Source: an optimization exercise on an open RTL-to-GDS flow (aim: small area). Production flows keep margins and buffers that such runs may drop.
Only simulation tests tie the RTL to the original design; equivalence was not proved.
The series may have gaps, and a smaller design here may also do less where the tests do not look.

==> design/flow/design.v <==
module fa (
    input  logic a,
    input  logic b,
    input  logic ci,
    output logic s,
    output logic co
);
    assign {co, s} = a + b + ci;
endmodule
module ha (
    input  logic a,
    input  logic b,
    output logic s,
    output logic co
);
    assign {co, s} = a + b;
endmodule
module counter (
    input  logic        i_clk,
    input  logic        i_arstn,
    input  logic        i_inc,
    output logic [31:0] o_count
);
    always_ff @(posedge i_clk, negedge i_arstn) begin
        if (~i_arstn)
            o_count <= 32'b0;
        else
            o_count <= o_count + {31'b0, i_inc};
    end
endmodule
module popcnt #(parameter N = 50) (
    input  logic [N-1:0] e,
    input  logic [N-1:0] o,
    output logic [7:0]   p
);
    logic s1;
    logic c2;
    logic s3;
    logic c4;
    logic s5;
    logic c6;
    logic s7;
    logic c8;
    logic s9;
    logic c10;
    logic s11;
    logic c12;
    logic s13;
    logic c14;
    logic s15;
    logic c16;
    logic s17;
    logic c18;
    logic s19;
    logic c20;
    logic s21;
    logic c22;
    logic s23;
    logic c24;
    logic s25;
    logic c26;
    logic s27;
    logic c28;
    logic s29;
    logic c30;
    logic s31;
    logic c32;
    logic s33;
    logic c34;
    logic s35;
    logic c36;
    logic s37;
    logic c38;
    logic s39;
    logic c40;
    logic s41;
    logic c42;
    logic s43;
    logic c44;
    logic s45;
    logic c46;
    logic s47;
    logic c48;
    logic s49;
    logic c50;
    logic s51;
    logic c52;
    logic s53;
    logic c54;
    logic s55;
    logic c56;
    logic s57;
    logic c58;
    logic s59;
    logic c60;
    logic s61;
    logic c62;
    logic s63;
    logic c64;
    logic s65;
    logic c66;
    logic s67;
    logic c68;
    logic s69;
    logic c70;
    logic s71;
    logic c72;
    logic s73;
    logic c74;
    logic s75;
    logic c76;
    logic s77;
    logic c78;
    logic s79;
    logic c80;
    logic s81;
    logic c82;
    logic s83;
    logic c84;
    logic s85;
    logic c86;
    logic s87;
    logic c88;
    logic s89;
    logic c90;
    logic s91;
    logic c92;
    logic s93;
    logic c94;
    logic s95;
    logic c96;
    logic s97;
    logic c98;
    logic s99;
    logic c100;
    logic s101;
    logic c102;
    logic s103;
    logic c104;
    logic s105;
    logic c106;
    logic s107;
    logic c108;
    logic s109;
    logic c110;
    logic s111;
    logic c112;
    logic s113;
    logic c114;
    logic s115;
    logic c116;
    logic s117;
    logic c118;
    logic s119;
    logic c120;
    logic s121;
    logic c122;
    logic s123;
    logic c124;
    logic s125;
    logic c126;
    logic s127;
    logic c128;
    logic s129;
    logic c130;
    logic s131;
    logic c132;
    logic s133;
    logic c134;
    logic s135;
    logic c136;
    logic s137;
    logic c138;
    logic s139;
    logic c140;
    logic s141;
    logic c142;
    logic s143;
    logic c144;
    logic s145;
    logic c146;
    logic s147;
    logic c148;
    logic s149;
    logic c150;
    logic s151;
    logic c152;
    logic s153;
    logic c154;
    logic s155;
    logic c156;
    logic s157;
    logic c158;
    logic s159;
    logic c160;
    logic s161;
    logic c162;
    logic s163;
    logic c164;
    logic s165;
    logic c166;
    logic s167;
    logic c168;
    logic s169;
    logic c170;
    logic s171;
    logic c172;
    logic s173;
    logic c174;
    logic s175;
    logic c176;
    logic s177;
    logic c178;
    logic s179;
    logic c180;
    logic s181;
    logic c182;
    logic s183;
    logic c184;
    logic s185;
    logic c186;
    logic s187;
    logic c188;
    logic s189;
    logic c190;
    logic s191;
    logic c192;
    logic s193;
    logic c194;
    logic s195;
    logic c196;
    logic s197;
    logic c198;
    logic s199;
    logic c200;
    logic s201;
    logic c202;
    logic s203;
    logic c204;
    logic s205;
    logic c206;
    logic s207;
    logic c208;
    logic s209;
    logic c210;
    logic s211;
    logic c212;
    fa u2 (.a(e[0]), .b(e[1]), .ci(e[2]), .s(s1), .co(c2));
    fa u4 (.a(e[3]), .b(e[4]), .ci(e[5]), .s(s3), .co(c4));
    fa u6 (.a(e[6]), .b(e[7]), .ci(e[8]), .s(s5), .co(c6));
    fa u8 (.a(e[9]), .b(e[10]), .ci(e[11]), .s(s7), .co(c8));
    fa u10 (.a(o[0]), .b(o[1]), .ci(o[2]), .s(s9), .co(c10));
    fa u12 (.a(o[3]), .b(o[4]), .ci(o[5]), .s(s11), .co(c12));
    fa u14 (.a(o[6]), .b(o[7]), .ci(o[8]), .s(s13), .co(c14));
    fa u16 (.a(o[9]), .b(o[10]), .ci(o[11]), .s(s15), .co(c16));
    fa u18 (.a(o[12]), .b(o[13]), .ci(o[14]), .s(s17), .co(c18));
    fa u20 (.a(o[15]), .b(o[16]), .ci(o[17]), .s(s19), .co(c20));
    fa u22 (.a(s1), .b(s3), .ci(s5), .s(s21), .co(c22));
    fa u24 (.a(s7), .b(e[12]), .ci(e[13]), .s(s23), .co(c24));
    fa u26 (.a(e[14]), .b(e[15]), .ci(e[16]), .s(s25), .co(c26));
    fa u28 (.a(e[17]), .b(e[18]), .ci(e[19]), .s(s27), .co(c28));
    fa u30 (.a(e[20]), .b(e[21]), .ci(e[22]), .s(s29), .co(c30));
    fa u32 (.a(e[23]), .b(e[24]), .ci(e[25]), .s(s31), .co(c32));
    fa u34 (.a(e[26]), .b(e[27]), .ci(e[28]), .s(s33), .co(c34));
    fa u36 (.a(s9), .b(s11), .ci(s13), .s(s35), .co(c36));
    fa u38 (.a(s15), .b(s17), .ci(s19), .s(s37), .co(c38));
    fa u40 (.a(o[18]), .b(o[19]), .ci(o[20]), .s(s39), .co(c40));
    fa u42 (.a(o[21]), .b(o[22]), .ci(o[23]), .s(s41), .co(c42));
    fa u44 (.a(o[24]), .b(o[25]), .ci(o[26]), .s(s43), .co(c44));
    fa u46 (.a(o[27]), .b(o[28]), .ci(o[29]), .s(s45), .co(c46));
    fa u48 (.a(o[30]), .b(o[31]), .ci(o[32]), .s(s47), .co(c48));
    fa u50 (.a(o[33]), .b(o[34]), .ci(o[35]), .s(s49), .co(c50));
    fa u52 (.a(o[36]), .b(o[37]), .ci(o[38]), .s(s51), .co(c52));
    fa u54 (.a(o[39]), .b(o[40]), .ci(o[41]), .s(s53), .co(c54));
    ha u56 (.a(o[42]), .b(o[43]), .s(s55), .co(c56));
    fa u58 (.a(s21), .b(s23), .ci(s25), .s(s57), .co(c58));
    fa u60 (.a(s27), .b(s29), .ci(s31), .s(s59), .co(c60));
    fa u62 (.a(s33), .b(e[29]), .ci(e[30]), .s(s61), .co(c62));
    fa u64 (.a(e[31]), .b(e[32]), .ci(e[33]), .s(s63), .co(c64));
    ha u66 (.a(e[34]), .b(e[35]), .s(s65), .co(c66));
    fa u68 (.a(s35), .b(s37), .ci(s39), .s(s67), .co(c68));
    fa u70 (.a(s41), .b(s43), .ci(s45), .s(s69), .co(c70));
    fa u72 (.a(s47), .b(s49), .ci(s51), .s(s71), .co(c72));
    fa u74 (.a(s53), .b(s55), .ci(o[44]), .s(s73), .co(c74));
    fa u76 (.a(o[45]), .b(o[46]), .ci(o[47]), .s(s75), .co(c76));
    fa u78 (.a(o[48]), .b(o[49]), .ci(c2), .s(s77), .co(c78));
    fa u80 (.a(c4), .b(c6), .ci(c8), .s(s79), .co(c80));
    fa u82 (.a(c10), .b(c12), .ci(c14), .s(s81), .co(c82));
    fa u84 (.a(c16), .b(c18), .ci(c20), .s(s83), .co(c84));
    ha u86 (.a(c36), .b(c38), .s(s85), .co(c86));
    fa u88 (.a(s57), .b(s59), .ci(s61), .s(s87), .co(c88));
    fa u90 (.a(s63), .b(s65), .ci(e[36]), .s(s89), .co(c90));
    fa u92 (.a(e[37]), .b(e[38]), .ci(e[39]), .s(s91), .co(c92));
    fa u94 (.a(s67), .b(s69), .ci(s71), .s(s93), .co(c94));
    fa u96 (.a(s73), .b(s75), .ci(s77), .s(s95), .co(c96));
    fa u98 (.a(s79), .b(c22), .ci(c24), .s(s97), .co(c98));
    fa u100 (.a(c26), .b(c28), .ci(c30), .s(s99), .co(c100));
    ha u102 (.a(c32), .b(c34), .s(s101), .co(c102));
    fa u104 (.a(s81), .b(s83), .ci(s85), .s(s103), .co(c104));
    fa u106 (.a(c40), .b(c42), .ci(c44), .s(s105), .co(c106));
    fa u108 (.a(c46), .b(c48), .ci(c50), .s(s107), .co(c108));
    fa u110 (.a(c52), .b(c54), .ci(c56), .s(s109), .co(c110));
    fa u112 (.a(c68), .b(c70), .ci(c72), .s(s111), .co(c112));
    ha u114 (.a(c74), .b(c76), .s(s113), .co(c114));
    fa u116 (.a(s87), .b(s89), .ci(s91), .s(s115), .co(c116));
    fa u118 (.a(e[40]), .b(e[41]), .ci(e[42]), .s(s117), .co(c118));
    fa u120 (.a(s93), .b(s95), .ci(s97), .s(s119), .co(c120));
    fa u122 (.a(s99), .b(s101), .ci(c58), .s(s121), .co(c122));
    fa u124 (.a(c60), .b(c62), .ci(c64), .s(s123), .co(c124));
    fa u126 (.a(s103), .b(s105), .ci(s107), .s(s125), .co(c126));
    fa u128 (.a(s109), .b(s111), .ci(s113), .s(s127), .co(c128));
    fa u130 (.a(c78), .b(c80), .ci(c94), .s(s129), .co(c130));
    ha u132 (.a(c96), .b(c98), .s(s131), .co(c132));
    fa u134 (.a(c82), .b(c84), .ci(c86), .s(s133), .co(c134));
    fa u136 (.a(c104), .b(c106), .ci(c108), .s(s135), .co(c136));
    fa u138 (.a(s115), .b(s117), .ci(e[43]), .s(s137), .co(c138));
    ha u140 (.a(e[44]), .b(e[45]), .s(s139), .co(c140));
    fa u142 (.a(s119), .b(s121), .ci(s123), .s(s141), .co(c142));
    fa u144 (.a(c66), .b(c88), .ci(c90), .s(s143), .co(c144));
    ha u146 (.a(c92), .b(c116), .s(s145), .co(c146));
    fa u148 (.a(s125), .b(s127), .ci(s129), .s(s147), .co(c148));
    fa u150 (.a(s131), .b(c100), .ci(c102), .s(s149), .co(c150));
    fa u152 (.a(c120), .b(c122), .ci(c124), .s(s151), .co(c152));
    fa u154 (.a(s133), .b(s135), .ci(c110), .s(s153), .co(c154));
    fa u156 (.a(c112), .b(c114), .ci(c126), .s(s155), .co(c156));
    fa u158 (.a(c128), .b(c130), .ci(c132), .s(s157), .co(c158));
    fa u160 (.a(s137), .b(s139), .ci(e[46]), .s(s159), .co(c160));
    fa u162 (.a(s141), .b(s143), .ci(s145), .s(s161), .co(c162));
    ha u164 (.a(c118), .b(c138), .s(s163), .co(c164));
    fa u166 (.a(s147), .b(s149), .ci(s151), .s(s165), .co(c166));
    fa u168 (.a(c142), .b(c144), .ci(c146), .s(s167), .co(c168));
    fa u170 (.a(s153), .b(s155), .ci(s157), .s(s169), .co(c170));
    fa u172 (.a(c148), .b(c150), .ci(c152), .s(s171), .co(c172));
    fa u174 (.a(c134), .b(c136), .ci(c154), .s(s173), .co(c174));
    ha u176 (.a(c156), .b(c158), .s(s175), .co(c176));
    ha u178 (.a(s159), .b(e[47]), .s(s177), .co(c178));
    fa u180 (.a(s161), .b(s163), .ci(c140), .s(s179), .co(c180));
    fa u182 (.a(s165), .b(s167), .ci(c162), .s(s181), .co(c182));
    fa u184 (.a(s169), .b(s171), .ci(c166), .s(s183), .co(c184));
    fa u186 (.a(s173), .b(s175), .ci(c170), .s(s185), .co(c186));
    ha u188 (.a(s177), .b(e[48]), .s(s187), .co(c188));
    fa u190 (.a(s179), .b(c160), .ci(c178), .s(s189), .co(c190));
    fa u192 (.a(s181), .b(c164), .ci(c180), .s(s191), .co(c192));
    fa u194 (.a(s183), .b(c168), .ci(c182), .s(s193), .co(c194));
    fa u196 (.a(s185), .b(c172), .ci(c184), .s(s195), .co(c196));
    fa u198 (.a(c174), .b(c176), .ci(c186), .s(s197), .co(c198));
    ha u200 (.a(s187), .b(e[49]), .s(s199), .co(c200));
    fa u202 (.a(s189), .b(c188), .ci(c200), .s(s201), .co(c202));
    fa u204 (.a(s191), .b(c190), .ci(c202), .s(s203), .co(c204));
    fa u206 (.a(s193), .b(c192), .ci(c204), .s(s205), .co(c206));
    fa u208 (.a(s195), .b(c194), .ci(c206), .s(s207), .co(c208));
    fa u210 (.a(s197), .b(c196), .ci(c208), .s(s209), .co(c210));
    ha u212 (.a(c198), .b(c210), .s(s211), .co(c212));
    assign p = {c212, s211, s209, s207, s205, s203, s201, s199};
endmodule
module t2b (
    input  logic [15:0] i_acc,
    input  logic [2:0]  i_cnt,
    output logic [1:0]  o_digit
);
    logic [2:0] s_d;
    assign s_d     = i_cnt + 3'd3;
    assign o_digit = i_acc[{s_d, 1'b0} +: 2];
endmodule
module serial_mul (
    input  logic i_clk,
    input  logic i_ins_e,
    input  logic i_ins_o,
    input  logic i_x,         
    input  logic i_k,         
    output logic o_x_e,       
    output logic o_x_o,       
    output logic o_k_e,       
    output logic o_k_o        
);
    logic [3:0] r_x_e, r_x_o, r_k_e, r_k_o;
    assign o_x_e = i_ins_e ? i_x : r_x_e[3];
    assign o_x_o = i_ins_o ? i_x : r_x_o[3];
    assign o_k_e = i_ins_e ? i_k : r_k_e[3];
    assign o_k_o = i_ins_o ? i_k : r_k_o[3];
    always_ff @(posedge i_clk) begin
        r_x_e <= {r_x_e[2:0], o_x_e};
        r_x_o <= {r_x_o[2:0], o_x_o};
        r_k_e <= {r_k_e[2:0], o_k_e};
        r_k_o <= {r_k_o[2:0], o_k_o};
    end
endmodule
module conv_top
#(
    parameter DATA_WIDTH  = 8,
    parameter KERNEL_SIZE = 25
)
(
    input  logic                     i_clk,
    input  logic                     i_arstn,
    input  logic                     i_arstn_perf,
    input  logic                     i_enable_count2,
    input  logic                     i_ready,
    input  logic                     i_valid,
    input  logic [KERNEL_SIZE - 1:0] i_bit_X,
    input  logic [KERNEL_SIZE - 1:0] i_bit_K,
    output logic [              1:0] o_conv,
    output logic                     o_ready,
    output logic                     o_valid,
    output logic [             31:0] o_perf_cycle_count,
    output logic [             31:0] o_perf_cycle_count2
);
    typedef enum logic [2:0] {
        IDLE       = 3'd0,
        READ       = 3'd1,
        WAIT_RES   = 3'd2,
        READ_DONE  = 3'd3,
        WRITE      = 3'd4,
        WRITE_DONE = 3'd5
    } state_t;
    state_t PS;
    state_t NS;
    logic [3:0] s_count;     
    logic       s_c2;        
    logic [1:0] s_ph;        
    logic       s_idle;
    assign s_idle = (PS == IDLE);
    always_comb begin
        NS = PS;
        case (PS)
            IDLE:       if (i_valid) NS = READ;
            READ:       NS = WAIT_RES;
            WAIT_RES:   NS = ((s_count >= 4'd5) & (s_count <= 4'd12)) ? WRITE : READ_DONE;
            READ_DONE:  if (~i_valid) NS = IDLE;
            WRITE:      if (~i_ready) NS = WRITE_DONE;
            WRITE_DONE: if (i_ready)  NS = IDLE;
            default:    NS = PS;
        endcase
    end
    always_ff @(posedge i_clk, negedge i_arstn) begin
        if (~i_arstn) begin
            PS      <= IDLE;
            s_count <= 4'd0;
            s_c2    <= 1'b0;
            s_ph    <= 2'd0;
        end
        else begin
            PS      <= NS;
            s_c2    <= (PS == WAIT_RES);
            s_ph    <= s_ph + 2'd1;
            if (s_idle & i_valid)
                s_count <= s_count + 4'd1;
        end
    end
    assign o_ready = s_idle;
    assign o_valid = (PS == WRITE);
    counter PERF1 (
        .i_clk   ( i_clk              ),
        .i_arstn ( i_arstn_perf       ),
        .i_inc   ( PS == READ         ),
        .o_count ( o_perf_cycle_count )
    );
    counter PERF2 (
        .i_clk   ( i_clk               ),
        .i_arstn ( i_arstn_perf        ),
        .i_inc   ( i_enable_count2     ),
        .o_count ( o_perf_cycle_count2 )
    );
    logic [3:0] s_bit;       
    logic       s_act;
    logic [2:0] s_col_e, s_col_o;
    logic       s_mk_e, s_mk_o, s_mx_e, s_mx_o, s_ins_e, s_ins_o;
    assign s_bit   = s_idle ? s_count : s_count - 4'd1;
    assign s_act   = (s_idle ? i_valid : ((PS == READ) | (PS == WAIT_RES) | s_c2)) & ~s_bit[3];
    assign s_col_e = {s_ph, 1'b0};
    assign s_col_o = {s_ph, 1'b1};
    assign s_mk_e  = s_act & (s_col_e <= s_bit[2:0]);
    assign s_mk_o  = s_act & (s_col_o <= s_bit[2:0]);
    assign s_mx_e  = s_act & (s_col_e <  s_bit[2:0]);
    assign s_mx_o  = s_act & (s_col_o <  s_bit[2:0]);
    assign s_ins_e = s_act & (s_col_e == s_bit[2:0]);
    assign s_ins_o = s_act & (s_col_o == s_bit[2:0]);
    logic [KERNEL_SIZE - 1:0] s_x, s_k;          
    logic [KERNEL_SIZE - 1:0] s_hold_x, s_hold_k;
    logic [KERNEL_SIZE - 1:0] s_pp_e1, s_pp_e2, s_pp_o1, s_pp_o2;
    assign s_x = s_idle ? i_bit_X : s_hold_x;
    assign s_k = s_idle ? i_bit_K : s_hold_k;
    always_ff @(posedge i_clk) begin
        s_hold_x <= s_x;
        s_hold_k <= s_k;
    end
    genvar i;
    generate
        for (i = 0; i < KERNEL_SIZE; i++) begin : serial_multipier
            logic s_tx_e, s_tx_o, s_tk_e, s_tk_o;
            serial_mul S_MUL0 (
                .i_clk   ( i_clk   ),
                .i_ins_e ( s_ins_e ),
                .i_ins_o ( s_ins_o ),
                .i_x     ( s_x[i]  ),
                .i_k     ( s_k[i]  ),
                .o_x_e   ( s_tx_e  ),
                .o_x_o   ( s_tx_o  ),
                .o_k_e   ( s_tk_e  ),
                .o_k_o   ( s_tk_o  )
            );
            assign s_pp_e1[i] = s_x[i] & s_tk_e & s_mk_e;
            assign s_pp_e2[i] = s_k[i] & s_tx_e & s_mx_e;
            assign s_pp_o1[i] = s_x[i] & s_tk_o & s_mk_o;
            assign s_pp_o2[i] = s_k[i] & s_tx_o & s_mx_o;
        end
    endgenerate
    logic [7:0] s_pop;
    popcnt #(.N(2 * KERNEL_SIZE)) POP0 (
        .e ( {s_pp_e2, s_pp_e1} ),
        .o ( {s_pp_o2, s_pp_o1} ),
        .p ( s_pop              )
    );
    logic [7:0]  s_pop_q;
    logic [3:0]  s_sh, s_sh_q;
    logic [15:0] s_acc;
    assign s_sh = s_bit + {1'b0, s_col_e};
    always_ff @(posedge i_clk, negedge i_arstn) begin
        if (~i_arstn) begin
            s_pop_q <= 8'd0;
            s_sh_q  <= 4'd0;
            s_acc   <= 16'd0;
        end
        else begin
            s_pop_q <= s_pop;
            s_sh_q  <= s_sh;
            s_acc   <= s_acc + ({8'd0, s_pop_q} << s_sh_q);
        end
    end
    logic [15:0] s_acc_out;
    assign s_acc_out = {s_acc[15:8],
                        s_acc[7] ^ (s_pop_q[0] & (s_sh_q == 4'd7)) ^ (s_pop[0] & (s_sh == 4'd7)),
                        s_acc[6:0]};
    t2b DIGIT0 (
        .i_acc   ( s_acc_out    ),
        .i_cnt   ( s_count[2:0] ),
        .o_digit ( o_conv       )
    );
endmodule
==> design/flow/run.sh <==
#!/bin/bash
# synth_recipe.tcl (not shown) runs the flow's synth.tcl, then flattens the netlist and writes it again
# the make line also repeats each setting of config.mk as NAME=value (left out here)
make -C /OpenROAD-flow-scripts/flow DESIGN_CONFIG=/design/flow/config.mk WORK_HOME=/design/flow/orfs CLKGATE_MAP_FILE= SYNTH_SCRIPT=/design/flow/synth_recipe.tcl finish
==> design/flow/config.mk <==
export PLATFORM = sky130hd
export DESIGN_NAME = conv_top
export DESIGN_NICKNAME = conv_top
export VERILOG_FILES = /design/flow/design.v
export SDC_FILE = /design/flow/constraint.sdc
export NUM_CORES = 4
export LEC_CHECK = 0
export CAP_MARGIN = 20
export CORE_MARGIN = 2
export CORE_UTILIZATION = 40
export SLEW_MARGIN = 20
==> design/flow/constraint.sdc <==
create_clock -name core_clock -period 12.0 [get_ports {i_clk}]
set_input_delay 2.4000 -clock core_clock [delete_from_list [all_inputs] [get_ports {i_clk}]]
set_output_delay 2.4000 -clock core_clock [all_outputs]
set_load 0.01 [all_outputs]
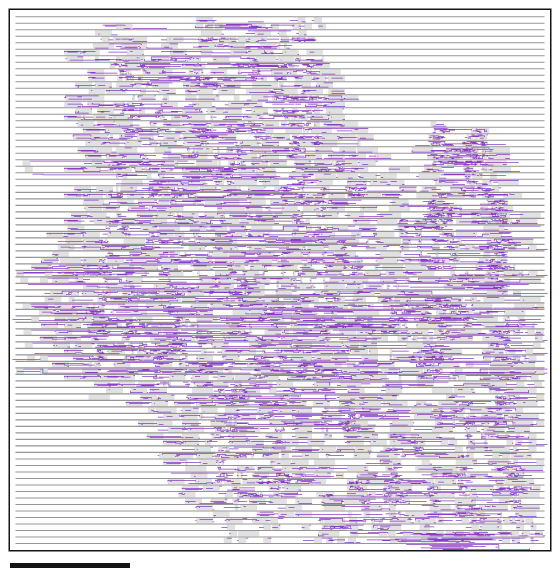
Fig. 1. Met1 routing (run 1).
The bar under the picture is 50 um long. Supply wires on this layer in grey.
- main direction: horizontal
- longest straight run: 61.6 um
- share of all routed wire: 47%
- wire length on this layer: 20.7 mm
post-detailed-routing wire length: 44060 um
vias: 12200
met1 GRT Util: 0.2367

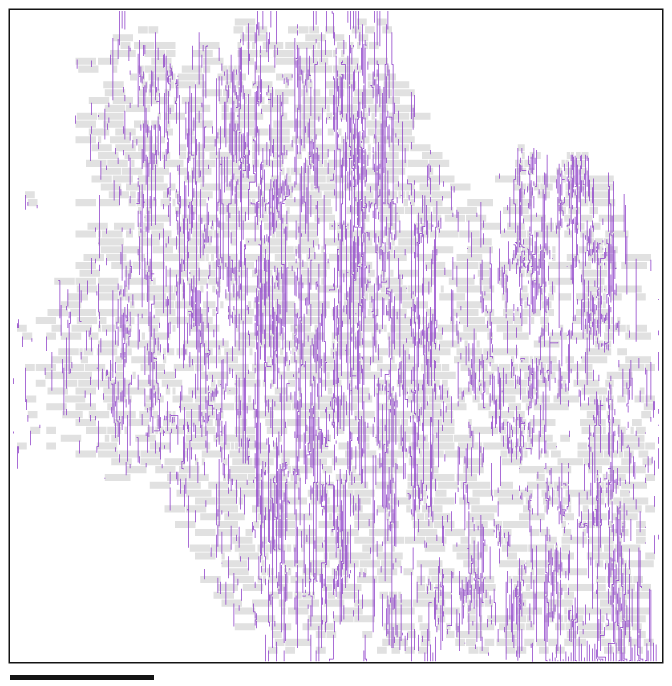
Fig. 2. Met2 routing (run 1).
The bar under the picture is 50 um long.
- longest straight run: 71.1 um
- wire length on this layer: 20.2 mm
fraction of met2 tracks used by global routing: 0.2814

==> run notes, run 1 <==
- Dividing the final minimum period by the clock period gives 0.9688.
- The fraction of final layout cells with drive strength greater than 1 is 0.1034.
- Hold timing on the final database bottoms out at a slack of 0.3117 ns.
- The die extent in x is between 200 and 250 um.
- The classification of the worst setup path is input pin to output port.
- Yosys attributes the largest share of cell area to dfxtp_1, dfrtp_1, fa_1.
- The maximum number of pins on one net before global-route repair is 65.
- The final standard cell count with taps included and fillers excluded is around 2600.
- The clock latency reported for the late side of the worst-skew pair is approximately 0.59 ns.
- The TritonCTS clock tree is done.
- The largest incremental delay on the critical path is 0.55 ns.
- The share of the yosys chip area belonging to registers is 0.5873.
- In the layout the commonest cells are dfxtp_1, nand2_1, inv_1.
- met2 is the most crowded layer.
- In this run the standard cell core region covers 48750 um2.
- Compared with the post-synthesis result, the final layout area differs by 21.95%.
- Setup repair after global routing left no endpoint under its margin.
- Counting tap cells, the placed design contains a total of 2470 instances.
- The length of routed met2 wiring is 20200 um.
- The fmax is 86.02 MHz.
- The final layout net count is 2062.
- In this run, the number of DRC markers left after iteration 0 of detailed routing was between 700 and 800.
- The kind of end point of the critical path is an output port.
- Clock-pin slew was measured on the worst setup and hold paths at 0.06 ns.
- The global-route usage over all layers is 0.1751.
- The iteration count of the initial detailed-routing pass is 6.
- The filler cell count in the final layout is 4380.
- Summed over all failing endpoints, the final setup total negative slack is 0 ns.
- The dominant delay contributor by cell family on the critical path is adder cells.
- In this run the clock root is driven by a clkbuf_16.
- Along the worst path, the maximum fanout reaches 6.
- Global routing finished with a remaining overflow of 0.
- Setup violations remaining at the end of the flow were counted as 0.
- The wire length of the first global-routing pass is ~69000 um.
- The initial antenna violation count is 0.
- The worst-margin pin slew is 0.9017 ns.
- The count of warnings emitted by yosys is 3.
- The synthesized area per cell is 11.68 um2.
- Sorting the synthesized cells by how often they occur yields dfxtp_1, nand2_1, inv_1.
- The maximum root-to-sink buffer count is 3.
- The data arrival time at the worst-slack endpoint is a little over 9 ns.
- Hold repair after CTS inserted 0 buffers.
- The shortest clock period the worst path allows after layout is between 10 and 15 ns.
- Max-cap violations in this run came to 0.
- The highest-delay cell along the critical path is fa_1.
- The type of origin of the critical path is an input pin.
- The via count of the first global-routing pass came to between 10000 and 15000.
- The most prevalent standard cell on the critical path is fa_1.
- The final-report hold violation count is 0.
- The post-route met1 wirelength is 20660 um.
- The maximum level of the CTS H-tree is 2.
- For flop-to-flop paths, the worst setup slack is 1.11 ns.
- The die is 225.8 um tall.
- The mean number of vias per cell is 4.729.
- The cell accounting for the most synthesized area is dfxtp_1.
- The number of antenna-violating nets in the routed design is 0.
- The clock drives between 500 and 600 sinks.
- The flip-flop cell with the highest count after synthesis is dfxtp_1.
- The count of unique library cells instantiated by Yosys is 60.
- The synthesized area is 19690 um2.
- The average detailed-routed wire length per instance is roughly 17 um.
- The headroom to the max-slew limit is 0.3989.
- The initial core utilization is 0.4038.
- The highest metal layer with signal wires is met4.
- The worst clock skew is 0.01968 ns.
- The number of slew-limit violations in the final report is 0.
- The post-synth net total is 1878.
- The flow ran to the end and the layout has no timing, DRC or antenna violations.
- The most common library cell in the layout ignoring fill and taps is dfxtp_1.
- Of the post-synthesis cell area, the dominant cell type holds 0.4576.
- The core occupancy in the finished layout is 0.4925.
- The buffer and inverter count on the worst path is 7.
- The half-perimeter wire length after placement is 31100 um.
- The remaining routing DRC violations is 0.
- Yosys mapped a number of flops with a built-in enable equal to 0.
- Synthesis inferred around 550 register bits.
- The required time of the critical path is 9.60 ns.
- 0 antenna diodes ended up in the layout.
- At the end of routability-driven placement, the weighted congestion stood at ~0.85.
- The cell with the most instances after synthesis is dfxtp_1.
- The boundary pin count is 124.
- The number of core rows is between 80 and 90.
- In this run the worst hold path is classified as flop to flop.
- Synthesis produced between 1500 and 2000 cells.
- After synthesis, the share of flip-flops with an asynchronous set or reset is 0.1848.
- The detailed route wirelength on metal3 is 1808 um.
- The clock buffer count from CTS is 54.
- The die area is 51010 um2.
- In this run the tool buffered the top-level ports with 123 buffer cells.
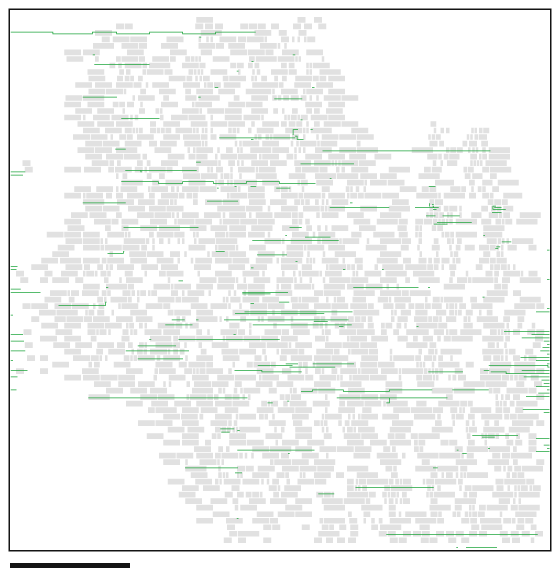
Fig. 3. Met3 routing (run 1).
The bar under the picture is 50 um long.
- main direction: horizontal
- wire length on this layer: 1810 um
global-route track usage on met3: 0.03396

==> run 1: repair_timing <==
action / CTS / global route
gates resized for setup: 21 / 9
endpoints found under the setup margin: 1 / 1
gates cloned: 2 / 2
pin swaps: 9 / 12
buffers inserted: 2 / 2
==> run 1: area by class of cell <==
cell class / count / area, um2 / share of cell area
inverter: 135 / 506.7 / 0.02111
timing repair buffer: 186 / 1843 / 0.07677
tap: 664 / 830.8 / 0.03461
clock buffer: 73 / 1556 / 0.06484
sequential: 552 / 11560 / 0.4816
clock inverter: 28 / 292.8 / 0.01220
multi-input combinational: 941 / 7416 / 0.3089
==> run 1: sequential cells by signal (all words and copies together), names as in the netlist <==
name,count
PERF1.o_count,32
PERF2.o_count,32
PS,3
s_acc,16
s_c2,1
s_count,4
s_hold_k,25
s_hold_x,25
s_ph,2
s_pop_q,8
s_sh_q,4
serial_multipier.S_MUL0.r_k_e,100
serial_multipier.S_MUL0.r_k_o,100
serial_multipier.S_MUL0.r_x_e,100
serial_multipier.S_MUL0.r_x_o,100
==> run 1: metrics by stage <==
step                setup WS [ns]  instance area (um2)
floorplan                  0.9027                19690
global placement          -0.2245                21900
CTS                       0.02785                23910
global route              0.04186                24010
finish                     0.3749                24010
detailed placement        -0.2852                21900
==> run 1: final timing paths <==
| kind | startpoint | endpoint | cells after the start |
|---|---|---|---|
| setup / recovery | i_valid | o_conv[1] | 26 |
| hold / removal | serial_multipier[24].S_MUL0.r_k_e[1] | serial_multipier[24].S_MUL0.r_k_e[2] | 0 |
| setup reg to reg | PS[1] | s_pop_q[6] | 29 |
| hold reg to reg | serial_multipier[24].S_MUL0.r_k_e[1] | serial_multipier[24].S_MUL0.r_k_e[2] | 0 |
| max in group asynchronous | i_arstn | s_acc[15] | 1 |
| min in group asynchronous | i_arstn | s_c2 | 1 |
==> run 1: kinds of logic (layout without fill, tap and decap cells) <==
group           after synthesis  in the layout  synth area share
flops                       552            552            0.5873
xor+xnor                     80             80           0.03667
mux                          60             60           0.03305
buf+inv                     193            422           0.04157
fa+ha+maj                   136            136            0.1223
compound gates              227            227           0.07627
simple gates                438            438            0.1029
==> run 2: changes to the inputs <==
--- a/design/flow/design.v
+++ b/design/flow/design.v
@@ -468,3 +468,3 @@
     assign s_bit   = s_idle ? s_count : s_count - 4'd1;
-    assign s_act   = (s_idle ? i_valid : ((PS == READ) | (PS == WAIT_RES) | s_c2)) & ~s_bit[3];
+    assign s_act   = (s_idle | (PS == READ) | (PS == WAIT_RES) | s_c2) & ~s_bit[3];
     assign s_col_e = {s_ph, 1'b0};
@@ -524,3 +524,3 @@
         else begin
-            s_pop_q <= s_pop;
+            s_pop_q <= (s_idle & ~i_valid) ? 8'd0 : s_pop;
             s_sh_q  <= s_sh;
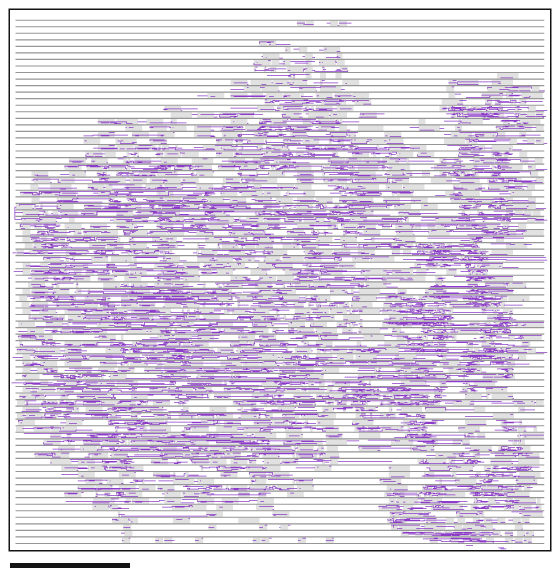
Fig. 4. Met1 routing (run 2).
The bar under the picture is 50 um long. Supply wires on this layer in grey.
- main direction: horizontal
- longest straight run: 59.8 um
- nets with wire on the layer: 1895
- share of all routed wire: 47%
post-detailed-routing wire length: 42390 um
vias: 11580
met1 GRT Util: 0.2265

==> run notes, run 2 <==
- STA classifies the critical path startpoint as an input pin.
- The path with the worst hold slack has its endpoint at serial_multipier[24].S_MUL0.r_x_o[1].
- The shortest clock period the worst path allows after layout came to 11.61 ns (-0.01715 ns).
- The type of the worst min-delay path is flop to flop.
- The die area is 50430 um2 (-1.1%).
- The kind of end point of the critical path is an output port.
- The portion of the clock cycle consumed by the worst path in the final layout is 0.9673 (-0.001429).
- The number of antenna-violating nets in the routed design is 0 (unchanged).
- The maximum level of the CTS H-tree is 2 (unchanged).
- The final standard cell count with taps included and fillers excluded is 2472 (-4.1%).
- The cts-stage hold buffer count is 0 (unchanged).
- The number of port buffers is 123 (unchanged).
- The worst clock skew is 0.02464 ns (+0.004963 ns).
- The final layout net count is 2008 (-2.6%).
- The count of unique library cells instantiated by Yosys is 62 (+3.3%).
- The clock latency reported for the late side of the worst-skew pair was 0.62 ns (+0.03 ns).
- The maximum root-to-sink buffer count came to 3 (unchanged).
- The flip-flop cell with the highest count after synthesis is dfxtp_1.
- The global routing stage identified its most utilized layer as met2.
- The half-perimeter wire length after placement is 30240 um (-2.8%).
- The final setup violation count is 0 (unchanged).
- The buffer type at the clock tree root is clkbuf_16.
- The detailed route wirelength on metal3 is 1524 um (-16%).
- The fraction of final layout cells with drive strength greater than 1 is 0.1007 (-0.002694).
- The gate count of the mapped netlist is 1637 (-2.9%).
- Setup repair after global routing left no endpoint under its margin.
- The clock buffer count from CTS is 53 (-1.9%).
- The count of warnings emitted by yosys is 3 (unchanged).
- In the layout the commonest cells are dfxtp_1, nor2_1, inv_1.
- The worst-margin pin slew is 0.8944 ns (-0.007250 ns).
- The number of maximum-capacitance violations is 0 (unchanged).
- The buffer and inverter count on the worst path was 6 (-1).
- The flow ran to the end and the layout has no timing, DRC or antenna violations.
- The core area is 47850 um2 (-1.9%).
- The largest fanout of any net on the critical path came to 2 (-4).
- Among all cell types in the netlist, the one instantiated most often is dfxtp_1.
- The depth of the most critical reg-to-reg path is 30 (+3.4%).
- The highest metal layer with signal wires is met4.
- The most prevalent standard cell on the critical path is fa_1.
- The area share of the largest cell type after synthesis was 0.4629 (+0.005325).
- The register-to-register setup slack was 1.27 ns (+0.16 ns).
- The global routing usage on met2 is 0.2861 (+0.004738).
- The total clock sinks is 552 (unchanged).
- The number of flops mapped to enable cells by yosys is 0 (unchanged).
- The global-route usage over all layers is 0.1699 (-0.005235).
- The number of synthesized register bits was 552 (unchanged).
- The weighted congestion at the end of routability-driven global placement came to 0.8481 (+0.31%).
- The worst hold path stage count is 0 (unchanged).
- The average detailed-routed wire length per instance is 17.15 um (+0.39%).
- The synthesized area is 19460 um2 (-1.2%).
- From synthesis to final layout, the design area changed by 20.89%.
- The initial core utilization is 0.4067 (+0.002881).
- The boundary pin count was 124 (unchanged).
- The mean number of vias per cell was 4.686 (-0.91%).
- The post-synth net total is 1828 (-2.7%).
- The cell accounting for the most synthesized area is dfxtp_1.
- The data arrival time at the worst-slack endpoint is 9.21 ns (-0.02 ns).
- The required time of the critical path came to 9.60 ns (about the same).
- The critical path goes through clkdlybuf4s50_1 -> mux2i_1 -> a21oi_1 -> nor3b_2 -> fa_1 -> inv_1 -> fa_1 -> fa_1 -> fa_1 -> fa_1 -> inv_1 -> fa_1 -> inv_1 -> fa_1 -> inv_1 -> ha_1 -> ha_1 -> ha_1 -> nand4_1 -> nor2_2 -> xnor2_1 -> a31oi_1 -> clkdlybuf4s50_1.
- The classification of the worst setup path is input pin to output port.
- The share of the yosys chip area belonging to registers is 0.5941 (+0.006834).
- The worst flop-to-flop path startpoint is PS[1].
- The number of DRC violations after detailed-routing iteration 0 is 633 (-14%).
- The length of routed met2 wiring is 20270 um (+0.33%).
- The headroom to the max-slew limit is 0.4037 (+0.004834).
- The highest-delay cell along the critical path is fa_1.
- The wire length of the first global-routing pass is 66470 um (-3.7%).
- The maximum number of pins on one net before global-route repair is 69 (+6.2%).
- The height of the die is 224.6 um (-0.57%).
- The fraction of registers with async set or reset after synthesis came to 0.1848 (unchanged).
- The sum of negative setup slack is 0 ns (unchanged).
- The timing startpoint of the critical path is i_bit_K[0].
- The largest incremental delay on the critical path is 0.58 ns (+0.03 ns).
- Ranked by total cell area, the synthesized netlist is headed by dfxtp_1, dfrtp_1, fa_1.
- The TritonCTS clock tree is done.
- The die extent in x is 224.6 um (-0.57%).
- The number of core rows is 80 (-1.2%).
- The clock edge transition at the registers on the reported setup and hold paths is 0.06 ns (about the same).
- The leftover overflow at the end of global routing is 0 (unchanged).
- By count the netlist is led by dfxtp_1, nor2_1, inv_1.
- The launch instance of the worst min-delay path is serial_multipier[24].S_MUL0.r_x_o[0].
- The endpoint identified for the worst register-to-register timing path is s_pop_q[6].
- The fmax is 86.15 MHz (+0.15%).
- The synthesized area per cell is 11.89 um2 (+1.8%).
- The total placed cells including tap cells is 2372 (-4.0%).
- The iteration count of the initial detailed-routing pass is 5 (-1).
- The most common library cell in the layout ignoring fill and taps is dfxtp_1.
- The remaining routing DRC violations is 0 (unchanged).
- The final-report hold violation count is 0 (unchanged).
- The post-route met1 wirelength is 19980 um (-3.3%).
- The initial antenna violation count was 0 (unchanged).
- The number of antenna cells inserted is 0 (unchanged).
- The via count of the first global-routing pass is 11910 (-4.3%).
- The number of slew-limit violations in the final report came to 0 (unchanged).
- The dominant delay contributor by cell family on the critical path is adder cells.
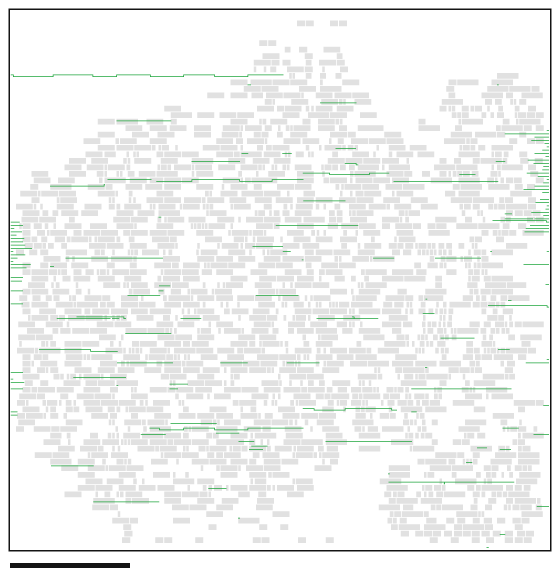
Fig. 5. Met3 routing (run 2).
The bar under the picture is 50 um long.
- nets with wire on the layer: 100
- share of all routed wire: 3.6%
- main direction: horizontal
- wire length on this layer: 1520 um
global-route track usage on met3: 0.03122

-- run 2: area by class of cell --
class | count | area, um2
Fill cell | 4283 | 24320
Sequential cell | 552 | 11560
Multi-Input combinational cell | 885 | 7127
Timing Repair Buffer | 178 | 1702
Clock buffer | 76 | 1597
Tap cell | 615 | 769.5
Inverter | 147 | 553.0
Clock inverter | 19 | 215.2
-- run 2: cell families after synthesis --
| group | count (synthesis) | synth area share |
|---|---|---|
| buffers and inverters | 200 | 0.04173 |
| multiplexers | 70 | 0.04096 |
| AO/OA/AOI/OAI | 170 | 0.05066 |
| adder cells (fa/ha/maj) | 135 | 0.1231 |
| AND/OR/NAND/NOR | 429 | 0.1123 |
| XOR/XNOR | 81 | 0.03716 |
| flip-flops | 552 | 0.5941 |
-- run 2: timing repair --
| action | 4_1_cts | 5_1_grt |
|---|---|---|
| resized for setup | 3 | 7 |
| setup buffers | 1 | 2 |
| pin swaps | 1 | 2 |
| gates cloned | 1 | 1 |
| endpoints found under the setup margin | 1 | 1 |
-- run 2: how the worst max path moves through the flow --
stage	endpoint	slack, ns	depth (start not counted)
floorplan	o_conv[1]	1.37	31
global placement	o_conv[1]	0.27	23
detailed placement	o_conv[1]	0.25	23
CTS	o_conv[1]	0.02	30
global route	o_conv[1]	0.03	30
finish	o_conv[1]	0.39	23
-- run 2: through the flow --
| stage | setup slack [ns] | hold WS, ns | utilization | cell area, um2 |
|---|---|---|---|---|
| after detailed placement | 0.2453 | 0.3121 | 0.4516 | 21610 |
| after CTS | 0.01977 | 0.3072 | 0.4904 | 23460 |
| final | 0.3920 | 0.3054 | 0.4917 | 23530 |
| after global routing | 0.02659 | 0.3204 | 0.4917 | 23530 |
| after global placement | 0.2673 | 0.3099 | 0.4515 | 21600 |
| after floorplan | 1.369 | 0.3096 | - | 19460 |
==> run 3: changes to the inputs <==
--- a/design/flow/config.mk
+++ b/design/flow/config.mk
@@ -7,2 +7,3 @@
 export LEC_CHECK = 0
+export ABC_AREA = 1
 export CAP_MARGIN = 20
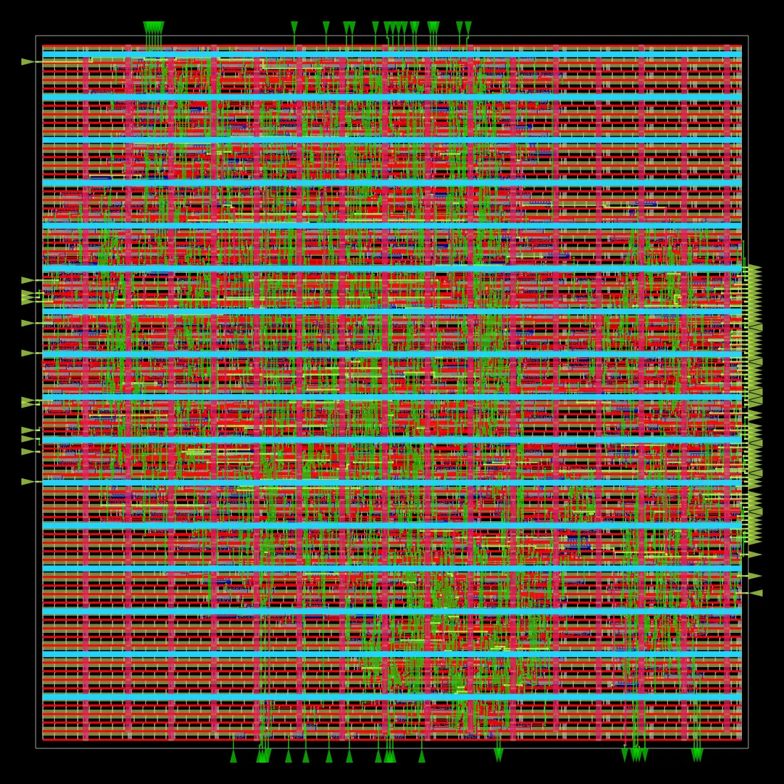
Fig. 6. Top view of the die (run 3).
cell area after layout: 23910 um2
final cell count without fillers: 2745
floorplan die height: 226.2 um

==> run notes, run 3 <==
- The maximum number of pins on one net before global-route repair is 65 (-5.8%).
- The final layout net count is 2225 (+11%).
- The number of slew-limit violations in the final report is 0 (unchanged).
- The iteration count of the initial detailed-routing pass came to 5 (unchanged).
- The synthesized area per cell came to 10.66 um2 (-10%).
- The worst-margin pin slew is 0.9176 ns (+0.02323 ns).
- The path class of the tightest hold or removal check is flop to flop.
- In the post-synthesis netlist, the cell with the most instances is dfxtp_1.
- The simple-gate portion of the synthesized area is 0.1348 (+0.02251).
- The clock edge transition at the registers on the reported setup and hold paths is 0.06 ns (about the same).
- The count of unique library cells instantiated by Yosys was 45 (-27%).
- The largest fanout of any net on the critical path is 2 (unchanged).
- The initial antenna violation count was 1 (+1).
- The number of antenna-violating nets in the routed design is 0 (unchanged).
- The gate count of the mapped netlist is 1853 (+13%).
- The share of synthesized cell area in full adder, half adder and majority cells is 0.1212 (-0.001847).
- The classification of the worst setup path is input pin to output port.
- The worst slack on hold paths is 0.3094 ns (+0.003991 ns).
- The worst clock skew is 0.02993 ns (+0.005283 ns).
- The initial core utilization is 0.4044 (-0.002284).
- The TritonCTS clock tree is done.
- The final setup violation count came to 0 (unchanged).
- The leftover overflow at the end of global routing was 0 (unchanged).
- The remaining routing DRC violations is 0 (unchanged).
- The number of maximum-capacitance violations is 0 (unchanged).
- The cell family contributing the most delay on the critical path is adder cells.
- Setup repair after global routing left no endpoint under its margin.
- The maximum level of the CTS H-tree is 2 (unchanged).
- The number of port buffers is 123 (unchanged).
- The boundary pin count came to 124 (unchanged).
- Leaving out fill and tap cells, the most frequent cell in the layout is dfxtp_1.
- The area share of the largest cell type after synthesis is 0.4560 (-0.006948).
- The portion of the clock cycle consumed by the worst path in the final layout is 0.9474 (-0.01994).
- The flip-flop cell with the highest count after synthesis is dfxtp_1.
- The multiplexer share of the synthesized area is 0.0005066 (-0.04045).
- The via count of the first global-routing pass is 12920 (+8.5%).
- The number of flops mapped to enable cells by yosys was 0 (unchanged).
- The required time of the critical path is 9.60 ns (about the same).
- The xor and xnor fraction of the mapped netlist area is 0.03325 (-0.003914).
- The mean number of vias per cell was 4.562 (-2.6%).
- The largest incremental delay on the critical path is 0.58 ns (about the same).
- The core occupancy in the finished layout came to 0.4895 (-0.002211).
- The flow ran to the end and the layout has no timing, DRC or antenna violations.
- The final-report hold violation count came to 0 (unchanged).
- The average detailed-routed wire length per instance came to 15.70 um (-8.5%).
- The total clock sinks was 552 (unchanged).
- The fraction of final layout cells with drive strength greater than 1 is 0.1245 (+0.02382).
- The fmax came to 87.96 MHz (+2.1%).
- STA classifies the critical path startpoint as an input pin.
- The weighted congestion at the end of routability-driven global placement is 0.8623 (+1.7%).
- The cell accounting for the most synthesized area is dfxtp_1.
- The post-synth net total is 2044 (+12%).
- The placement-stage worst setup slack is 0.03391 ns (-0.2114 ns).
- The maximum root-to-sink buffer count is 3 (unchanged).
- The buffer and inverter count on the worst path was 8 (+2).
- The largest individual stage delay along the critical path comes from the cell fa_1.
- The fraction of registers with async set or reset after synthesis is 0.1848 (unchanged).
- The most prevalent standard cell on the critical path is fa_1.
- The cts-stage hold buffer count is 0 (unchanged).
- The global-route usage over all layers is 0.1736 (+0.003736).
- The number of synthesized register bits came to 552 (unchanged).
- The share of the yosys chip area belonging to registers is 0.5852 (-0.008917).
- The clock buffer count from CTS is 55 (+3.8%).
- The synthesized area came to 19760 um2 (+1.5%).
- The total placed cells including tap cells is 2640 (+11%).
- The worst setup path is captured at an output port.
- The half-perimeter wire length after placement came to 30870 um (+2.1%).
- In the layout the commonest cells are dfxtp_1, nand2_1, inv_1.
- The sum of negative setup slack was 0 ns (unchanged).
- The least setup slack across all paths after layout is 0.6313 ns (+0.2392 ns).
- The data arrival time at the worst-slack endpoint is 8.97 ns (-0.24 ns).
- The shortest clock period the worst path allows after layout is 11.37 ns (-0.2392 ns).
- The buffer type at the clock tree root is clkbuf_16.
- The number of DRC violations after detailed-routing iteration 0 is 792 (+25%).
- The die extent in x is 226.2 um (+0.75%).
- The clock latency reported for the late side of the worst-skew pair is 0.61 ns (about the same).
- The number of core rows is 81 (+1.3%).
- The core area is 48850 um2 (+2.1%).
- The headroom to the max-slew limit is 0.3882 (-0.01549).
- The commonest cells after synthesis are dfxtp_1, nand2_1, inv_1.
- The count of warnings emitted by yosys is 3 (unchanged).
- Compared with the post-synthesis result, the final layout area differs by 21.03%.
- The die area is 51180 um2 (+1.5%).
- Ranked by total cell area, the synthesized netlist is headed by dfxtp_1, dfrtp_1, fa_1.
- After synthesis, the largest family of logic cells by area is simple AND/OR/NAND/NOR gates.
- The share of the synthesized area in compound gates (AO/OA/AOI/OAI) is 0.06270 (+0.01203).
- The post-detailed-placement cell area was 21890 um2 (+1.3%).
- The wire length of the first global-routing pass is 69150 um (+4.0%).
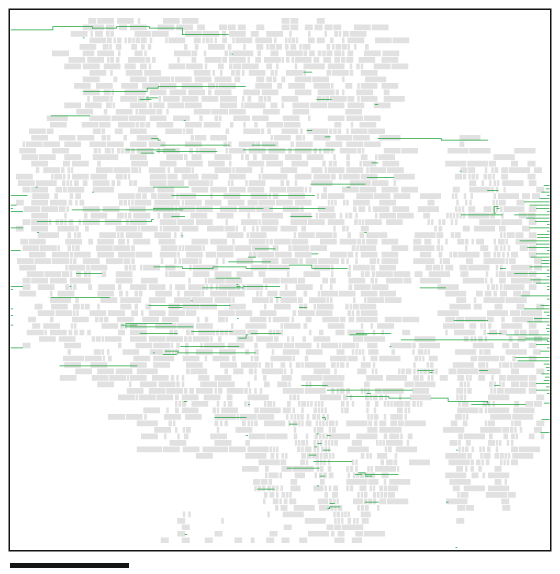
Fig. 7. Met3 routing (run 3).
The bar under the picture is 50 um long.
- wire length on this layer: 1860 um
- share of all routed wire: 4.3%
global-route track usage on met3: 0.02836
post-detailed-routing wire length: 43090 um
vias: 12520

==> run 3: cell types whose count changed in the layout (fill, tap and decap cells not counted), sizes merged, moves of 30 or more <==
cell / previous run / this run
nand3: 29 / 101
nor3: 8 / 54
nor3b: 32 / 0
inv: 148 / 257
mux2i: 56 / 1
a21oi: 116 / 16
or2: 3 / 49
nand2: 79 / 269
xnor2: 59 / 24
nor2: 172 / 87
xor2: 21 / 51
o21ai: 21 / 169
==> run 3: kinds of logic (layout without fill, tap and decap cells) <==
| group | Yosys count | in the layout |
|---|---|---|
| muxes | 1 | 1 |
| adders and majority gates | 135 | 135 |
| AOI/OAI and AO/OA | 210 | 210 |
| xor gates and xnor gates | 75 | 75 |
| buffers and inverters | 297 | 524 |
| other | 0 | 1 |
| DFF | 552 | 552 |
| and+or+nand+nor | 583 | 583 |
==> run 3: timing repair <==
action                     in CTS  in global routing
gates resized for setup         1                 17
pin swaps                       0                  0
setup buffers                   0                  1
setup endpoints to repair       1                  1
==> run 3: path summary, 6_finish.rpt <==
kind,start,to,slack (ns),depth (start not counted)
max reg2reg,s_count[1],s_pop_q[6],1.34,36
min,serial_multipier[12].S_MUL0.r_k_o[2],serial_multipier[12].S_MUL0.r_k_o[3],0.31,0
min in group asynchronous,i_arstn,s_acc[12],1.93,1
max,i_bit_K[8],o_conv[1],0.63,28
min reg2reg,serial_multipier[12].S_MUL0.r_k_o[2],serial_multipier[12].S_MUL0.r_k_o[3],0.31,0
max in group asynchronous,i_arstn,s_count[0],9.44,1
==> run 3: layer usage <==
| metal | wire length (um) | track usage | up-vias |
|---|---|---|---|
| met3 | 1858 | 0.02836 | 72 |
| met5 | 0 | 0 | - |
| li1 | - | - | 6198 |
| met4 | 1016 | 0.05709 | 0 |
| met2 | 19720 | 0.2787 | 273 |
| met1 | 20500 | 0.2392 | 5981 |
==> run 3: final cells by class <==
type / instances / area (um2)
multi-input cells: 1004 / 7003
fillers: 4416 / 24940
inverters: 255 / 960.9
flip-flops and latches: 552 / 11560
well taps: 664 / 830.8
clock buffers: 76 / 1639
clock inverters: 27 / 340.3
repair buffers: 166 / 1572
diodes: 1 / 2.502
==> run 4: changes to the inputs <==
--- a/design/flow/config.mk
+++ b/design/flow/config.mk
@@ -7,6 +7,5 @@
 export LEC_CHECK = 0
-export ABC_AREA = 1
 export CAP_MARGIN = 20
 export CORE_MARGIN = 2
-export CORE_UTILIZATION = 40
+export CORE_UTILIZATION = 65
 export SLEW_MARGIN = 20
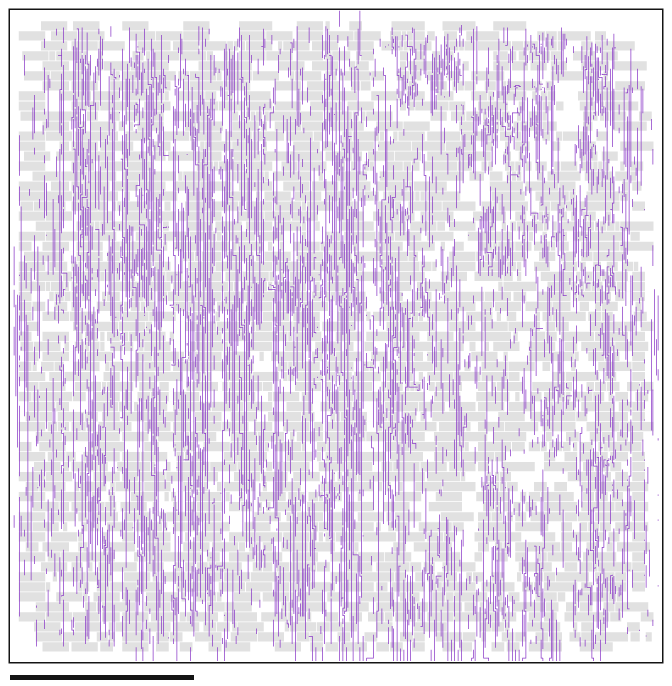
Fig. 8. Met2 routing (run 4).
The bar under the picture is 50 um long.
- share of all routed wire: 48%
- main direction: vertical
- wire length on this layer: 19800 um
- nets with wire on the layer: 1744
- longest straight run: 87.4 um
fraction of met2 tracks used by global routing: 0.4502
post-detailed-routing wire length: 40920 um
vias: 11900

==> run notes, run 4 <==
- The run finished with no timing, DRC or antenna violations.
- For this design, the slowest cell found on the critical path is fa_1.
- The maximum root-to-sink buffer count came to 3 (unchanged).
- The height of the die is 177.0 um (-22%).
- The synthesized area is 19460 um2 (-1.5%).
- The endpoint identified for the worst register-to-register timing path is s_pop_q[6].
- The TritonCTS clock tree is done.
- The largest fanout of any net on the critical path was 39 (+37).
- The final setup violation count is 0 (unchanged).
- The startpoint identified for the worst register-to-register timing path is PS[1].
- The post-synth net total was 1828 (-11%).
- The fraction of registers with async set or reset after synthesis is 0.1848 (unchanged).
- The fmax came to 86.16 MHz (-2.0%).
- The final standard cell count with taps included and fillers excluded is 2241 (-18%).
- The weighted congestion at the end of routability-driven global placement is 0.8432 (-2.2%).
- The number of antenna-violating nets in the routed design is 0 (unchanged).
- The die area was 31340 um2 (-39%).
- The worst clock skew came to 0.02393 ns (-0.005995 ns).
- The number of slew-limit violations in the final report came to 0 (unchanged).
- The clock edge transition at the registers on the reported setup and hold paths is 0.06 ns (about the same).
- The number of DRC violations after detailed-routing iteration 0 is 694 (-12%).
- The number of synthesized register bits is 552 (unchanged).
- The number of core rows is 63 (-22%).
- The worst slack on hold paths is 0.3108 ns (+0.001381 ns).
- The die extent in x is 177.0 um (-22%).
- The clock buffer count from CTS came to 51 (-7.3%).
- The required time of the critical path came to 9.60 ns (about the same).
- The core area is 29560 um2 (-39%).
- The data arrival time at the worst-slack endpoint is 9.21 ns (+0.24 ns).
- The share of the yosys chip area belonging to registers is 0.5941 (+0.008917).
- The initial core utilization is 0.6583 (+0.2539).
- The total placed cells including tap cells was 2145 (-19%).
- The worst hold path begins at serial_multipier[20].S_MUL0.r_k_o[0].
- The fraction of final layout cells with drive strength greater than 1 is 0.09724 (-0.02727).
- The half-perimeter wire length after placement is 28480 um (-7.8%).
- The register-to-register setup slack came to 1.24 ns (-0.10 ns).
- The depth of the most critical reg-to-reg path was 30 (-17%).
- The placement-stage worst setup slack is 0.2132 ns (+0.1793 ns).
- The worst setup path is captured at an output port.
- The sum of negative setup slack was 0 ns (unchanged).
- STA classifies the critical path startpoint as a flop.
- The buffer type at the clock tree root is clkbuf_16.
- The portion of the clock cycle consumed by the worst path in the final layout was 0.9672 (+0.01979).
- The most prevalent standard cell on the critical path is fa_1.
- The remaining routing DRC violations came to 0 (unchanged).
- The wire length of the first global-routing pass is 65490 um (-5.3%).
- The leftover overflow at the end of global routing is 0 (unchanged).
- The filler cell count in the final layout is 1879 (-57%).
- The least setup slack across all paths after layout is 0.3938 ns (-0.2375 ns).
- The initial antenna violation count came to 0 (-1).
- The maximum number of pins on one net before global-route repair is 87 (+34%).
- After synthesis, the cell types taking the most area are dfxtp_1, dfrtp_1, fa_1.
- The headroom to the max-slew limit is 0.4284 (+0.04012).
- The count of warnings emitted by yosys was 3 (unchanged).
- In the synthesized netlist the dominant register cell turns out to be dfxtp_1.
- The final-report hold violation count was 0 (unchanged).
- The critical path is of the flop to output port type.
- The most common library cell in the layout ignoring fill and taps is dfxtp_1.
- The count of unique library cells instantiated by Yosys is 62 (+38%).
- The iteration count of the initial detailed-routing pass is 5 (unchanged).
- The final layout net count is 2001 (-10%).
- The shortest clock period the worst path allows after layout was 11.61 ns (+0.2375 ns).
- The clock latency reported for the late side of the worst-skew pair is 0.57 ns (-0.04 ns).
- The synthesized area per cell is 11.89 um2 (+11%).
- Relative to the synthesized area, the layout overhead comes to 18.63%.
- The via count of the first global-routing pass is 12230 (-5.3%).
- The number of maximum-capacitance violations is 0 (unchanged).
- The total clock sinks is 552 (unchanged).
- The maximum level of the CTS H-tree is 2 (unchanged).
- The timing startpoint of the critical path is PS[1].
- The core occupancy in the finished layout is 0.7810 (+0.2915).
- The cts-stage hold buffer count is 0 (unchanged).
- The worst-margin pin slew was 0.8575 ns (-0.06018 ns).
- The global-route usage over all layers is 0.2707 (+0.09707).
- The worst hold path stage count is 0 (unchanged).
- The number of flops mapped to enable cells by yosys is 0 (unchanged).
- The largest incremental delay on the critical path is 0.57 ns (about the same).
- The top cell types in the final layout, fill and taps aside, are dfxtp_1, nor2_1, inv_1.
- The number of antenna cells inserted is 0 (-1).
- The mean number of vias per cell is 5.311 (+16%).
- The number of port buffers is 123 (unchanged).
- The gate count of the mapped netlist is 1637 (-12%).
- The commonest cells after synthesis are dfxtp_1, nor2_1, inv_1.
- The path with the worst hold slack has its endpoint at serial_multipier[20].S_MUL0.r_k_o[1].
- The cell with the most instances after synthesis is dfxtp_1.
- The area share of the largest cell type after synthesis is 0.4629 (+0.006948).
- The average detailed-routed wire length per instance is 18.26 um (+16%).
- The cell accounting for the most synthesized area is dfxtp_1.
- The worst hold path belongs to the class flop to flop.
- The boundary pin count is 124 (unchanged).
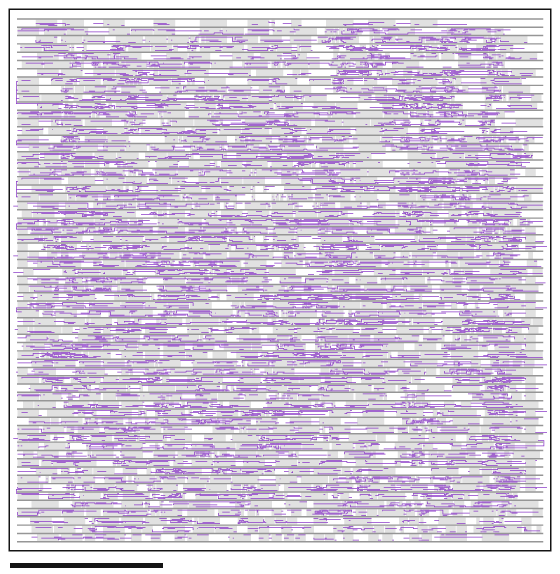
Fig. 9. Met1 routing (run 4).
The bar under the picture is 50 um long. Supply wires on this layer in grey.
- wire length on this layer: 17600 um
- share of all routed wire: 43%
- nets with wire on the layer: 1875
met1 GRT Util: 0.3596

run 4: changes by cell type after synthesis, sizes merged, moves of 55 or more:
cell / delta
nand2: -190
o21ai: -148
inv: -108
a21oi: +100
nor2: +85
nand3: -72
mux2i: +55
run 4: metrics by stage:
stage / instance area [um2]
after global placement: 21290
after CTS: 23030
final: 23090
after floorplan: 19460
after global routing: 23090
after detailed placement: 21290
run 4: cells by family (layout without fill, tap and decap cells):
logic type,count (synthesis),after routing,synth area share
fa+ha+maj,135,135,0.1231
buf+inv,200,414,0.04173
xor+xnor,81,81,0.03716
mux,70,70,0.04096
flops,552,552,0.5941
simple gates,429,429,0.1123
compound gates,170,170,0.05066
run 4: layout make-up:
| cell class | count | area (um2) | share of cell area |
|---|---|---|---|
| Tap cell | 390 | 488.0 | 0.02114 |
| Clock inverter | 20 | 185.2 | 0.008021 |
| Multi-Input combinational cell | 885 | 7129 | 0.3088 |
| Sequential cell | 552 | 11560 | 0.5008 |
| Clock buffer | 74 | 1546 | 0.06699 |
| Timing Repair Buffer | 173 | 1624 | 0.07035 |
| Inverter | 147 | 551.8 | 0.02390 |
run 4: worst max-delay path by stage:
| stage | to | slack [ns] | depth (start not counted) |
|---|---|---|---|
| 2_1_floorplan | o_conv[1] | 1.37 | 31 |
| 3_3_place_gp | o_conv[1] | 0.42 | 22 |
| 3_5_place_dp | o_conv[1] | 0.21 | 22 |
| 4_1_cts | o_conv[1] | 0.04 | 29 |
| 5_1_grt | o_conv[1] | -0.07 | 30 |
| 6_report | o_conv[1] | 0.39 | 30 |
run 4: critical path, delay by kind of cell, from the launching register on:
kind	cells	cell delay [ns]
fa+ha+maj	11	4.66
buf+inv	7	1.24
simple gates	7	1.20
compound gates	3	0.80
flops	1	0.48
xor+xnor	2	0.26
run 4: what timing repair did:
action | CTS | global route
endpoints found under the hold margin | 0 | 0
pin swaps | 0 | 2
resized for setup | 4 | 11
setup buffers | 0 | 2
endpoints found under the setup margin | 1 | 1
run 4: per-layer routing:
layer	routed length (um)	global-route usage
met1	17630	0.3596
met2	19770	0.4502
met3	1976	0.04124
met4	1545	0.1050
met5	0	0
==> run 5: changes to the inputs <==
--- a/design/flow/config.mk
+++ b/design/flow/config.mk
@@ -10,2 +10,5 @@
 export CORE_UTILIZATION = 65
+export CTS_BUF_LIST = sky130_fd_sc_hd__clkbuf_8
+export CTS_CLUSTER_DIAMETER = 50
+export CTS_CLUSTER_SIZE = 15
 export SLEW_MARGIN = 20
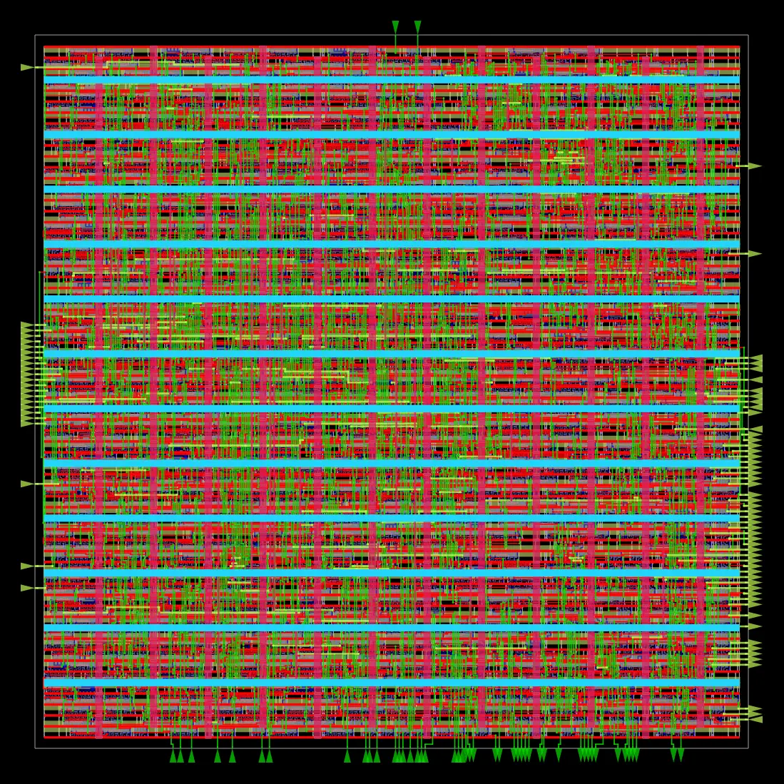
Fig. 10. Top view of the die (run 5).
width of the die: 177.0 um
floorplan die height: 177.0 um

==> run notes, run 5 <==
- The worst clock skew was 0.02148 ns (-0.002454 ns).
- The total clock sinks is 552 (unchanged).
- The proportion of cell area occupied by multi-input gates is 0.3212 (+0.01240).
- STA classifies the critical path startpoint as a flop.
- The number of antenna cells inserted is 0 (unchanged).
- The clock edge transition at the registers on the reported setup and hold paths is 0.09 ns (+0.03 ns).
- The cts-stage hold buffer count is 0 (unchanged).
- The fraction of registers with async set or reset after synthesis is 0.1848 (unchanged).
- The final layout net count is 1997 (-0.20%).
- The iteration count of the initial detailed-routing pass is 5 (unchanged).
- The leftover overflow at the end of global routing came to 0 (unchanged).
- For this run, the leading register cell type out of synthesis is dfxtp_1.
- The portion of the clock cycle consumed by the worst path in the final layout is 0.9654 (-0.001778).
- The clock tree buffer count of the final layout is 51 (-31%).
- The average detailed-routed wire length per instance is 17.87 um (-2.1%).
- The gate count of the mapped netlist came to 1637 (unchanged).
- Sorting the synthesized cells by area gives the leading types as dfxtp_1, dfrtp_1, fa_1.
- The multi-input gate count is 885 (unchanged).
- The buffer type at the clock tree root is clkbuf_8.
- The post-synth net total came to 1828 (unchanged).
- The maximum root-to-sink buffer count is 3 (unchanged).
- The clock buffer count from CTS came to 48 (-5.9%).
- The initial core utilization is 0.6583 (unchanged).
- The maximum level of the CTS H-tree came to 2 (unchanged).
- The final setup violation count came to 0 (unchanged).
- The die area was 31340 um2 (unchanged).
- The wire length of the first global-routing pass came to 63680 um (-2.8%).
- Setup repair after global routing left no endpoint under its margin.
- The core area is 29560 um2 (unchanged).
- The number of maximum-capacitance violations is 0 (unchanged).
- The via count of the first global-routing pass is 11890 (-2.8%).
- In this design, the critical path's most frequently occurring cell is fa_1.
- The most common library cell in the layout ignoring fill and taps is dfxtp_1.
- The buffering overhead was 0.07302 (+0.002674).
- The area fraction of clock buffers and clock inverters was 0.03826 (-0.03675).
- The clock latency reported for the late side of the worst-skew pair is 0.59 ns (+0.02 ns).
- The largest incremental delay on the critical path is 0.56 ns (about the same).
- The area share of the largest cell type after synthesis came to 0.4629 (unchanged).
- The shortest clock period the worst path allows after layout is 11.58 ns (-0.02133 ns).
- The number of core rows is 63 (unchanged).
- The fmax is 86.32 MHz (+0.18%).
- The number of synthesized register bits is 552 (unchanged).
- The synthesized area per cell is 11.89 um2 (unchanged).
- The number of non-clock buffers in the layout was 172 (-0.58%).
- STA classifies the critical path endpoint as an output port.
- The half-perimeter wire length after placement is 28480 um (unchanged).
- The count of flip-flops and latches is 552 (unchanged).
- The sum of negative setup slack came to 0 ns (unchanged).
- The required time of the critical path is 9.60 ns (about the same).
- The worst-margin pin slew is 0.8481 ns (-0.009317 ns).
- The remaining routing DRC violations is 0 (unchanged).
- The share of the yosys chip area belonging to registers was 0.5941 (unchanged).
- The maximum number of pins on one net before global-route repair is 87 (unchanged).
- The cell group occupying the most layout area is flip-flops and latches.
- The number of DRC violations after detailed-routing iteration 0 is 649 (-6.5%).
- The sequential share of cell area is 0.5207 (+0.01989).
- The mean number of vias per cell is 5.251 (-1.1%).
- The final-report hold violation count is 0 (unchanged).
- The flow ran to the end and the layout has no timing, DRC or antenna violations.
- The largest total area in the synthesized netlist belongs to dfxtp_1.
- The largest fanout of any net on the critical path came to 15 (-62%).
- In this run the worst hold path is classified as flop to flop.
- The number of port buffers is 123 (unchanged).
- The initial antenna violation count is 0 (unchanged).
- The count of unique library cells instantiated by Yosys is 62 (unchanged).
- Ranked by instance count, the synthesized netlist is headed by dfxtp_1, nor2_1, inv_1.
- The synthesized area is 19460 um2 (unchanged).
- The core occupancy in the finished layout came to 0.7512 (-0.02976).
- In the layout the commonest cells are dfxtp_1, nor2_1, inv_1.
- The count of warnings emitted by yosys was 3 (unchanged).
- The area taken by multi-input logic gates was 7133 um2 (about the same).
- Relative to the synthesized area, the layout overhead comes to 14.11%.
- The fraction of final layout cells with drive strength greater than 1 is 0.08807 (-0.009170).
- The setup path with the least slack is of type flop to output port.
- The inverter count was 147 (unchanged).
- The boundary pin count came to 124 (unchanged).
- The number of well-tap cells placed is 390 (unchanged).
- The global-route usage over all layers is 0.2627 (-0.007999).
- The slowest stage of the critical path is the fa_1 cell.
- The headroom to the max-slew limit is 0.4346 (+0.006211).
- The cell with the most instances after synthesis is dfxtp_1.
- The weighted congestion at the end of routability-driven global placement came to 0.8432 (unchanged).
- The area of all sequential standard cells is 11560 um2 (about the same).
- The TritonCTS clock tree is done.
- The filler cell count in the final layout is 2047 (+8.9%).
- The number of flops mapped to enable cells by yosys is 0 (unchanged).
- The number of slew-limit violations in the final report is 0 (unchanged).
- The data arrival time at the worst-slack endpoint is 9.18 ns (-0.03 ns).
- The number of antenna-violating nets in the routed design was 0 (unchanged).
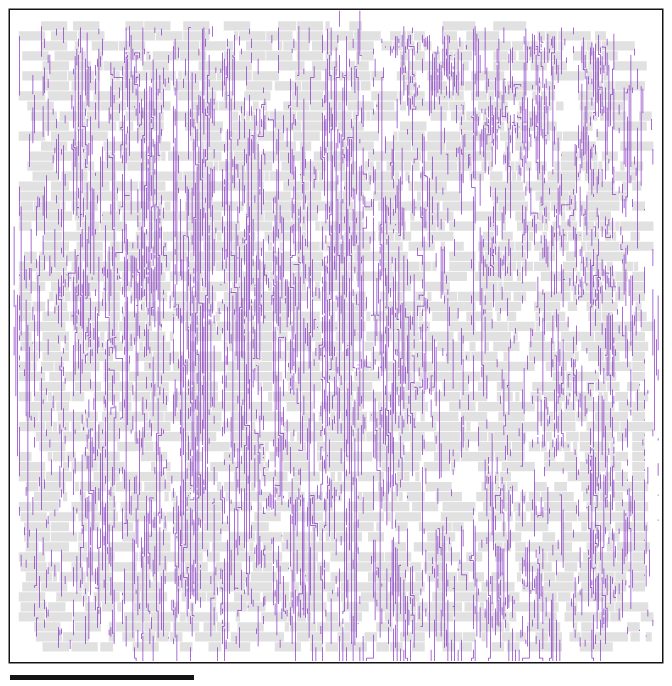
Fig. 11. Met2 routing (run 5).
The bar under the picture is 50 um long.
- longest straight run: 84.6 um
- share of all routed wire: 48%
- main direction: vertical
- wire length on this layer: 19000 um
vias: 11650
post-detailed-routing wire length: 39650 um
fraction of met2 tracks used by global routing: 0.4416

-- run 5: cell counts after synthesis --
Identical to the previous run, type by type.
-- run 5: path summary, 6_finish.rpt --
kind                       depth (start not counted)                                    to  slack [ns]                                 start
setup / recovery                                  29                             o_conv[1]        0.42                                 PS[1]
hold / removal                                     0  serial_multipier[18].S_MUL0.r_x_o[1]        0.31  serial_multipier[18].S_MUL0.r_x_o[0]
setup reg to reg                                  30                            s_pop_q[6]        1.21                                 PS[1]
hold reg to reg                                    0  serial_multipier[18].S_MUL0.r_x_o[1]        0.31  serial_multipier[18].S_MUL0.r_x_o[0]
max in group asynchronous                          2                     PERF1.o_count[31]        9.48                          i_arstn_perf
min in group asynchronous                          1                                  s_c2        1.90                               i_arstn
-- run 5: cell families after synthesis --
kind of cell / count (synthesis) / synth area share
DFF: 552 / 0.5941
and+or+nand+nor: 429 / 0.1123
AOI/OAI and AO/OA: 170 / 0.05066
muxes: 70 / 0.04096
adders and majority gates: 135 / 0.1231
xor gates and xnor gates: 81 / 0.03716
buffers and inverters: 200 / 0.04173
-- run 5: metrics by stage --
stage          hold slack (ns)  instance area (um2)  setup WS, ns  std cells
2_1_floorplan           0.3096                19460         1.369       1637
3_3_place_gp            0.3097                21290        0.4210       2145
3_5_place_dp            0.3121                21290        0.2132       2145
4_1_cts                 0.3108                22150       0.02001       2217
5_1_grt                 0.3188                22210       0.02311       2218
6_report                0.3136                22210        0.4151       2218
-- run 5: metal layers --
layer  global-route usage  part of all wire  vias to the layer above
met5                    0                 0                        -
met4              0.08333             0.030                        0
met3              0.03866             0.046                       71
met2               0.4416              0.48                      280
met1               0.3535              0.44                     5671
li1                     -                 -                     5624
-- run 5: timing repair --
action	4_1_cts	5_1_grt
endpoints found under the hold margin	0	0
pin swaps	0	2
setup buffers	0	1
gates resized for setup	4	15
setup endpoints to repair	1	1
-- run 5: critical path, delay by kind of cell, from the launching register on --
kind | cells | cell delay, ns
AO/OA/AOI/OAI | 1 | 0.17
XOR/XNOR | 2 | 0.37
adder cells (fa/ha/maj) | 10 | 4.35
buffers and inverters | 10 | 1.68
flip-flops | 1 | 0.48
AND/OR/NAND/NOR | 6 | 1.52
==> run 6: changes to the inputs <==
--- a/design/flow/config.mk
+++ b/design/flow/config.mk
@@ -10,5 +10,5 @@
 export CORE_UTILIZATION = 65
-export CTS_BUF_LIST = sky130_fd_sc_hd__clkbuf_8
-export CTS_CLUSTER_DIAMETER = 50
-export CTS_CLUSTER_SIZE = 15
+export CTS_BUF_LIST = sky130_fd_sc_hd__clkbuf_4
+export CTS_CLUSTER_DIAMETER = 40
+export CTS_CLUSTER_SIZE = 8
 export SLEW_MARGIN = 20
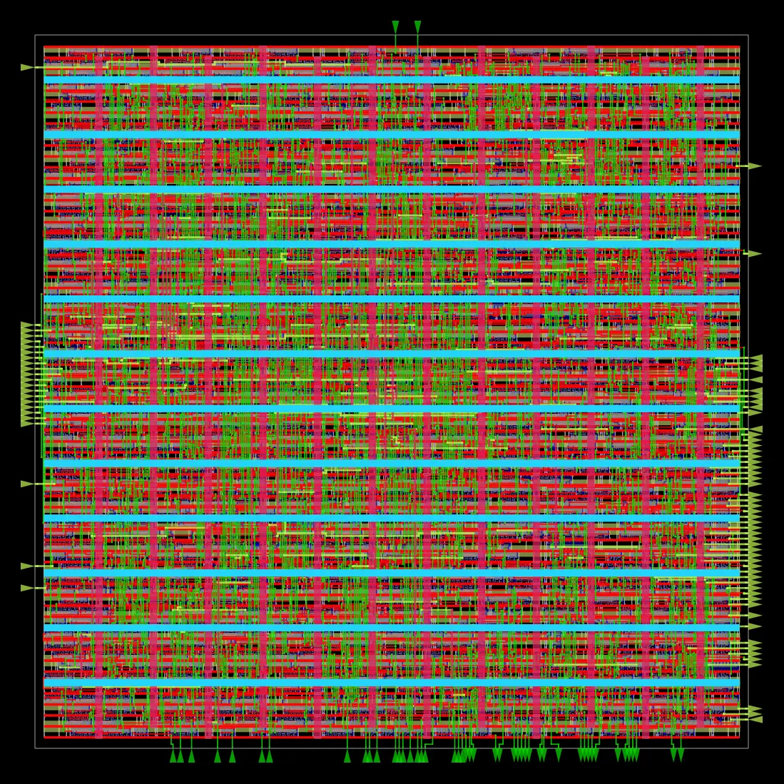
Fig. 12. Top view of the die (run 6).
post-detailed-routing wire length: 40050 um
placement row count: 63
final cell count without fillers: 2265

==> run notes, run 6 <==
- The die extent in x is 177.0 um (unchanged).
- The number of maximum-capacitance violations came to 0 (unchanged).
- The cell with the most instances after synthesis is dfxtp_1.
- The worst-margin pin slew is 0.8551 ns (+0.006929 ns).
- The cell accounting for the most synthesized area is dfxtp_1.
- The number of slew-limit violations in the final report was 0 (unchanged).
- The data arrival time at the worst-slack endpoint is 8.88 ns (-0.30 ns).
- The number of DRC violations after detailed-routing iteration 0 is 549 (-15%).
- The core area was 29560 um2 (unchanged).
- The height of the die was 177.0 um (unchanged).
- The area of all sequential standard cells is 11560 um2 (unchanged).
- The largest incremental delay on the critical path is 0.62 ns (+0.06 ns).
- The final layout net count came to 2035 (+1.9%).
- The fraction of final layout cells with drive strength greater than 1 is 0.1137 (+0.02559).
- The remaining routing DRC violations is 0 (unchanged).
- The total clock sinks was 552 (unchanged).
- In the layout the commonest cells are dfxtp_1, nor2_1, inv_1.
- The shortest clock period the worst path allows after layout was 11.28 ns (-0.3089 ns).
- The synthesized area is 19460 um2 (unchanged).
- The sum of negative setup slack is 0 ns (unchanged).
- The maximum root-to-sink buffer count was 3 (unchanged).
- The run finished with no timing, DRC or antenna violations.
- The final setup violation count was 0 (unchanged).
- The kind of end point of the critical path is an output port.
- The buffer type at the clock tree root is clkbuf_4.
- The leftover overflow at the end of global routing is 0 (unchanged).
- The maximum level of the CTS H-tree is 3 (+1).
- The number of synthesized register bits is 552 (unchanged).
- The gate count of the mapped netlist is 1637 (unchanged).
- The number of flops mapped to enable cells by yosys is 0 (unchanged).
- The area share of the largest cell type after synthesis is 0.4629 (unchanged).
- The area taken by multi-input logic gates is 7158 um2 (+0.35%).
- The number of port buffers is 123 (unchanged).
- The boundary pin count came to 124 (unchanged).
- The mean number of vias per cell is 5.265 (+0.28%).
- The largest fanout of any net on the critical path came to 13 (-2).
- The die area is 31340 um2 (unchanged).
- The final-report hold violation count is 0 (unchanged).
- The worst hold path stage count was 0 (unchanged).
- The classification of the worst setup path is flop to output port.
- The fmax came to 88.68 MHz (+2.7%).
- The endpoint identified for the worst register-to-register timing path is s_pop_q[6].
- The slowest stage of the critical path is the fa_1 cell.
- The synthesized area per cell is 11.89 um2 (unchanged).
- The worst register-to-register path begins at PS[1].
- The wire length of the first global-routing pass is 64310 um (+1.0%).
- The count of warnings emitted by yosys is 3 (unchanged).
- The register-to-register setup slack is 1.29 ns (+0.08 ns).
- The depth of the most critical reg-to-reg path is 30 (unchanged).
- The global-route usage over all layers is 0.2664 (+0.003770).
- The maximum number of pins on one net before global-route repair was 87 (unchanged).
- The filler cell count in the final layout was 2049 (+0.098%).
- The most prevalent standard cell on the critical path is fa_1.
- The via count of the first global-routing pass is 12140 (+2.1%).
- The worst clock skew is 0.07870 ns (+0.05722 ns).
- Sorting the synthesized cells by area gives the leading types as dfxtp_1, dfrtp_1, fa_1.
- The post-synth net total came to 1828 (unchanged).
- The initial core utilization came to 0.6583 (unchanged).
- The number of antenna-violating nets in the routed design is 0 (unchanged).
- Setup repair after global routing left no endpoint under its margin.
- The half-perimeter wire length after placement is 28480 um (unchanged).
- TritonCTS built the clock tree.
- The average detailed-routed wire length per instance is 17.68 um (-1.1%).
- The initial antenna violation count came to 1 (+1).
- The clock latency reported for the late side of the worst-skew pair was 0.76 ns (+0.17 ns).
- The clock buffer count from CTS is 82 (+71%).
- The headroom to the max-slew limit is 0.4300 (-0.004619).
- The terminating pin of the worst hold path is serial_multipier[23].S_MUL0.r_x_o[3].
- The layout overhead on the synthesized area is 14.88%.
- The share of the yosys chip area belonging to registers is 0.5941 (unchanged).
- The fraction of registers with async set or reset after synthesis came to 0.1848 (unchanged).
- After synthesis, the most frequently instantiated cells are dfxtp_1, nor2_1, inv_1.
- In this run the worst hold path is classified as flop to flop.
- The flip-flop cell with the highest count after synthesis is dfxtp_1.
- The clock edge transition at the registers on the reported setup and hold paths is 0.10 ns (about the same).
- The portion of the clock cycle consumed by the worst path in the final layout is 0.9397 (-0.02574).
- The weighted congestion at the end of routability-driven global placement is 0.8432 (unchanged).
- The type of origin of the critical path is a flop.
- The required time of the critical path is 9.60 ns (about the same).
- The count of unique library cells instantiated by Yosys is 62 (unchanged).
- The iteration count of the initial detailed-routing pass is 16 (+11).
- Leaving out fill and tap cells, the most frequent cell in the layout is dfxtp_1.
- The worst hold path begins at serial_multipier[23].S_MUL0.r_x_o[2].
- The cts-stage hold buffer count is 0 (unchanged).
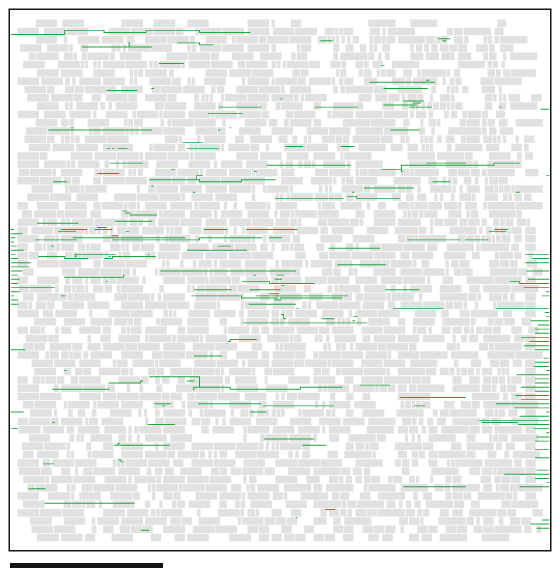
Fig. 13. Met3 routing (run 6).
The bar under the picture is 50 um long.
- longest straight run: 44.2 um
- share of all routed wire: 4.7%
- main direction: horizontal
- nets with wire on the layer: 147
- wire length on this layer: 1890 um
vias: 11930
global-route track usage on met3: 0.04897

==> run 6: how the worst max path moves through the flow <==
stage,cells after the start,endpoint,startpoint,slack (ns)
after floorplan,31,o_conv[1],PS[0],1.37
after global placement,22,o_conv[1],i_bit_K[8],0.42
after detailed placement,22,o_conv[1],i_bit_K[8],0.21
after CTS,30,o_conv[1],PS[1],0.03
after global routing,31,o_conv[1],PS[1],0.30
final,29,o_conv[1],PS[1],0.72
==> run 6: worst max-delay path: cells and delay by family (launching register included) <==
family	cells	cell delay [ns]
AO/OA/AOI/OAI	2	0.22
adder cells (fa/ha/maj)	11	4.85
flip-flops	1	0.46
XOR/XNOR	2	0.30
AND/OR/NAND/NOR	8	1.58
buffers and inverters	6	0.72
==> run 6: through the flow <==
step                      hold WS [ns]    util  setup WS (ns)  instance area, um2  std cells
final                           0.2814  0.7563         0.7240               22360       2265
after global routing            0.2794  0.7563         0.2998               22360       2265
after CTS                       0.2712  0.7530        0.02504               22260       2260
after detailed placement        0.3121  0.7203         0.2132               21290       2145
after global placement          0.3097  0.7203         0.4210               21290       2145
after floorplan                 0.3096       -          1.369               19460       1637
==> run 6: routing by layer <==
metal  GRT usage  share of wire  vias to the layer above
li1            -              -                     5742
met1      0.3547           0.44                     5808
met2      0.4392           0.49                      299
met3     0.04897          0.047                       77
met4     0.09676          0.029                        0
met5           0              0                        -
==> run 6: cell families after synthesis <==
| logic type | after synthesis | share of synthesized area |
|---|---|---|
| compound gates | 170 | 0.05066 |
| xor+xnor | 81 | 0.03716 |
| fa+ha+maj | 135 | 0.1231 |
| buf+inv | 200 | 0.04173 |
| flops | 552 | 0.5941 |
| mux | 70 | 0.04096 |
| simple gates | 429 | 0.1123 |
==> run 6: cell type report <==
class	count	share of cell area
repair buffers	176	0.07416
clock buffers	99	0.03324
clock inverters	15	0.008619
multi-input cells	885	0.3202
well taps	390	0.02183
diodes	1	0.0001119
inverters	147	0.02468
flip-flops and latches	552	0.5172
==> run 6: timing repair <==
action,4_1_cts,5_1_grt
setup buffers,1,4
pin swaps,2,1
endpoints found under the hold margin,0,0
resized for setup,9,15
endpoints found under the setup margin,1,1
==> run 7: changes to the inputs <==
==> design/flow/flow/run.sh (new file) <==
#!/bin/bash
# Own layout flow: the standard layout (standard.sh, standard synthesis) with two changes
# made through ORFS variables appended to config.mk:
#  - port buffers are sky130_fd_sc_hd__buf_1 (buffer_ports -buffer_cell);
#  - clock tree synthesis without dummy loads, clkbuf_4 buffers, clusters of at most 10 sinks.
# The output of the ORFS make run goes to flow_make.log; ORFS keeps each tool's log in orfs/logs.
set -euo pipefail
cat >> config.mk <<'CFG'
export BUFFER_PORTS_ARGS = -buffer_cell sky130_fd_sc_hd__buf_1
export CTS_ARGS = -sink_clustering_enable -repair_clock_nets -dont_use_dummy_load -buf_list sky130_fd_sc_hd__clkbuf_4 -sink_clustering_size 10 -sink_clustering_max_diameter 40
CFG
bash standard.sh > flow_make.log 2>&1
==> design/flow/standard.sh (new file) <==
#!/bin/bash
# synth_recipe.tcl (not shown) runs the flow's synth.tcl, then flattens the netlist and writes it again
# the make line also repeats each setting of config.mk as NAME=value (left out here)
make -C /OpenROAD-flow-scripts/flow DESIGN_CONFIG=/design/flow/config.mk WORK_HOME=/design/flow/orfs CLKGATE_MAP_FILE= SYNTH_SCRIPT=/design/flow/synth_recipe.tcl "${@:-finish}"
==> design/flow/config.mk (replaced) <==
export PLATFORM = sky130hd
export DESIGN_NAME = conv_top
export DESIGN_NICKNAME = conv_top
export VERILOG_FILES = /design/flow/design.v
export SDC_FILE = /design/flow/constraint.sdc
export NUM_CORES = 4
export LEC_CHECK = 0
export CAP_MARGIN = 30
export CORE_MARGIN = 2
export CORE_UTILIZATION = 65
export CTS_BUF_LIST = sky130_fd_sc_hd__clkbuf_8
export CTS_CLUSTER_DIAMETER = 50
export CTS_CLUSTER_SIZE = 15
export SLEW_MARGIN = 20
export BUFFER_PORTS_ARGS = -buffer_cell sky130_fd_sc_hd__buf_1
export CTS_ARGS = -sink_clustering_enable -repair_clock_nets -dont_use_dummy_load -buf_list sky130_fd_sc_hd__clkbuf_4 -sink_clustering_size 10 -sink_clustering_max_diameter 40
removed: design/flow/run.sh
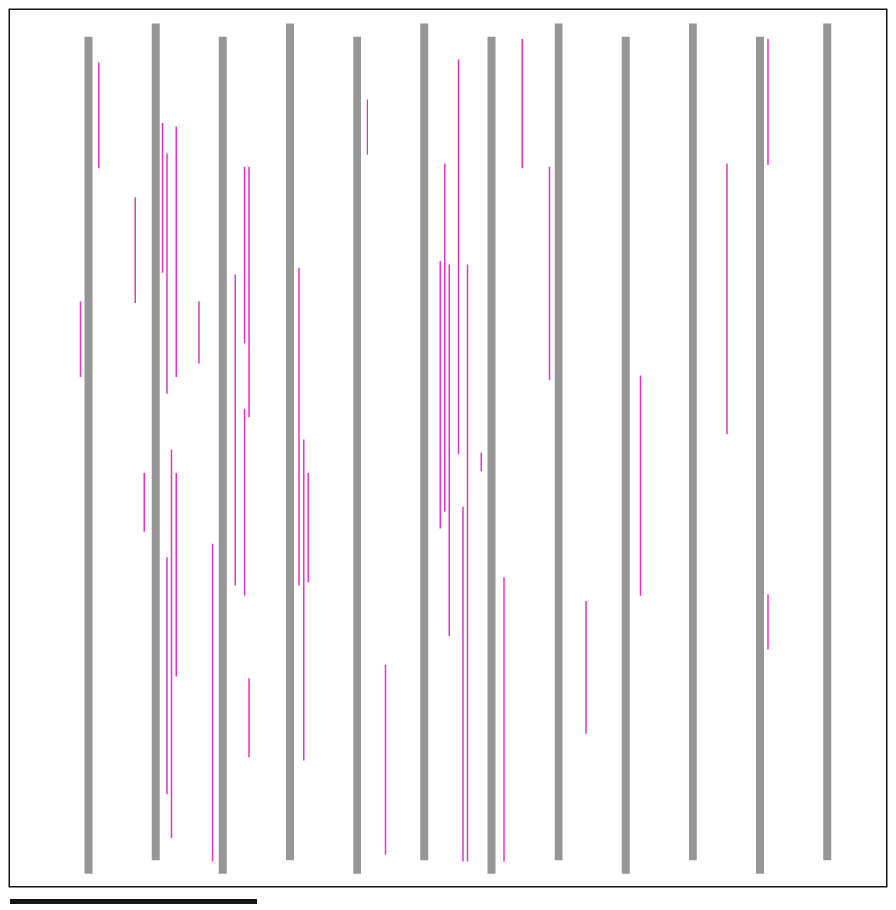
Fig. 14. Metal 4 (run 7).
The bar under the picture is 50 um long. Supply wires on this layer in grey.
- main direction: vertical
- wire length on this layer: 1600 um
- longest straight run: 120 um
post-detailed-routing wire length: 39390 um
vias: 11650

==> run notes, run 7 <==
- The run finished with no timing, DRC or antenna violations.
- In the layout the commonest cells are dfxtp_1, nor2_1, inv_1.
- The portion of the clock cycle consumed by the worst path in the final layout is 0.9617 (+0.02202).
- The mean number of vias per cell came to 5.304 (+0.74%).
- The weighted congestion at the end of routability-driven global placement was 0.8843 (+4.9%).
- The number of DRC violations after detailed-routing iteration 0 was 515 (-6.2%).
- The synthesized area per cell is 11.89 um2 (unchanged).
- Yosys attributes the largest share of cell area to dfxtp_1, dfrtp_1, fa_1.
- The worst-margin pin slew is 0.9912 ns (+0.1361 ns).
- The leftover overflow at the end of global routing is 0 (unchanged).
- The required time of the critical path is 9.60 ns (about the same).
- The number of core rows was 63 (unchanged).
- The post-detailed-placement cell area is 20350 um2 (-4.4%).
- The worst flop-to-flop path startpoint is PS[0].
- The register-to-register setup slack came to 1.16 ns (-0.13 ns).
- The area share of the largest cell type after synthesis was 0.4629 (unchanged).
- In this run the worst setup path begins at PS[0].
- In the synthesized netlist, the cells that appear most often are dfxtp_1, nor2_1, inv_1.
- The total clock sinks is 552 (unchanged).
- The path class of the tightest hold or removal check is flop to flop.
- The synthesized area is 19460 um2 (unchanged).
- The highest-delay cell along the critical path is fa_1.
- The fmax is 86.65 MHz (-2.3%).
- The sum of negative setup slack is 0 ns (unchanged).
- Summed over all instances, the cell type with the most area after synthesis is dfxtp_1.
- The number of antenna-violating nets in the routed design is 0 (unchanged).
- The final-report hold violation count is 0 (unchanged).
- TritonCTS built the clock tree.
- The number of port buffers is 123 (unchanged).
- The boundary pin count was 124 (unchanged).
- The largest incremental delay on the critical path was 0.63 ns (about the same).
- The shortest clock period the worst path allows after layout is 11.54 ns (+0.2643 ns).
- The fraction of registers with async set or reset after synthesis is 0.1848 (unchanged).
- The maximum number of pins on one net before global-route repair is 65 (-25%).
- The remaining routing DRC violations is 0 (unchanged).
- Setup repair after global routing left no endpoint under its margin.
- The number of slew-limit violations in the final report is 0 (unchanged).
- The initial core utilization is 0.6583 (unchanged).
- The gate count of the mapped netlist is 1637 (unchanged).
- The post-synth net total is 1828 (unchanged).
- The worst hold path stage count was 0 (unchanged).
- The number of flops mapped to enable cells by yosys is 0 (unchanged).
- The maximum root-to-sink buffer count is 3 (unchanged).
- The headroom to the max-slew limit was 0.3392 (-0.09074).
- The count of warnings emitted by yosys is 3 (unchanged).
- The total placed cells including tap cells is 2120 (-1.2%).
- The core area is 29560 um2 (unchanged).
- The initial antenna violation count was 1 (unchanged).
- The startpoint identified for the worst hold timing path is serial_multipier[1].S_MUL0.r_k_e[0].
- The average detailed-routed wire length per instance was 17.93 um (+1.4%).
- The number of maximum-capacitance violations was 0 (unchanged).
- From synthesis to final layout, the design area changed by 7.767%.
- The largest fanout of any net on the critical path is 16 (+3).
- Leaving out fill and tap cells, the most frequent cell in the layout is dfxtp_1.
- The placement-stage worst setup slack is 0.5444 ns (+0.3313 ns).
- The number of synthesized register bits is 552 (unchanged).
- The count of unique library cells instantiated by Yosys is 62 (unchanged).
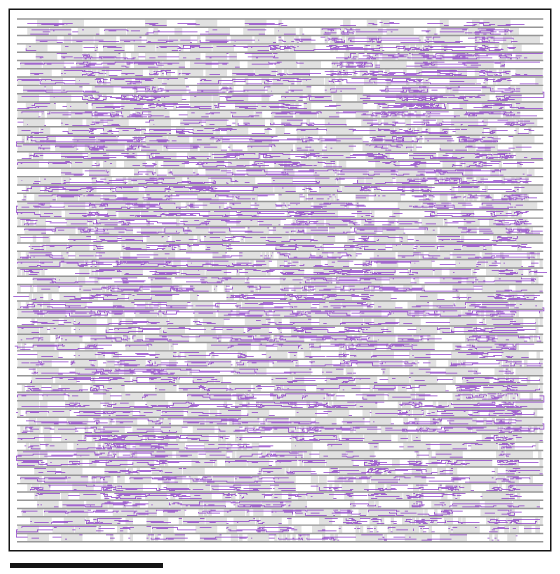
Fig. 15. Met1 routing (run 7).
The bar under the picture is 50 um long. Supply wires on this layer in grey.
- main direction: horizontal
- wire length on this layer: 17600 um
- nets with wire on the layer: 1844
met1 GRT Util: 0.3494

[run 7: cell counts after synthesis]
Identical to the previous run, type by type.
[run 7: layout make-up]
class	count	area [um2]
Inverter	147	551.8
Clock buffer	69	518.0
Multi-Input combinational cell	885	7113
Antenna cell	2	5.005
Sequential cell	552	11560
Timing Repair Buffer	152	732.0
Tap cell	390	488.0
Fill cell	2195	8588
[run 7: cells by family after synthesis]
group | Yosys count | share of synthesized area
flip-flops | 552 | 0.5941
AND/OR/NAND/NOR | 429 | 0.1123
buffers and inverters | 200 | 0.04173
AO/OA/AOI/OAI | 170 | 0.05066
adder cells (fa/ha/maj) | 135 | 0.1231
XOR/XNOR | 81 | 0.03716
multiplexers | 70 | 0.04096
[run 7: critical path, delay by kind of cell (launching register included)]
kind | cells | cell delay [ns]
buffers and inverters | 5 | 0.57
XOR/XNOR | 1 | 0.10
AO/OA/AOI/OAI | 3 | 0.62
adder cells (fa/ha/maj) | 11 | 4.73
flip-flops | 1 | 0.48
AND/OR/NAND/NOR | 8 | 1.94
[run 7: what timing repair did]
action | in CTS | in global routing
setup endpoints to repair | 1 | 1
resized for setup | 3 | 11
gates cloned | 0 | 1
pin swaps | 0 | 1
buffers inserted | 0 | 4
hold buffers | 0 | 0
[run 7: how the worst max path moves through the flow]
stage	endpoint	slack (ns)	cells past startpoint
after floorplan	o_conv[1]	1.37	31
after global placement	o_conv[1]	0.73	30
after detailed placement	o_conv[1]	0.54	30
after CTS	o_conv[1]	0.1	30
after global routing	o_conv[1]	0.05	28
final	o_conv[1]	0.46	28
[run 7: metrics by stage]
stage / hold slack (ns) / utilization
2_1_floorplan: 0.3096 / -
3_3_place_gp: 0.3097 / 0.6884
3_5_place_dp: 0.3121 / 0.6884
4_1_cts: 0.2707 / 0.7062
5_1_grt: 0.2749 / 0.7095
6_report: 0.2702 / 0.7095
[run 7: metal layers]
metal  vias to the layer above  part of all wire  global-route usage
met1                      5664              0.45              0.3494
met2                       273              0.47              0.4214
met3                        90             0.044             0.03845
li1                       5626                 -                   -
met5                         -                 0                   0
met4                         0             0.041              0.1105
==> run 8: changes to the inputs <==
==> design/flow/flow/run.sh (replaced) <==
#!/bin/bash
# Own layout flow: the standard layout (standard.sh, standard synthesis) with two changes
# made through ORFS variables appended to config.mk:
#  - port buffers are sky130_fd_sc_hd__buf_1 (buffer_ports -buffer_cell);
#  - power recovery (downsizing) after global routing;
#  - clock tree synthesis without dummy loads, clkbuf_8 buffers, clusters of at most 15 sinks.
# The output of the ORFS make run goes to flow_make.log; ORFS keeps each tool's log in orfs/logs.
set -euo pipefail
cat >> config.mk <<'CFG'
export BUFFER_PORTS_ARGS = -buffer_cell sky130_fd_sc_hd__buf_1
export CTS_ARGS = -sink_clustering_enable -repair_clock_nets -dont_use_dummy_load -buf_list sky130_fd_sc_hd__clkbuf_8 -sink_clustering_size 15 -sink_clustering_max_diameter 50
export RECOVER_POWER = 100
CFG
bash standard.sh > flow_make.log 2>&1
--- a/design/flow/config.mk
+++ b/design/flow/config.mk
@@ -15,2 +15,3 @@
 export BUFFER_PORTS_ARGS = -buffer_cell sky130_fd_sc_hd__buf_1
-export CTS_ARGS = -sink_clustering_enable -repair_clock_nets -dont_use_dummy_load -buf_list sky130_fd_sc_hd__clkbuf_4 -sink_clustering_size 10 -sink_clustering_max_diameter 40
+export CTS_ARGS = -sink_clustering_enable -repair_clock_nets -dont_use_dummy_load -buf_list sky130_fd_sc_hd__clkbuf_8 -sink_clustering_size 15 -sink_clustering_max_diameter 50
+export RECOVER_POWER = 100
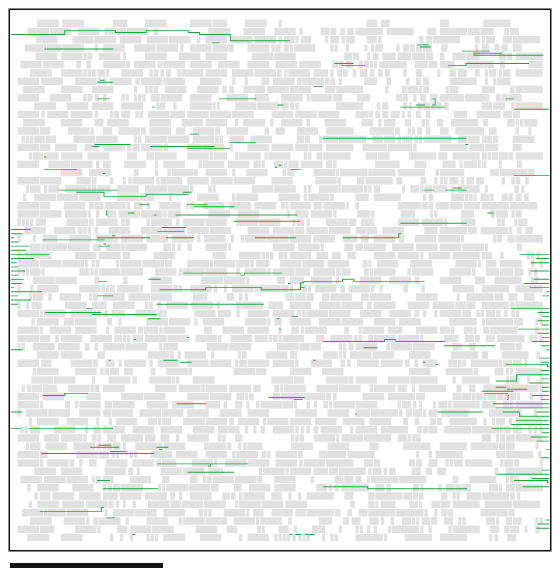
Fig. 16. Met3 routing (run 8).
The bar under the picture is 50 um long.
- main direction: horizontal
- longest straight run: 46.9 um
- nets with wire on the layer: 137
- share of all routed wire: 4.4%
global-route track usage on met3: 0.04016
vias: 11500
post-detailed-routing wire length: 38870 um

==> run notes, run 8 <==
- The initial antenna violation count came to 0 (-1).
- The most prevalent standard cell on the critical path is fa_1.
- The via count of the first global-routing pass is 11770.
- The core area is 29560 um2 (unchanged).
- Summed over all instances, the cell type with the most area after synthesis is dfxtp_1.
- The portion of the clock cycle consumed by the worst path in the final layout came to 0.9487 (-0.01299).
- The weighted congestion at the end of routability-driven global placement came to 0.8843 (unchanged).
- The layout overhead on the synthesized area is 7.542%.
- By area the synthesized netlist is led by dfxtp_1, dfrtp_1, fa_1.
- The initial core utilization is 0.6583 (unchanged).
- The number of DRC violations after detailed-routing iteration 0 is 617 (+20%).
- The wire length of the first global-routing pass is ~62000 um.
- Clock-pin slew was measured on the worst setup and hold paths at 0.09 ns.
- The fraction of registers with async set or reset after synthesis was 0.1848 (unchanged).
- The number of flops mapped to enable cells by yosys was 0 (unchanged).
- The mean number of vias per cell is 5.304 (about the same).
- The number of antenna-violating nets in the routed design is 0 (unchanged).
- The number of slew-limit violations in the final report is 99 (+99).
- The iteration count of the initial detailed-routing pass is 5.
- Across the routed clock network, the largest skew measured is roughly 0.080 ns.
- Setup repair after global routing left no endpoint under its margin.
- By count the netlist is led by dfxtp_1, nor2_1, inv_1.
- The number of antenna cells inserted was 0 (-2).
- The maximum root-to-sink buffer count was 3 (unchanged).
- The boundary pin count was 124 (unchanged).
- The sum of negative setup slack was 0 ns (unchanged).
- The final setup violation count is 0.
- The gate count of the mapped netlist is 1637 (unchanged).
- The largest fanout of any net on the critical path is 57 (+41).
- In the global route stage, overall resource usage came out at 0.2575.
- The total clock sinks is 552 (unchanged).
- The highest-delay cell along the critical path is fa_1.
- The worst slack on hold paths came to 0.3004 ns (+0.03022 ns).
- The synthesized area per cell is 11.89 um2 (unchanged).
- The remaining routing DRC violations was 0 (unchanged).
- The half-perimeter wire length after placement is 28220 um.
- The final layout net count is 1971.
- In the layout the commonest cells are dfxtp_1, nor2_1, inv_1.
- Leaving out fill and tap cells, the most frequent cell in the layout is dfxtp_1.
- The height of the die is 177.0 um.
- The fmax is 87.84 MHz (+1.4%).
- Among all flip-flop cells after synthesis, the most frequent one is dfxtp_1.
- The final-report hold violation count came to 0 (unchanged).
- The largest incremental delay on the critical path is 0.56 ns (-0.07 ns).
- The tightest min-delay check is of the flop to flop type.
- The number of core rows was 63 (unchanged).
- The average detailed-routed wire length per instance is 17.93 um (about the same).
- The number of synthesized register bits was 552 (unchanged).
- The H-tree generated during clock tree synthesis spans 2 levels.
- The layout checks failed on max-capacitance violations, max-slew violations.
- The leftover overflow at the end of global routing is 0 (unchanged).
- The synthesized area is 19460 um2 (unchanged).
- The clock buffer count from CTS is 47.
- The maximum number of pins on one net before global-route repair came to 65 (unchanged).
- The core occupancy in the finished layout is 0.7080 (-0.001481).
- The worst-margin pin slew is 3.327 ns (+2.336 ns).
- The run finished, with violations left.
- The area share of the largest cell type after synthesis is 0.4629 (unchanged).
- The number of port buffers came to 123 (unchanged).
- The buffer and inverter count on the worst path came to 7 (+2).
- The count of warnings emitted by yosys is 3 (unchanged).
- STA puts the critical path data arrival time at roughly 9 ns.
- The filler cell count in the final layout is 2190 (-0.23%).
- In the final layout, the share of cells above drive strength 1 is 0.04893.
- The dominant delay contributor by cell family on the critical path is adder cells.
- The cell with the most instances after synthesis is dfxtp_1.
- The share of the yosys chip area belonging to registers is 0.5941.
- The die extent in x is about 180 um.
- The worst setup path is captured at an output port.
- The headroom to the max-slew limit was -1.218 (-1.557).
- The buffer type at the clock tree root is clkbuf_8.
- For the worst-skew pair, the clock arrives at the later sink with an insertion delay of 0.62 ns.
- The TritonCTS clock tree is done.
- The classification of the worst setup path is flop to output port.
- The post-synth net total came to 1828 (unchanged).
- The shortest clock period the worst path allows after layout is 11.38 ns (-0.1559 ns).
- The required time of the critical path was 9.60 ns (about the same).
- The die area is 31340 um2.
- The number of maximum-capacitance violations came to 2 (+2).
- The worst setup path is launched from a flop.
- The count of unique library cells instantiated by Yosys is 62 (unchanged).
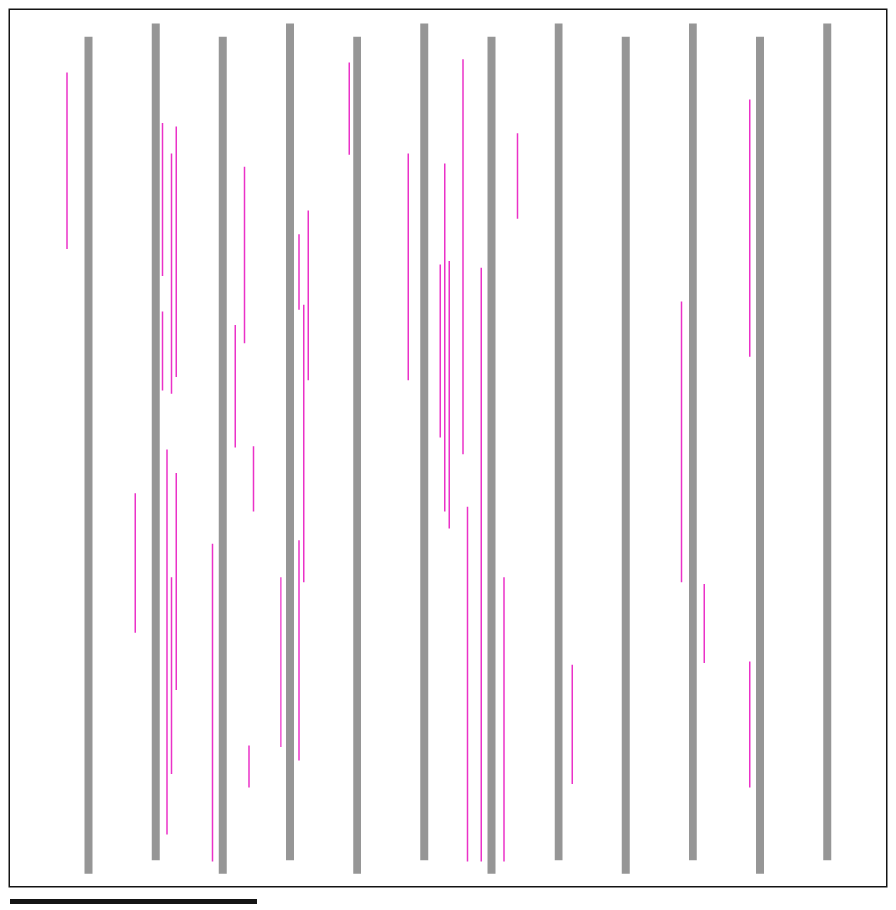
Fig. 17. Metal 4 (run 8).
The bar under the picture is 50 um long. Supply wires on this layer in grey.
- nets with wire on the layer: 23
- main direction: vertical

-- run 8: layer usage --
| metal | routed length, um | global-route usage | vias to the layer above |
|---|---|---|---|
| met4 | 1436 | 0.1002 | 0 |
| met5 | 0 | 0 | - |
| met2 | 18360 | 0.4227 | 265 |
| met1 | 17370 | 0.3462 | 5601 |
| met3 | 1701 | 0.04016 | 76 |
| li1 | - | - | 5556 |
-- run 8: metrics by stage --
step | area [um2] | instances | setup WS, ns
after global placement | 20350 | 2120 | 0.7331
final | 20930 | 2168 | 0.6156
after CTS | 21000 | 2167 | 0.05388
after detailed placement | 20350 | 2120 | 0.5444
after global routing | 20930 | 2168 | 0.1165
after floorplan | 19460 | 1637 | 1.369
-- run 8: layout make-up --
| class | instances | area (um2) | share of cell area |
|---|---|---|---|
| clock buffers | 47 | 646.9 | 0.03091 |
| inverters | 147 | 551.8 | 0.02637 |
| multi-input cells | 885 | 7063 | 0.3375 |
| flip-flops and latches | 552 | 11560 | 0.5525 |
| well taps | 390 | 488.0 | 0.02332 |
| repair buffers | 147 | 615.6 | 0.02942 |
-- run 8: final timing paths --
| kind | start | to | slack [ns] | cells past startpoint |
|---|---|---|---|---|
| max | PS[1] | o_conv[1] | 0.62 | 29 |
| min reg2reg | serial_multipier[6].S_MUL0.r_k_e[1] | serial_multipier[6].S_MUL0.r_k_e[2] | 0.30 | 0 |
| max reg2reg | PS[1] | s_pop_q[6] | 0.69 | 30 |
| min | serial_multipier[6].S_MUL0.r_k_e[1] | serial_multipier[6].S_MUL0.r_k_e[2] | 0.30 | 0 |
| min in group asynchronous | i_arstn | s_ph[1] | 1.69 | 1 |
| max in group asynchronous | i_arstn_perf | PERF2.o_count[22] | 7.08 | 2 |
-- run 8: what timing repair did --
item | 4_1_cts | 5_1_grt
setup endpoints to repair | 1 | 1
gates resized for setup | 1 | 9
buffers inserted | 0 | 0
hold buffers | 0 | 0
-- run 8: cells by family after synthesis --
family / Yosys count / share of synthesized area
compound gates: 170 / 0.05066
xor+xnor: 81 / 0.03716
fa+ha+maj: 135 / 0.1231
buf+inv: 200 / 0.04173
flops: 552 / 0.5941
mux: 70 / 0.04096
simple gates: 429 / 0.1123
==> run 9: changes to the inputs <==
--- a/design/flow/flow/run.sh
+++ b/design/flow/flow/run.sh
@@ -4,3 +4,2 @@
 #  - port buffers are sky130_fd_sc_hd__buf_1 (buffer_ports -buffer_cell);
-#  - power recovery (downsizing) after global routing;
 #  - clock tree synthesis without dummy loads, clkbuf_8 buffers, clusters of at most 15 sinks.
@@ -11,3 +10,2 @@
 export CTS_ARGS = -sink_clustering_enable -repair_clock_nets -dont_use_dummy_load -buf_list sky130_fd_sc_hd__clkbuf_8 -sink_clustering_size 15 -sink_clustering_max_diameter 50
-export RECOVER_POWER = 100
 CFG
--- a/design/flow/config.mk
+++ b/design/flow/config.mk
@@ -16,2 +16 @@
 export CTS_ARGS = -sink_clustering_enable -repair_clock_nets -dont_use_dummy_load -buf_list sky130_fd_sc_hd__clkbuf_8 -sink_clustering_size 15 -sink_clustering_max_diameter 50
-export RECOVER_POWER = 100
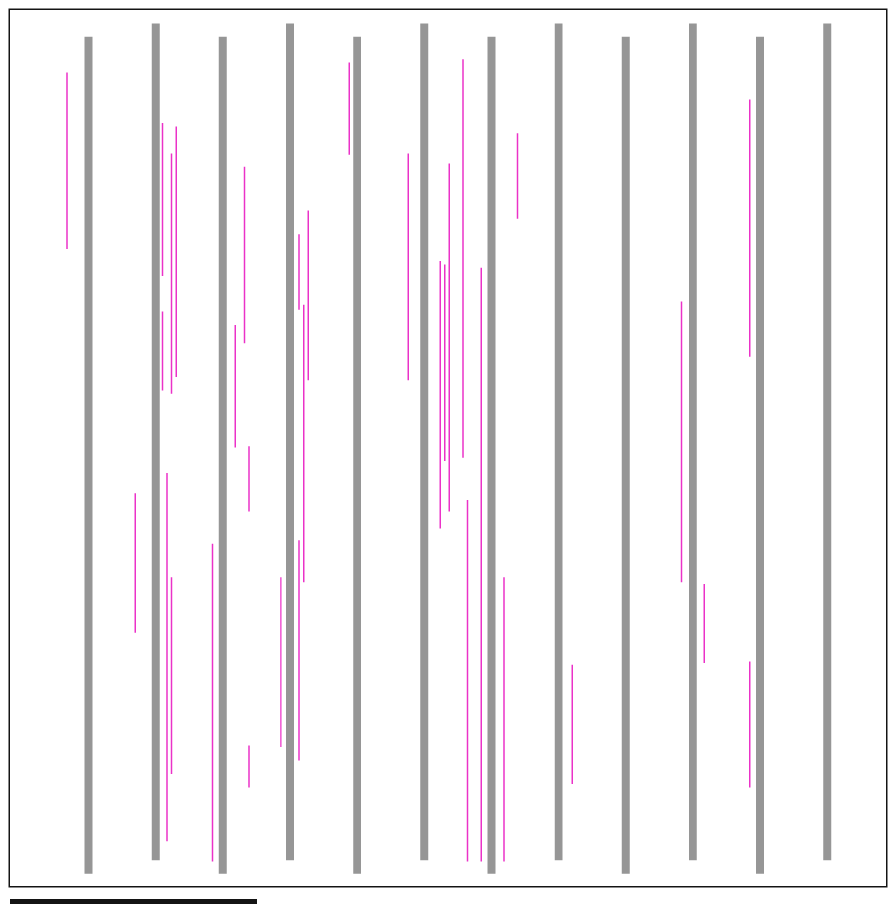
Fig. 18. Metal 4 (run 9).
The bar under the picture is 50 um long. Supply wires on this layer in grey.
- longest straight run: 120 um
- share of all routed wire: 3.6%
- nets with wire on the layer: 22
- wire length on this layer: 1400 um
vias: 11470
post-detailed-routing wire length: 38930 um

==> run notes, run 9 <==
- The flow ran to the end and the layout has no timing, DRC or antenna violations.
- The worst clock skew is 0.08049 ns (+0.0003435 ns).
- The initial antenna violation count is 0 (unchanged).
- The register-to-register setup slack is 1.07 ns (+0.38 ns).
- The clock buffer count from CTS is 47 (unchanged).
- The cts-stage hold buffer count is 0 (unchanged).
- The final layout net count is 1971 (unchanged).
- The worst-margin pin slew was 0.9845 ns (-2.342 ns).
- The iteration count of the initial detailed-routing pass was 5 (unchanged).
- The height of the die is 177.0 um (unchanged).
- The boundary pin count came to 124 (unchanged).
- The count of warnings emitted by yosys is 3 (unchanged).
- TritonCTS built the clock tree.
- The buffer type at the clock tree root is clkbuf_8.
- The maximum level of the CTS H-tree is 2 (unchanged).
- Setup repair after global routing left no endpoint under its margin.
- The depth of the most critical reg-to-reg path is 30 (unchanged).
- The remaining routing DRC violations is 0 (unchanged).
- The number of maximum-capacitance violations came to 0 (-2).
- Ranked by instance count, the synthesized netlist is headed by dfxtp_1, nor2_1, inv_1.
- The portion of the clock cycle consumed by the worst path in the final layout is 0.9512 (+0.002467).
- The worst slack on hold paths is 0.3004 ns (-0.000008000 ns).
- The number of antenna-violating nets in the routed design is 0 (unchanged).
- The flip-flop cell with the highest count after synthesis is dfxtp_1.
- Compared with the post-synthesis result, the final layout area differs by 8.114%.
- The cell with the most instances after synthesis is dfxtp_1.
- The clock latency reported for the late side of the worst-skew pair came to 0.62 ns (about the same).
- The leftover overflow at the end of global routing came to 0 (unchanged).
- The number of buffers inserted to repair setup after CTS is 0 (unchanged).
- The number of synthesized register bits was 552 (unchanged).
- By instance count, the cell type seen most on the critical path is fa_1.
- The maximum root-to-sink buffer count came to 3 (unchanged).
- The data arrival time at the worst-slack endpoint is 9.01 ns (+0.03 ns).
- The die area was 31340 um2 (unchanged).
- The shortest clock period the worst path allows after layout is 11.41 ns (+0.02960 ns).
- The cell area after layout is 21040 um2 (+0.53%).
- The final setup violation count is 0 (unchanged).
- The number of flops mapped to enable cells by yosys is 0 (unchanged).
- The number of core rows is 63 (unchanged).
- The endpoint identified for the worst register-to-register timing path is s_pop_q[6].
- The library cells used most frequently in the layout, excluding fill and tap cells, are dfxtp_1, nor2_1, inv_1.
- The global-route usage over all layers is 0.2575 (unchanged).
- The synthesized area came to 19460 um2 (unchanged).
- The kind of end point of the critical path is an output port.
- The headroom to the max-slew limit is 0.3437 (+1.562).
- After synthesis, the cell types taking the most area are dfxtp_1, dfrtp_1, fa_1.
- The worst setup path is launched from a flop.
- The largest incremental delay on the critical path came to 0.56 ns (about the same).
- The required time of the critical path is 9.60 ns (about the same).
- The core area is 29560 um2 (unchanged).
- The fraction of final layout cells with drive strength greater than 1 came to 0.06355 (+0.01462).
- The share of the yosys chip area belonging to registers is 0.5941 (unchanged).
- The count of unique library cells instantiated by Yosys came to 62 (unchanged).
- The number of antenna cells inserted is 0 (unchanged).
- The post-detailed-placement cell area is 20350 um2 (unchanged).
- The clock edge transition at the registers on the reported setup and hold paths was 0.09 ns (about the same).
- The wire length of the first global-routing pass came to 62000 um (unchanged).
- The gate count of the mapped netlist came to 1637 (unchanged).
- The launch instance of the worst min-delay path is serial_multipier[6].S_MUL0.r_k_e[1].
- The initial core utilization is 0.6583 (unchanged).
- The number of DRC violations after detailed-routing iteration 0 is 597 (-3.2%).
- The via count of the first global-routing pass is 11770 (unchanged).
- The number of slew-limit violations in the final report is 0 (-100%).
- The worst flop-to-flop path startpoint is PS[1].
- The core occupancy in the finished layout is 0.7117 (+0.003767).
- The worst hold path stage count is 0 (unchanged).
- The total clock sinks came to 552 (unchanged).
- The synthesized area per cell came to 11.89 um2 (unchanged).
- The number of port buffers is 123 (unchanged).
- The largest fanout of any net on the critical path was 57 (unchanged).
- The fraction of registers with async set or reset after synthesis is 0.1848 (unchanged).
- The filler cell count in the final layout is 2162 (-1.3%).
- The fmax is 87.61 MHz (-0.26%).
- The cell accounting for the most synthesized area is dfxtp_1.
- The weighted congestion at the end of routability-driven global placement came to 0.8843 (unchanged).
- The worst setup path is of the flop to output port kind.
- The post-synth net total was 1828 (unchanged).
- The area share of the largest cell type after synthesis is 0.4629 (unchanged).
- The type of the worst min-delay path is flop to flop.
- The sum of negative setup slack is 0 ns (unchanged).
- The average detailed-routed wire length per instance is 17.96 um (+0.15%).
- The path with the worst hold slack has its endpoint at serial_multipier[6].S_MUL0.r_k_e[2].
- The final-report hold violation count came to 0 (unchanged).
- The library cell used most frequently in the layout, excluding fill and tap cells, is dfxtp_1.
- The die extent in x is 177.0 um (unchanged).
- The largest individual stage delay along the critical path comes from the cell fa_1.
- The maximum number of pins on one net before global-route repair is 65 (unchanged).
- The mean number of vias per cell was 5.292 (-0.21%).
- The half-perimeter wire length after placement is 28220 um (unchanged).
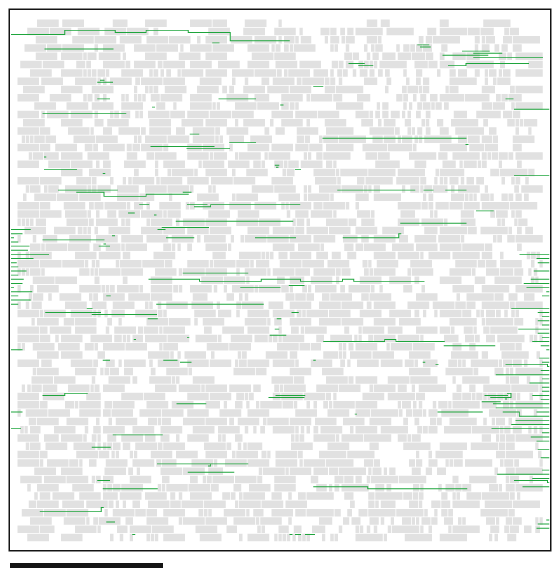
Fig. 19. Met3 routing (run 9).
The bar under the picture is 50 um long.
- longest straight run: 46.9 um
- share of all routed wire: 4.2%
- nets with wire on the layer: 125
- main direction: horizontal
- wire length on this layer: 1650 um

-- run 9: worst max-delay path by stage --
stage	from	slack, ns	end	cells after the start
CTS	s_count[0]	0.05	o_conv[1]	30
detailed placement	s_count[0]	0.54	o_conv[1]	30
global placement	s_count[0]	0.73	o_conv[1]	30
global route	s_count[0]	0.07	o_conv[1]	31
floorplan	PS[0]	1.37	o_conv[1]	31
finish	PS[1]	0.59	o_conv[1]	29
-- run 9: what timing repair did --
action / CTS / global route
resized for setup: 1 / 9
gates cloned: 0 / 0
endpoints found under the setup margin: 1 / 1
-- run 9: per-layer routing --
layer	up-vias	track usage	wire, um
met3	73	0.04016	1649
met2	236	0.4227	18400
li1	5554	-	-
met5	-	0	0
met4	0	0.1002	1396
met1	5611	0.3462	17490
-- run 9: logic make-up after synthesis --
logic type      after synthesis  synth area share
buf+inv                     200           0.04173
mux                          70           0.04096
xor+xnor                     81           0.03716
flops                       552            0.5941
simple gates                429            0.1123
compound gates              170           0.05066
fa+ha+maj                   135            0.1231
-- run 9: per-stage QoR --
step | std cells | setup WS (ns)
floorplan | 1637 | 1.369
global placement | 2120 | 0.7331
detailed placement | 2120 | 0.5444
CTS | 2167 | 0.05388
global route | 2168 | 0.07415
finish | 2168 | 0.5860
-- run 9: layout make-up --
cell class / count / area [um2] / share of cell area
Inverter: 147 / 551.8 / 0.02623
Timing Repair Buffer: 147 / 681.9 / 0.03241
Sequential cell: 552 / 11560 / 0.5496
Tap cell: 390 / 488.0 / 0.02319
Multi-Input combinational cell: 885 / 7108 / 0.3379
Clock buffer: 47 / 646.9 / 0.03075
-- run 9: critical path, delay by kind of cell, from the launching register on --
family	cells	cell delay, ns
xor gates and xnor gates	1	0.10
DFF	1	0.50
and+or+nand+nor	8	1.76
buffers and inverters	6	1.10
AOI/OAI and AO/OA	4	0.84
adders and majority gates	10	4.11

==> gallery <==
Met1 routing.
The bar under the picture is 50 um long. Supply wires on this layer in grey.
(a)
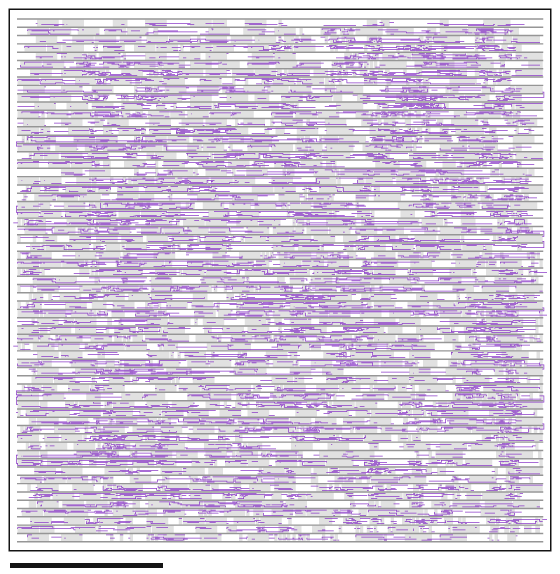
(b)
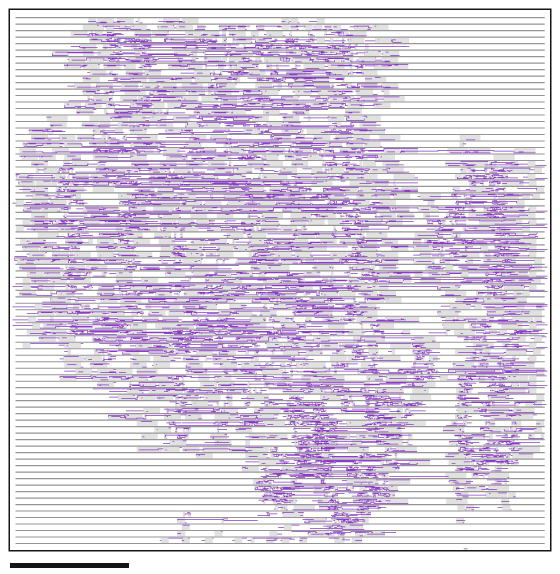
(b) comes from run 3.
(a) comes from run 9.


==> gallery <==
Metal 4.
The bar under the picture is 50 um long. Supply wires on this layer in grey.
panel A
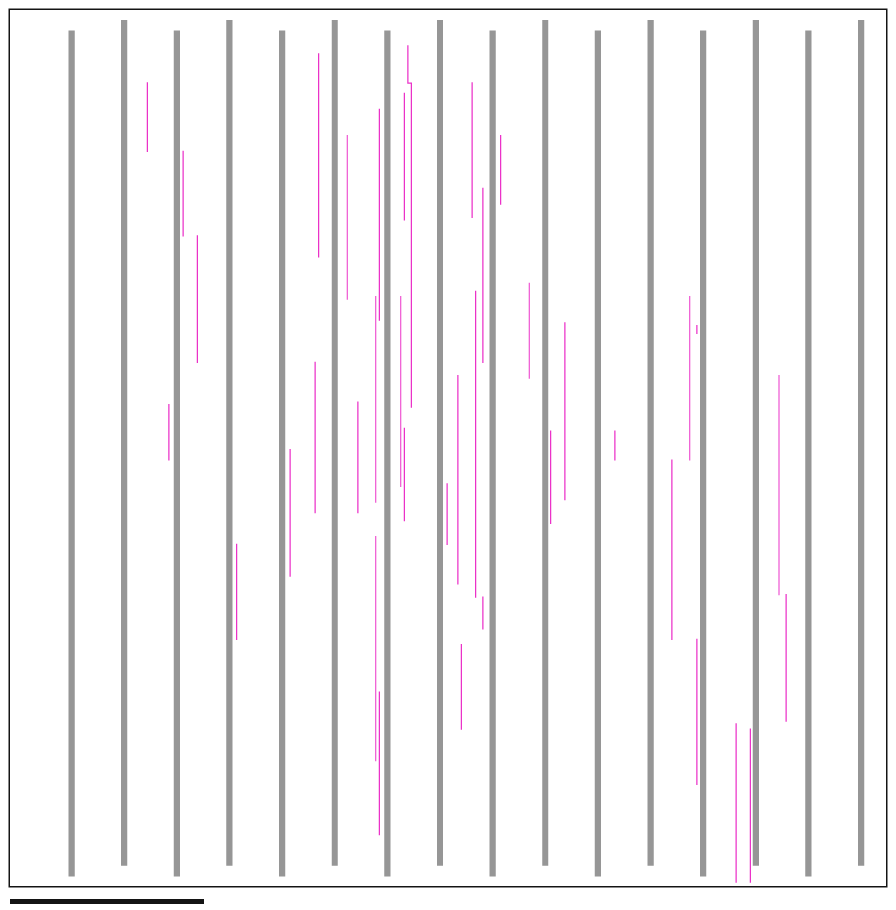
panel B
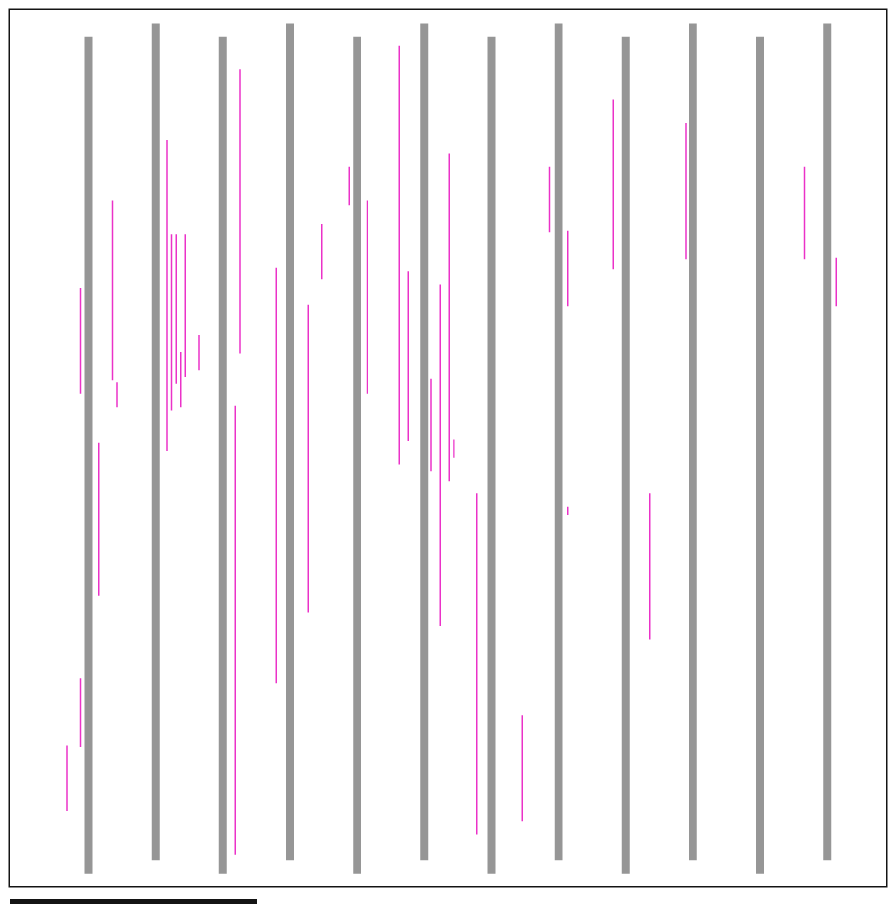
panel C
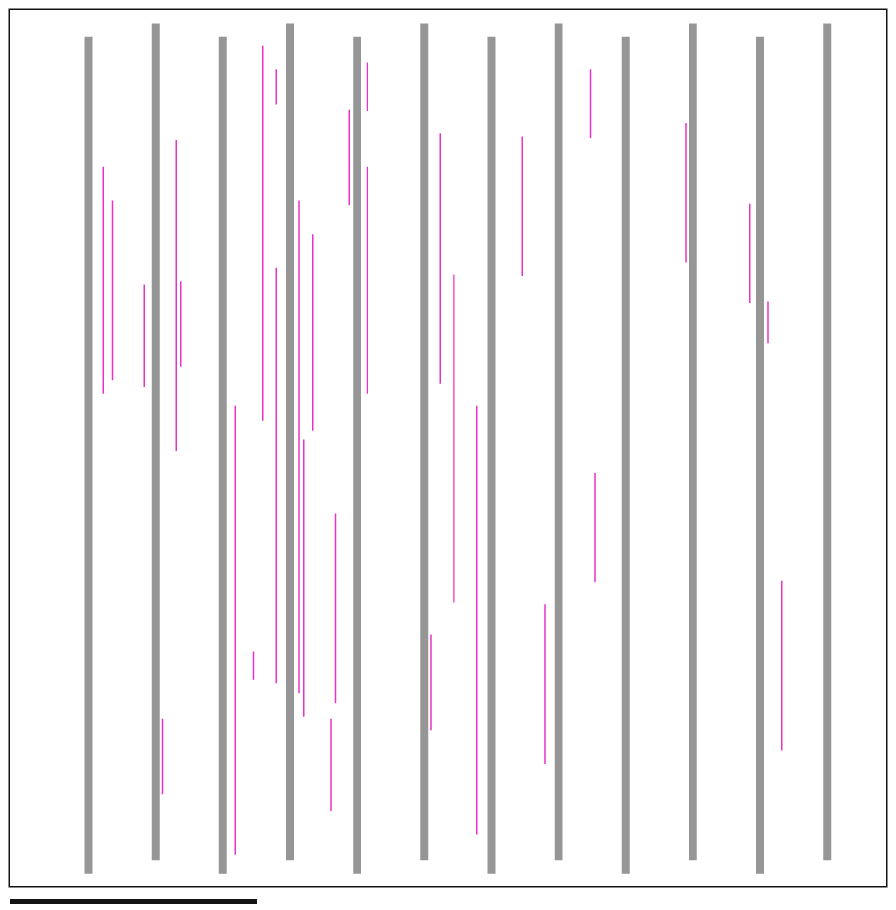
run 1 -> panel A
run 6 -> panel B
run 5 -> panel C
The one with the largest die is panel A.

==> separate check: timing with driven ports <==
In the flow no input, the clock included, has a driving cell. The finished layouts below were timed again as built, in two steps. Step 1 sets driving cells, clkbuf_16 on the clock port and buf_2 on the other inputs (assumed; they add their load-dependent delay and slew). Step 2, shift: input delay + t, output delay - t, t = (earliest + latest rising clock arrival at the registers) / 2. This alone moves slack from input paths to output paths. Slacks: ideal / step 1 / step 2; pairs: ideal / step 1.
| run | t, ns | slack for setup (ns) | latest minus earliest clock arrival (ns) | worst slew at a driven data input, ns |
|---|---|---|---|---|
| run 1 | 0.643 | 0.375 / 0.307 / 0.307 | 0.027 / 0.027 | 0.06 |
| run 2 | 0.656 | 0.392 / 0.371 / 0.371 | 0.026 / 0.026 | 0.10 |
| run 3 | 0.655 | 0.631 / 0.604 / 0.570 | 0.031 / 0.031 | 0.08 |
| run 4 | 0.607 | 0.394 / 0.342 / 0.407 | 0.025 / 0.024 | 0.06 |
| run 5 | 0.629 | 0.415 / 0.365 / 0.463 | 0.029 / 0.029 | 0.06 |
| run 6 | 0.770 | 0.724 / 0.675 / 0.525 | 0.083 / 0.084 | 0.06 |
| run 7 | 0.720 | 0.460 / 0.409 / 0.862 | 0.114 / 0.115 | 0.07 |
| run 8 | 0.619 | 0.616 / 0.567 / 0.694 | 0.103 / 0.103 | 0.08 |
| run 9 | 0.619 | 0.586 / 0.535 / 0.867 | 0.103 / 0.103 | 0.08 |
For run 6, which loses most, drivers alone change the setup slack by -0.049 ns; drivers and shift together by -0.199 ns.
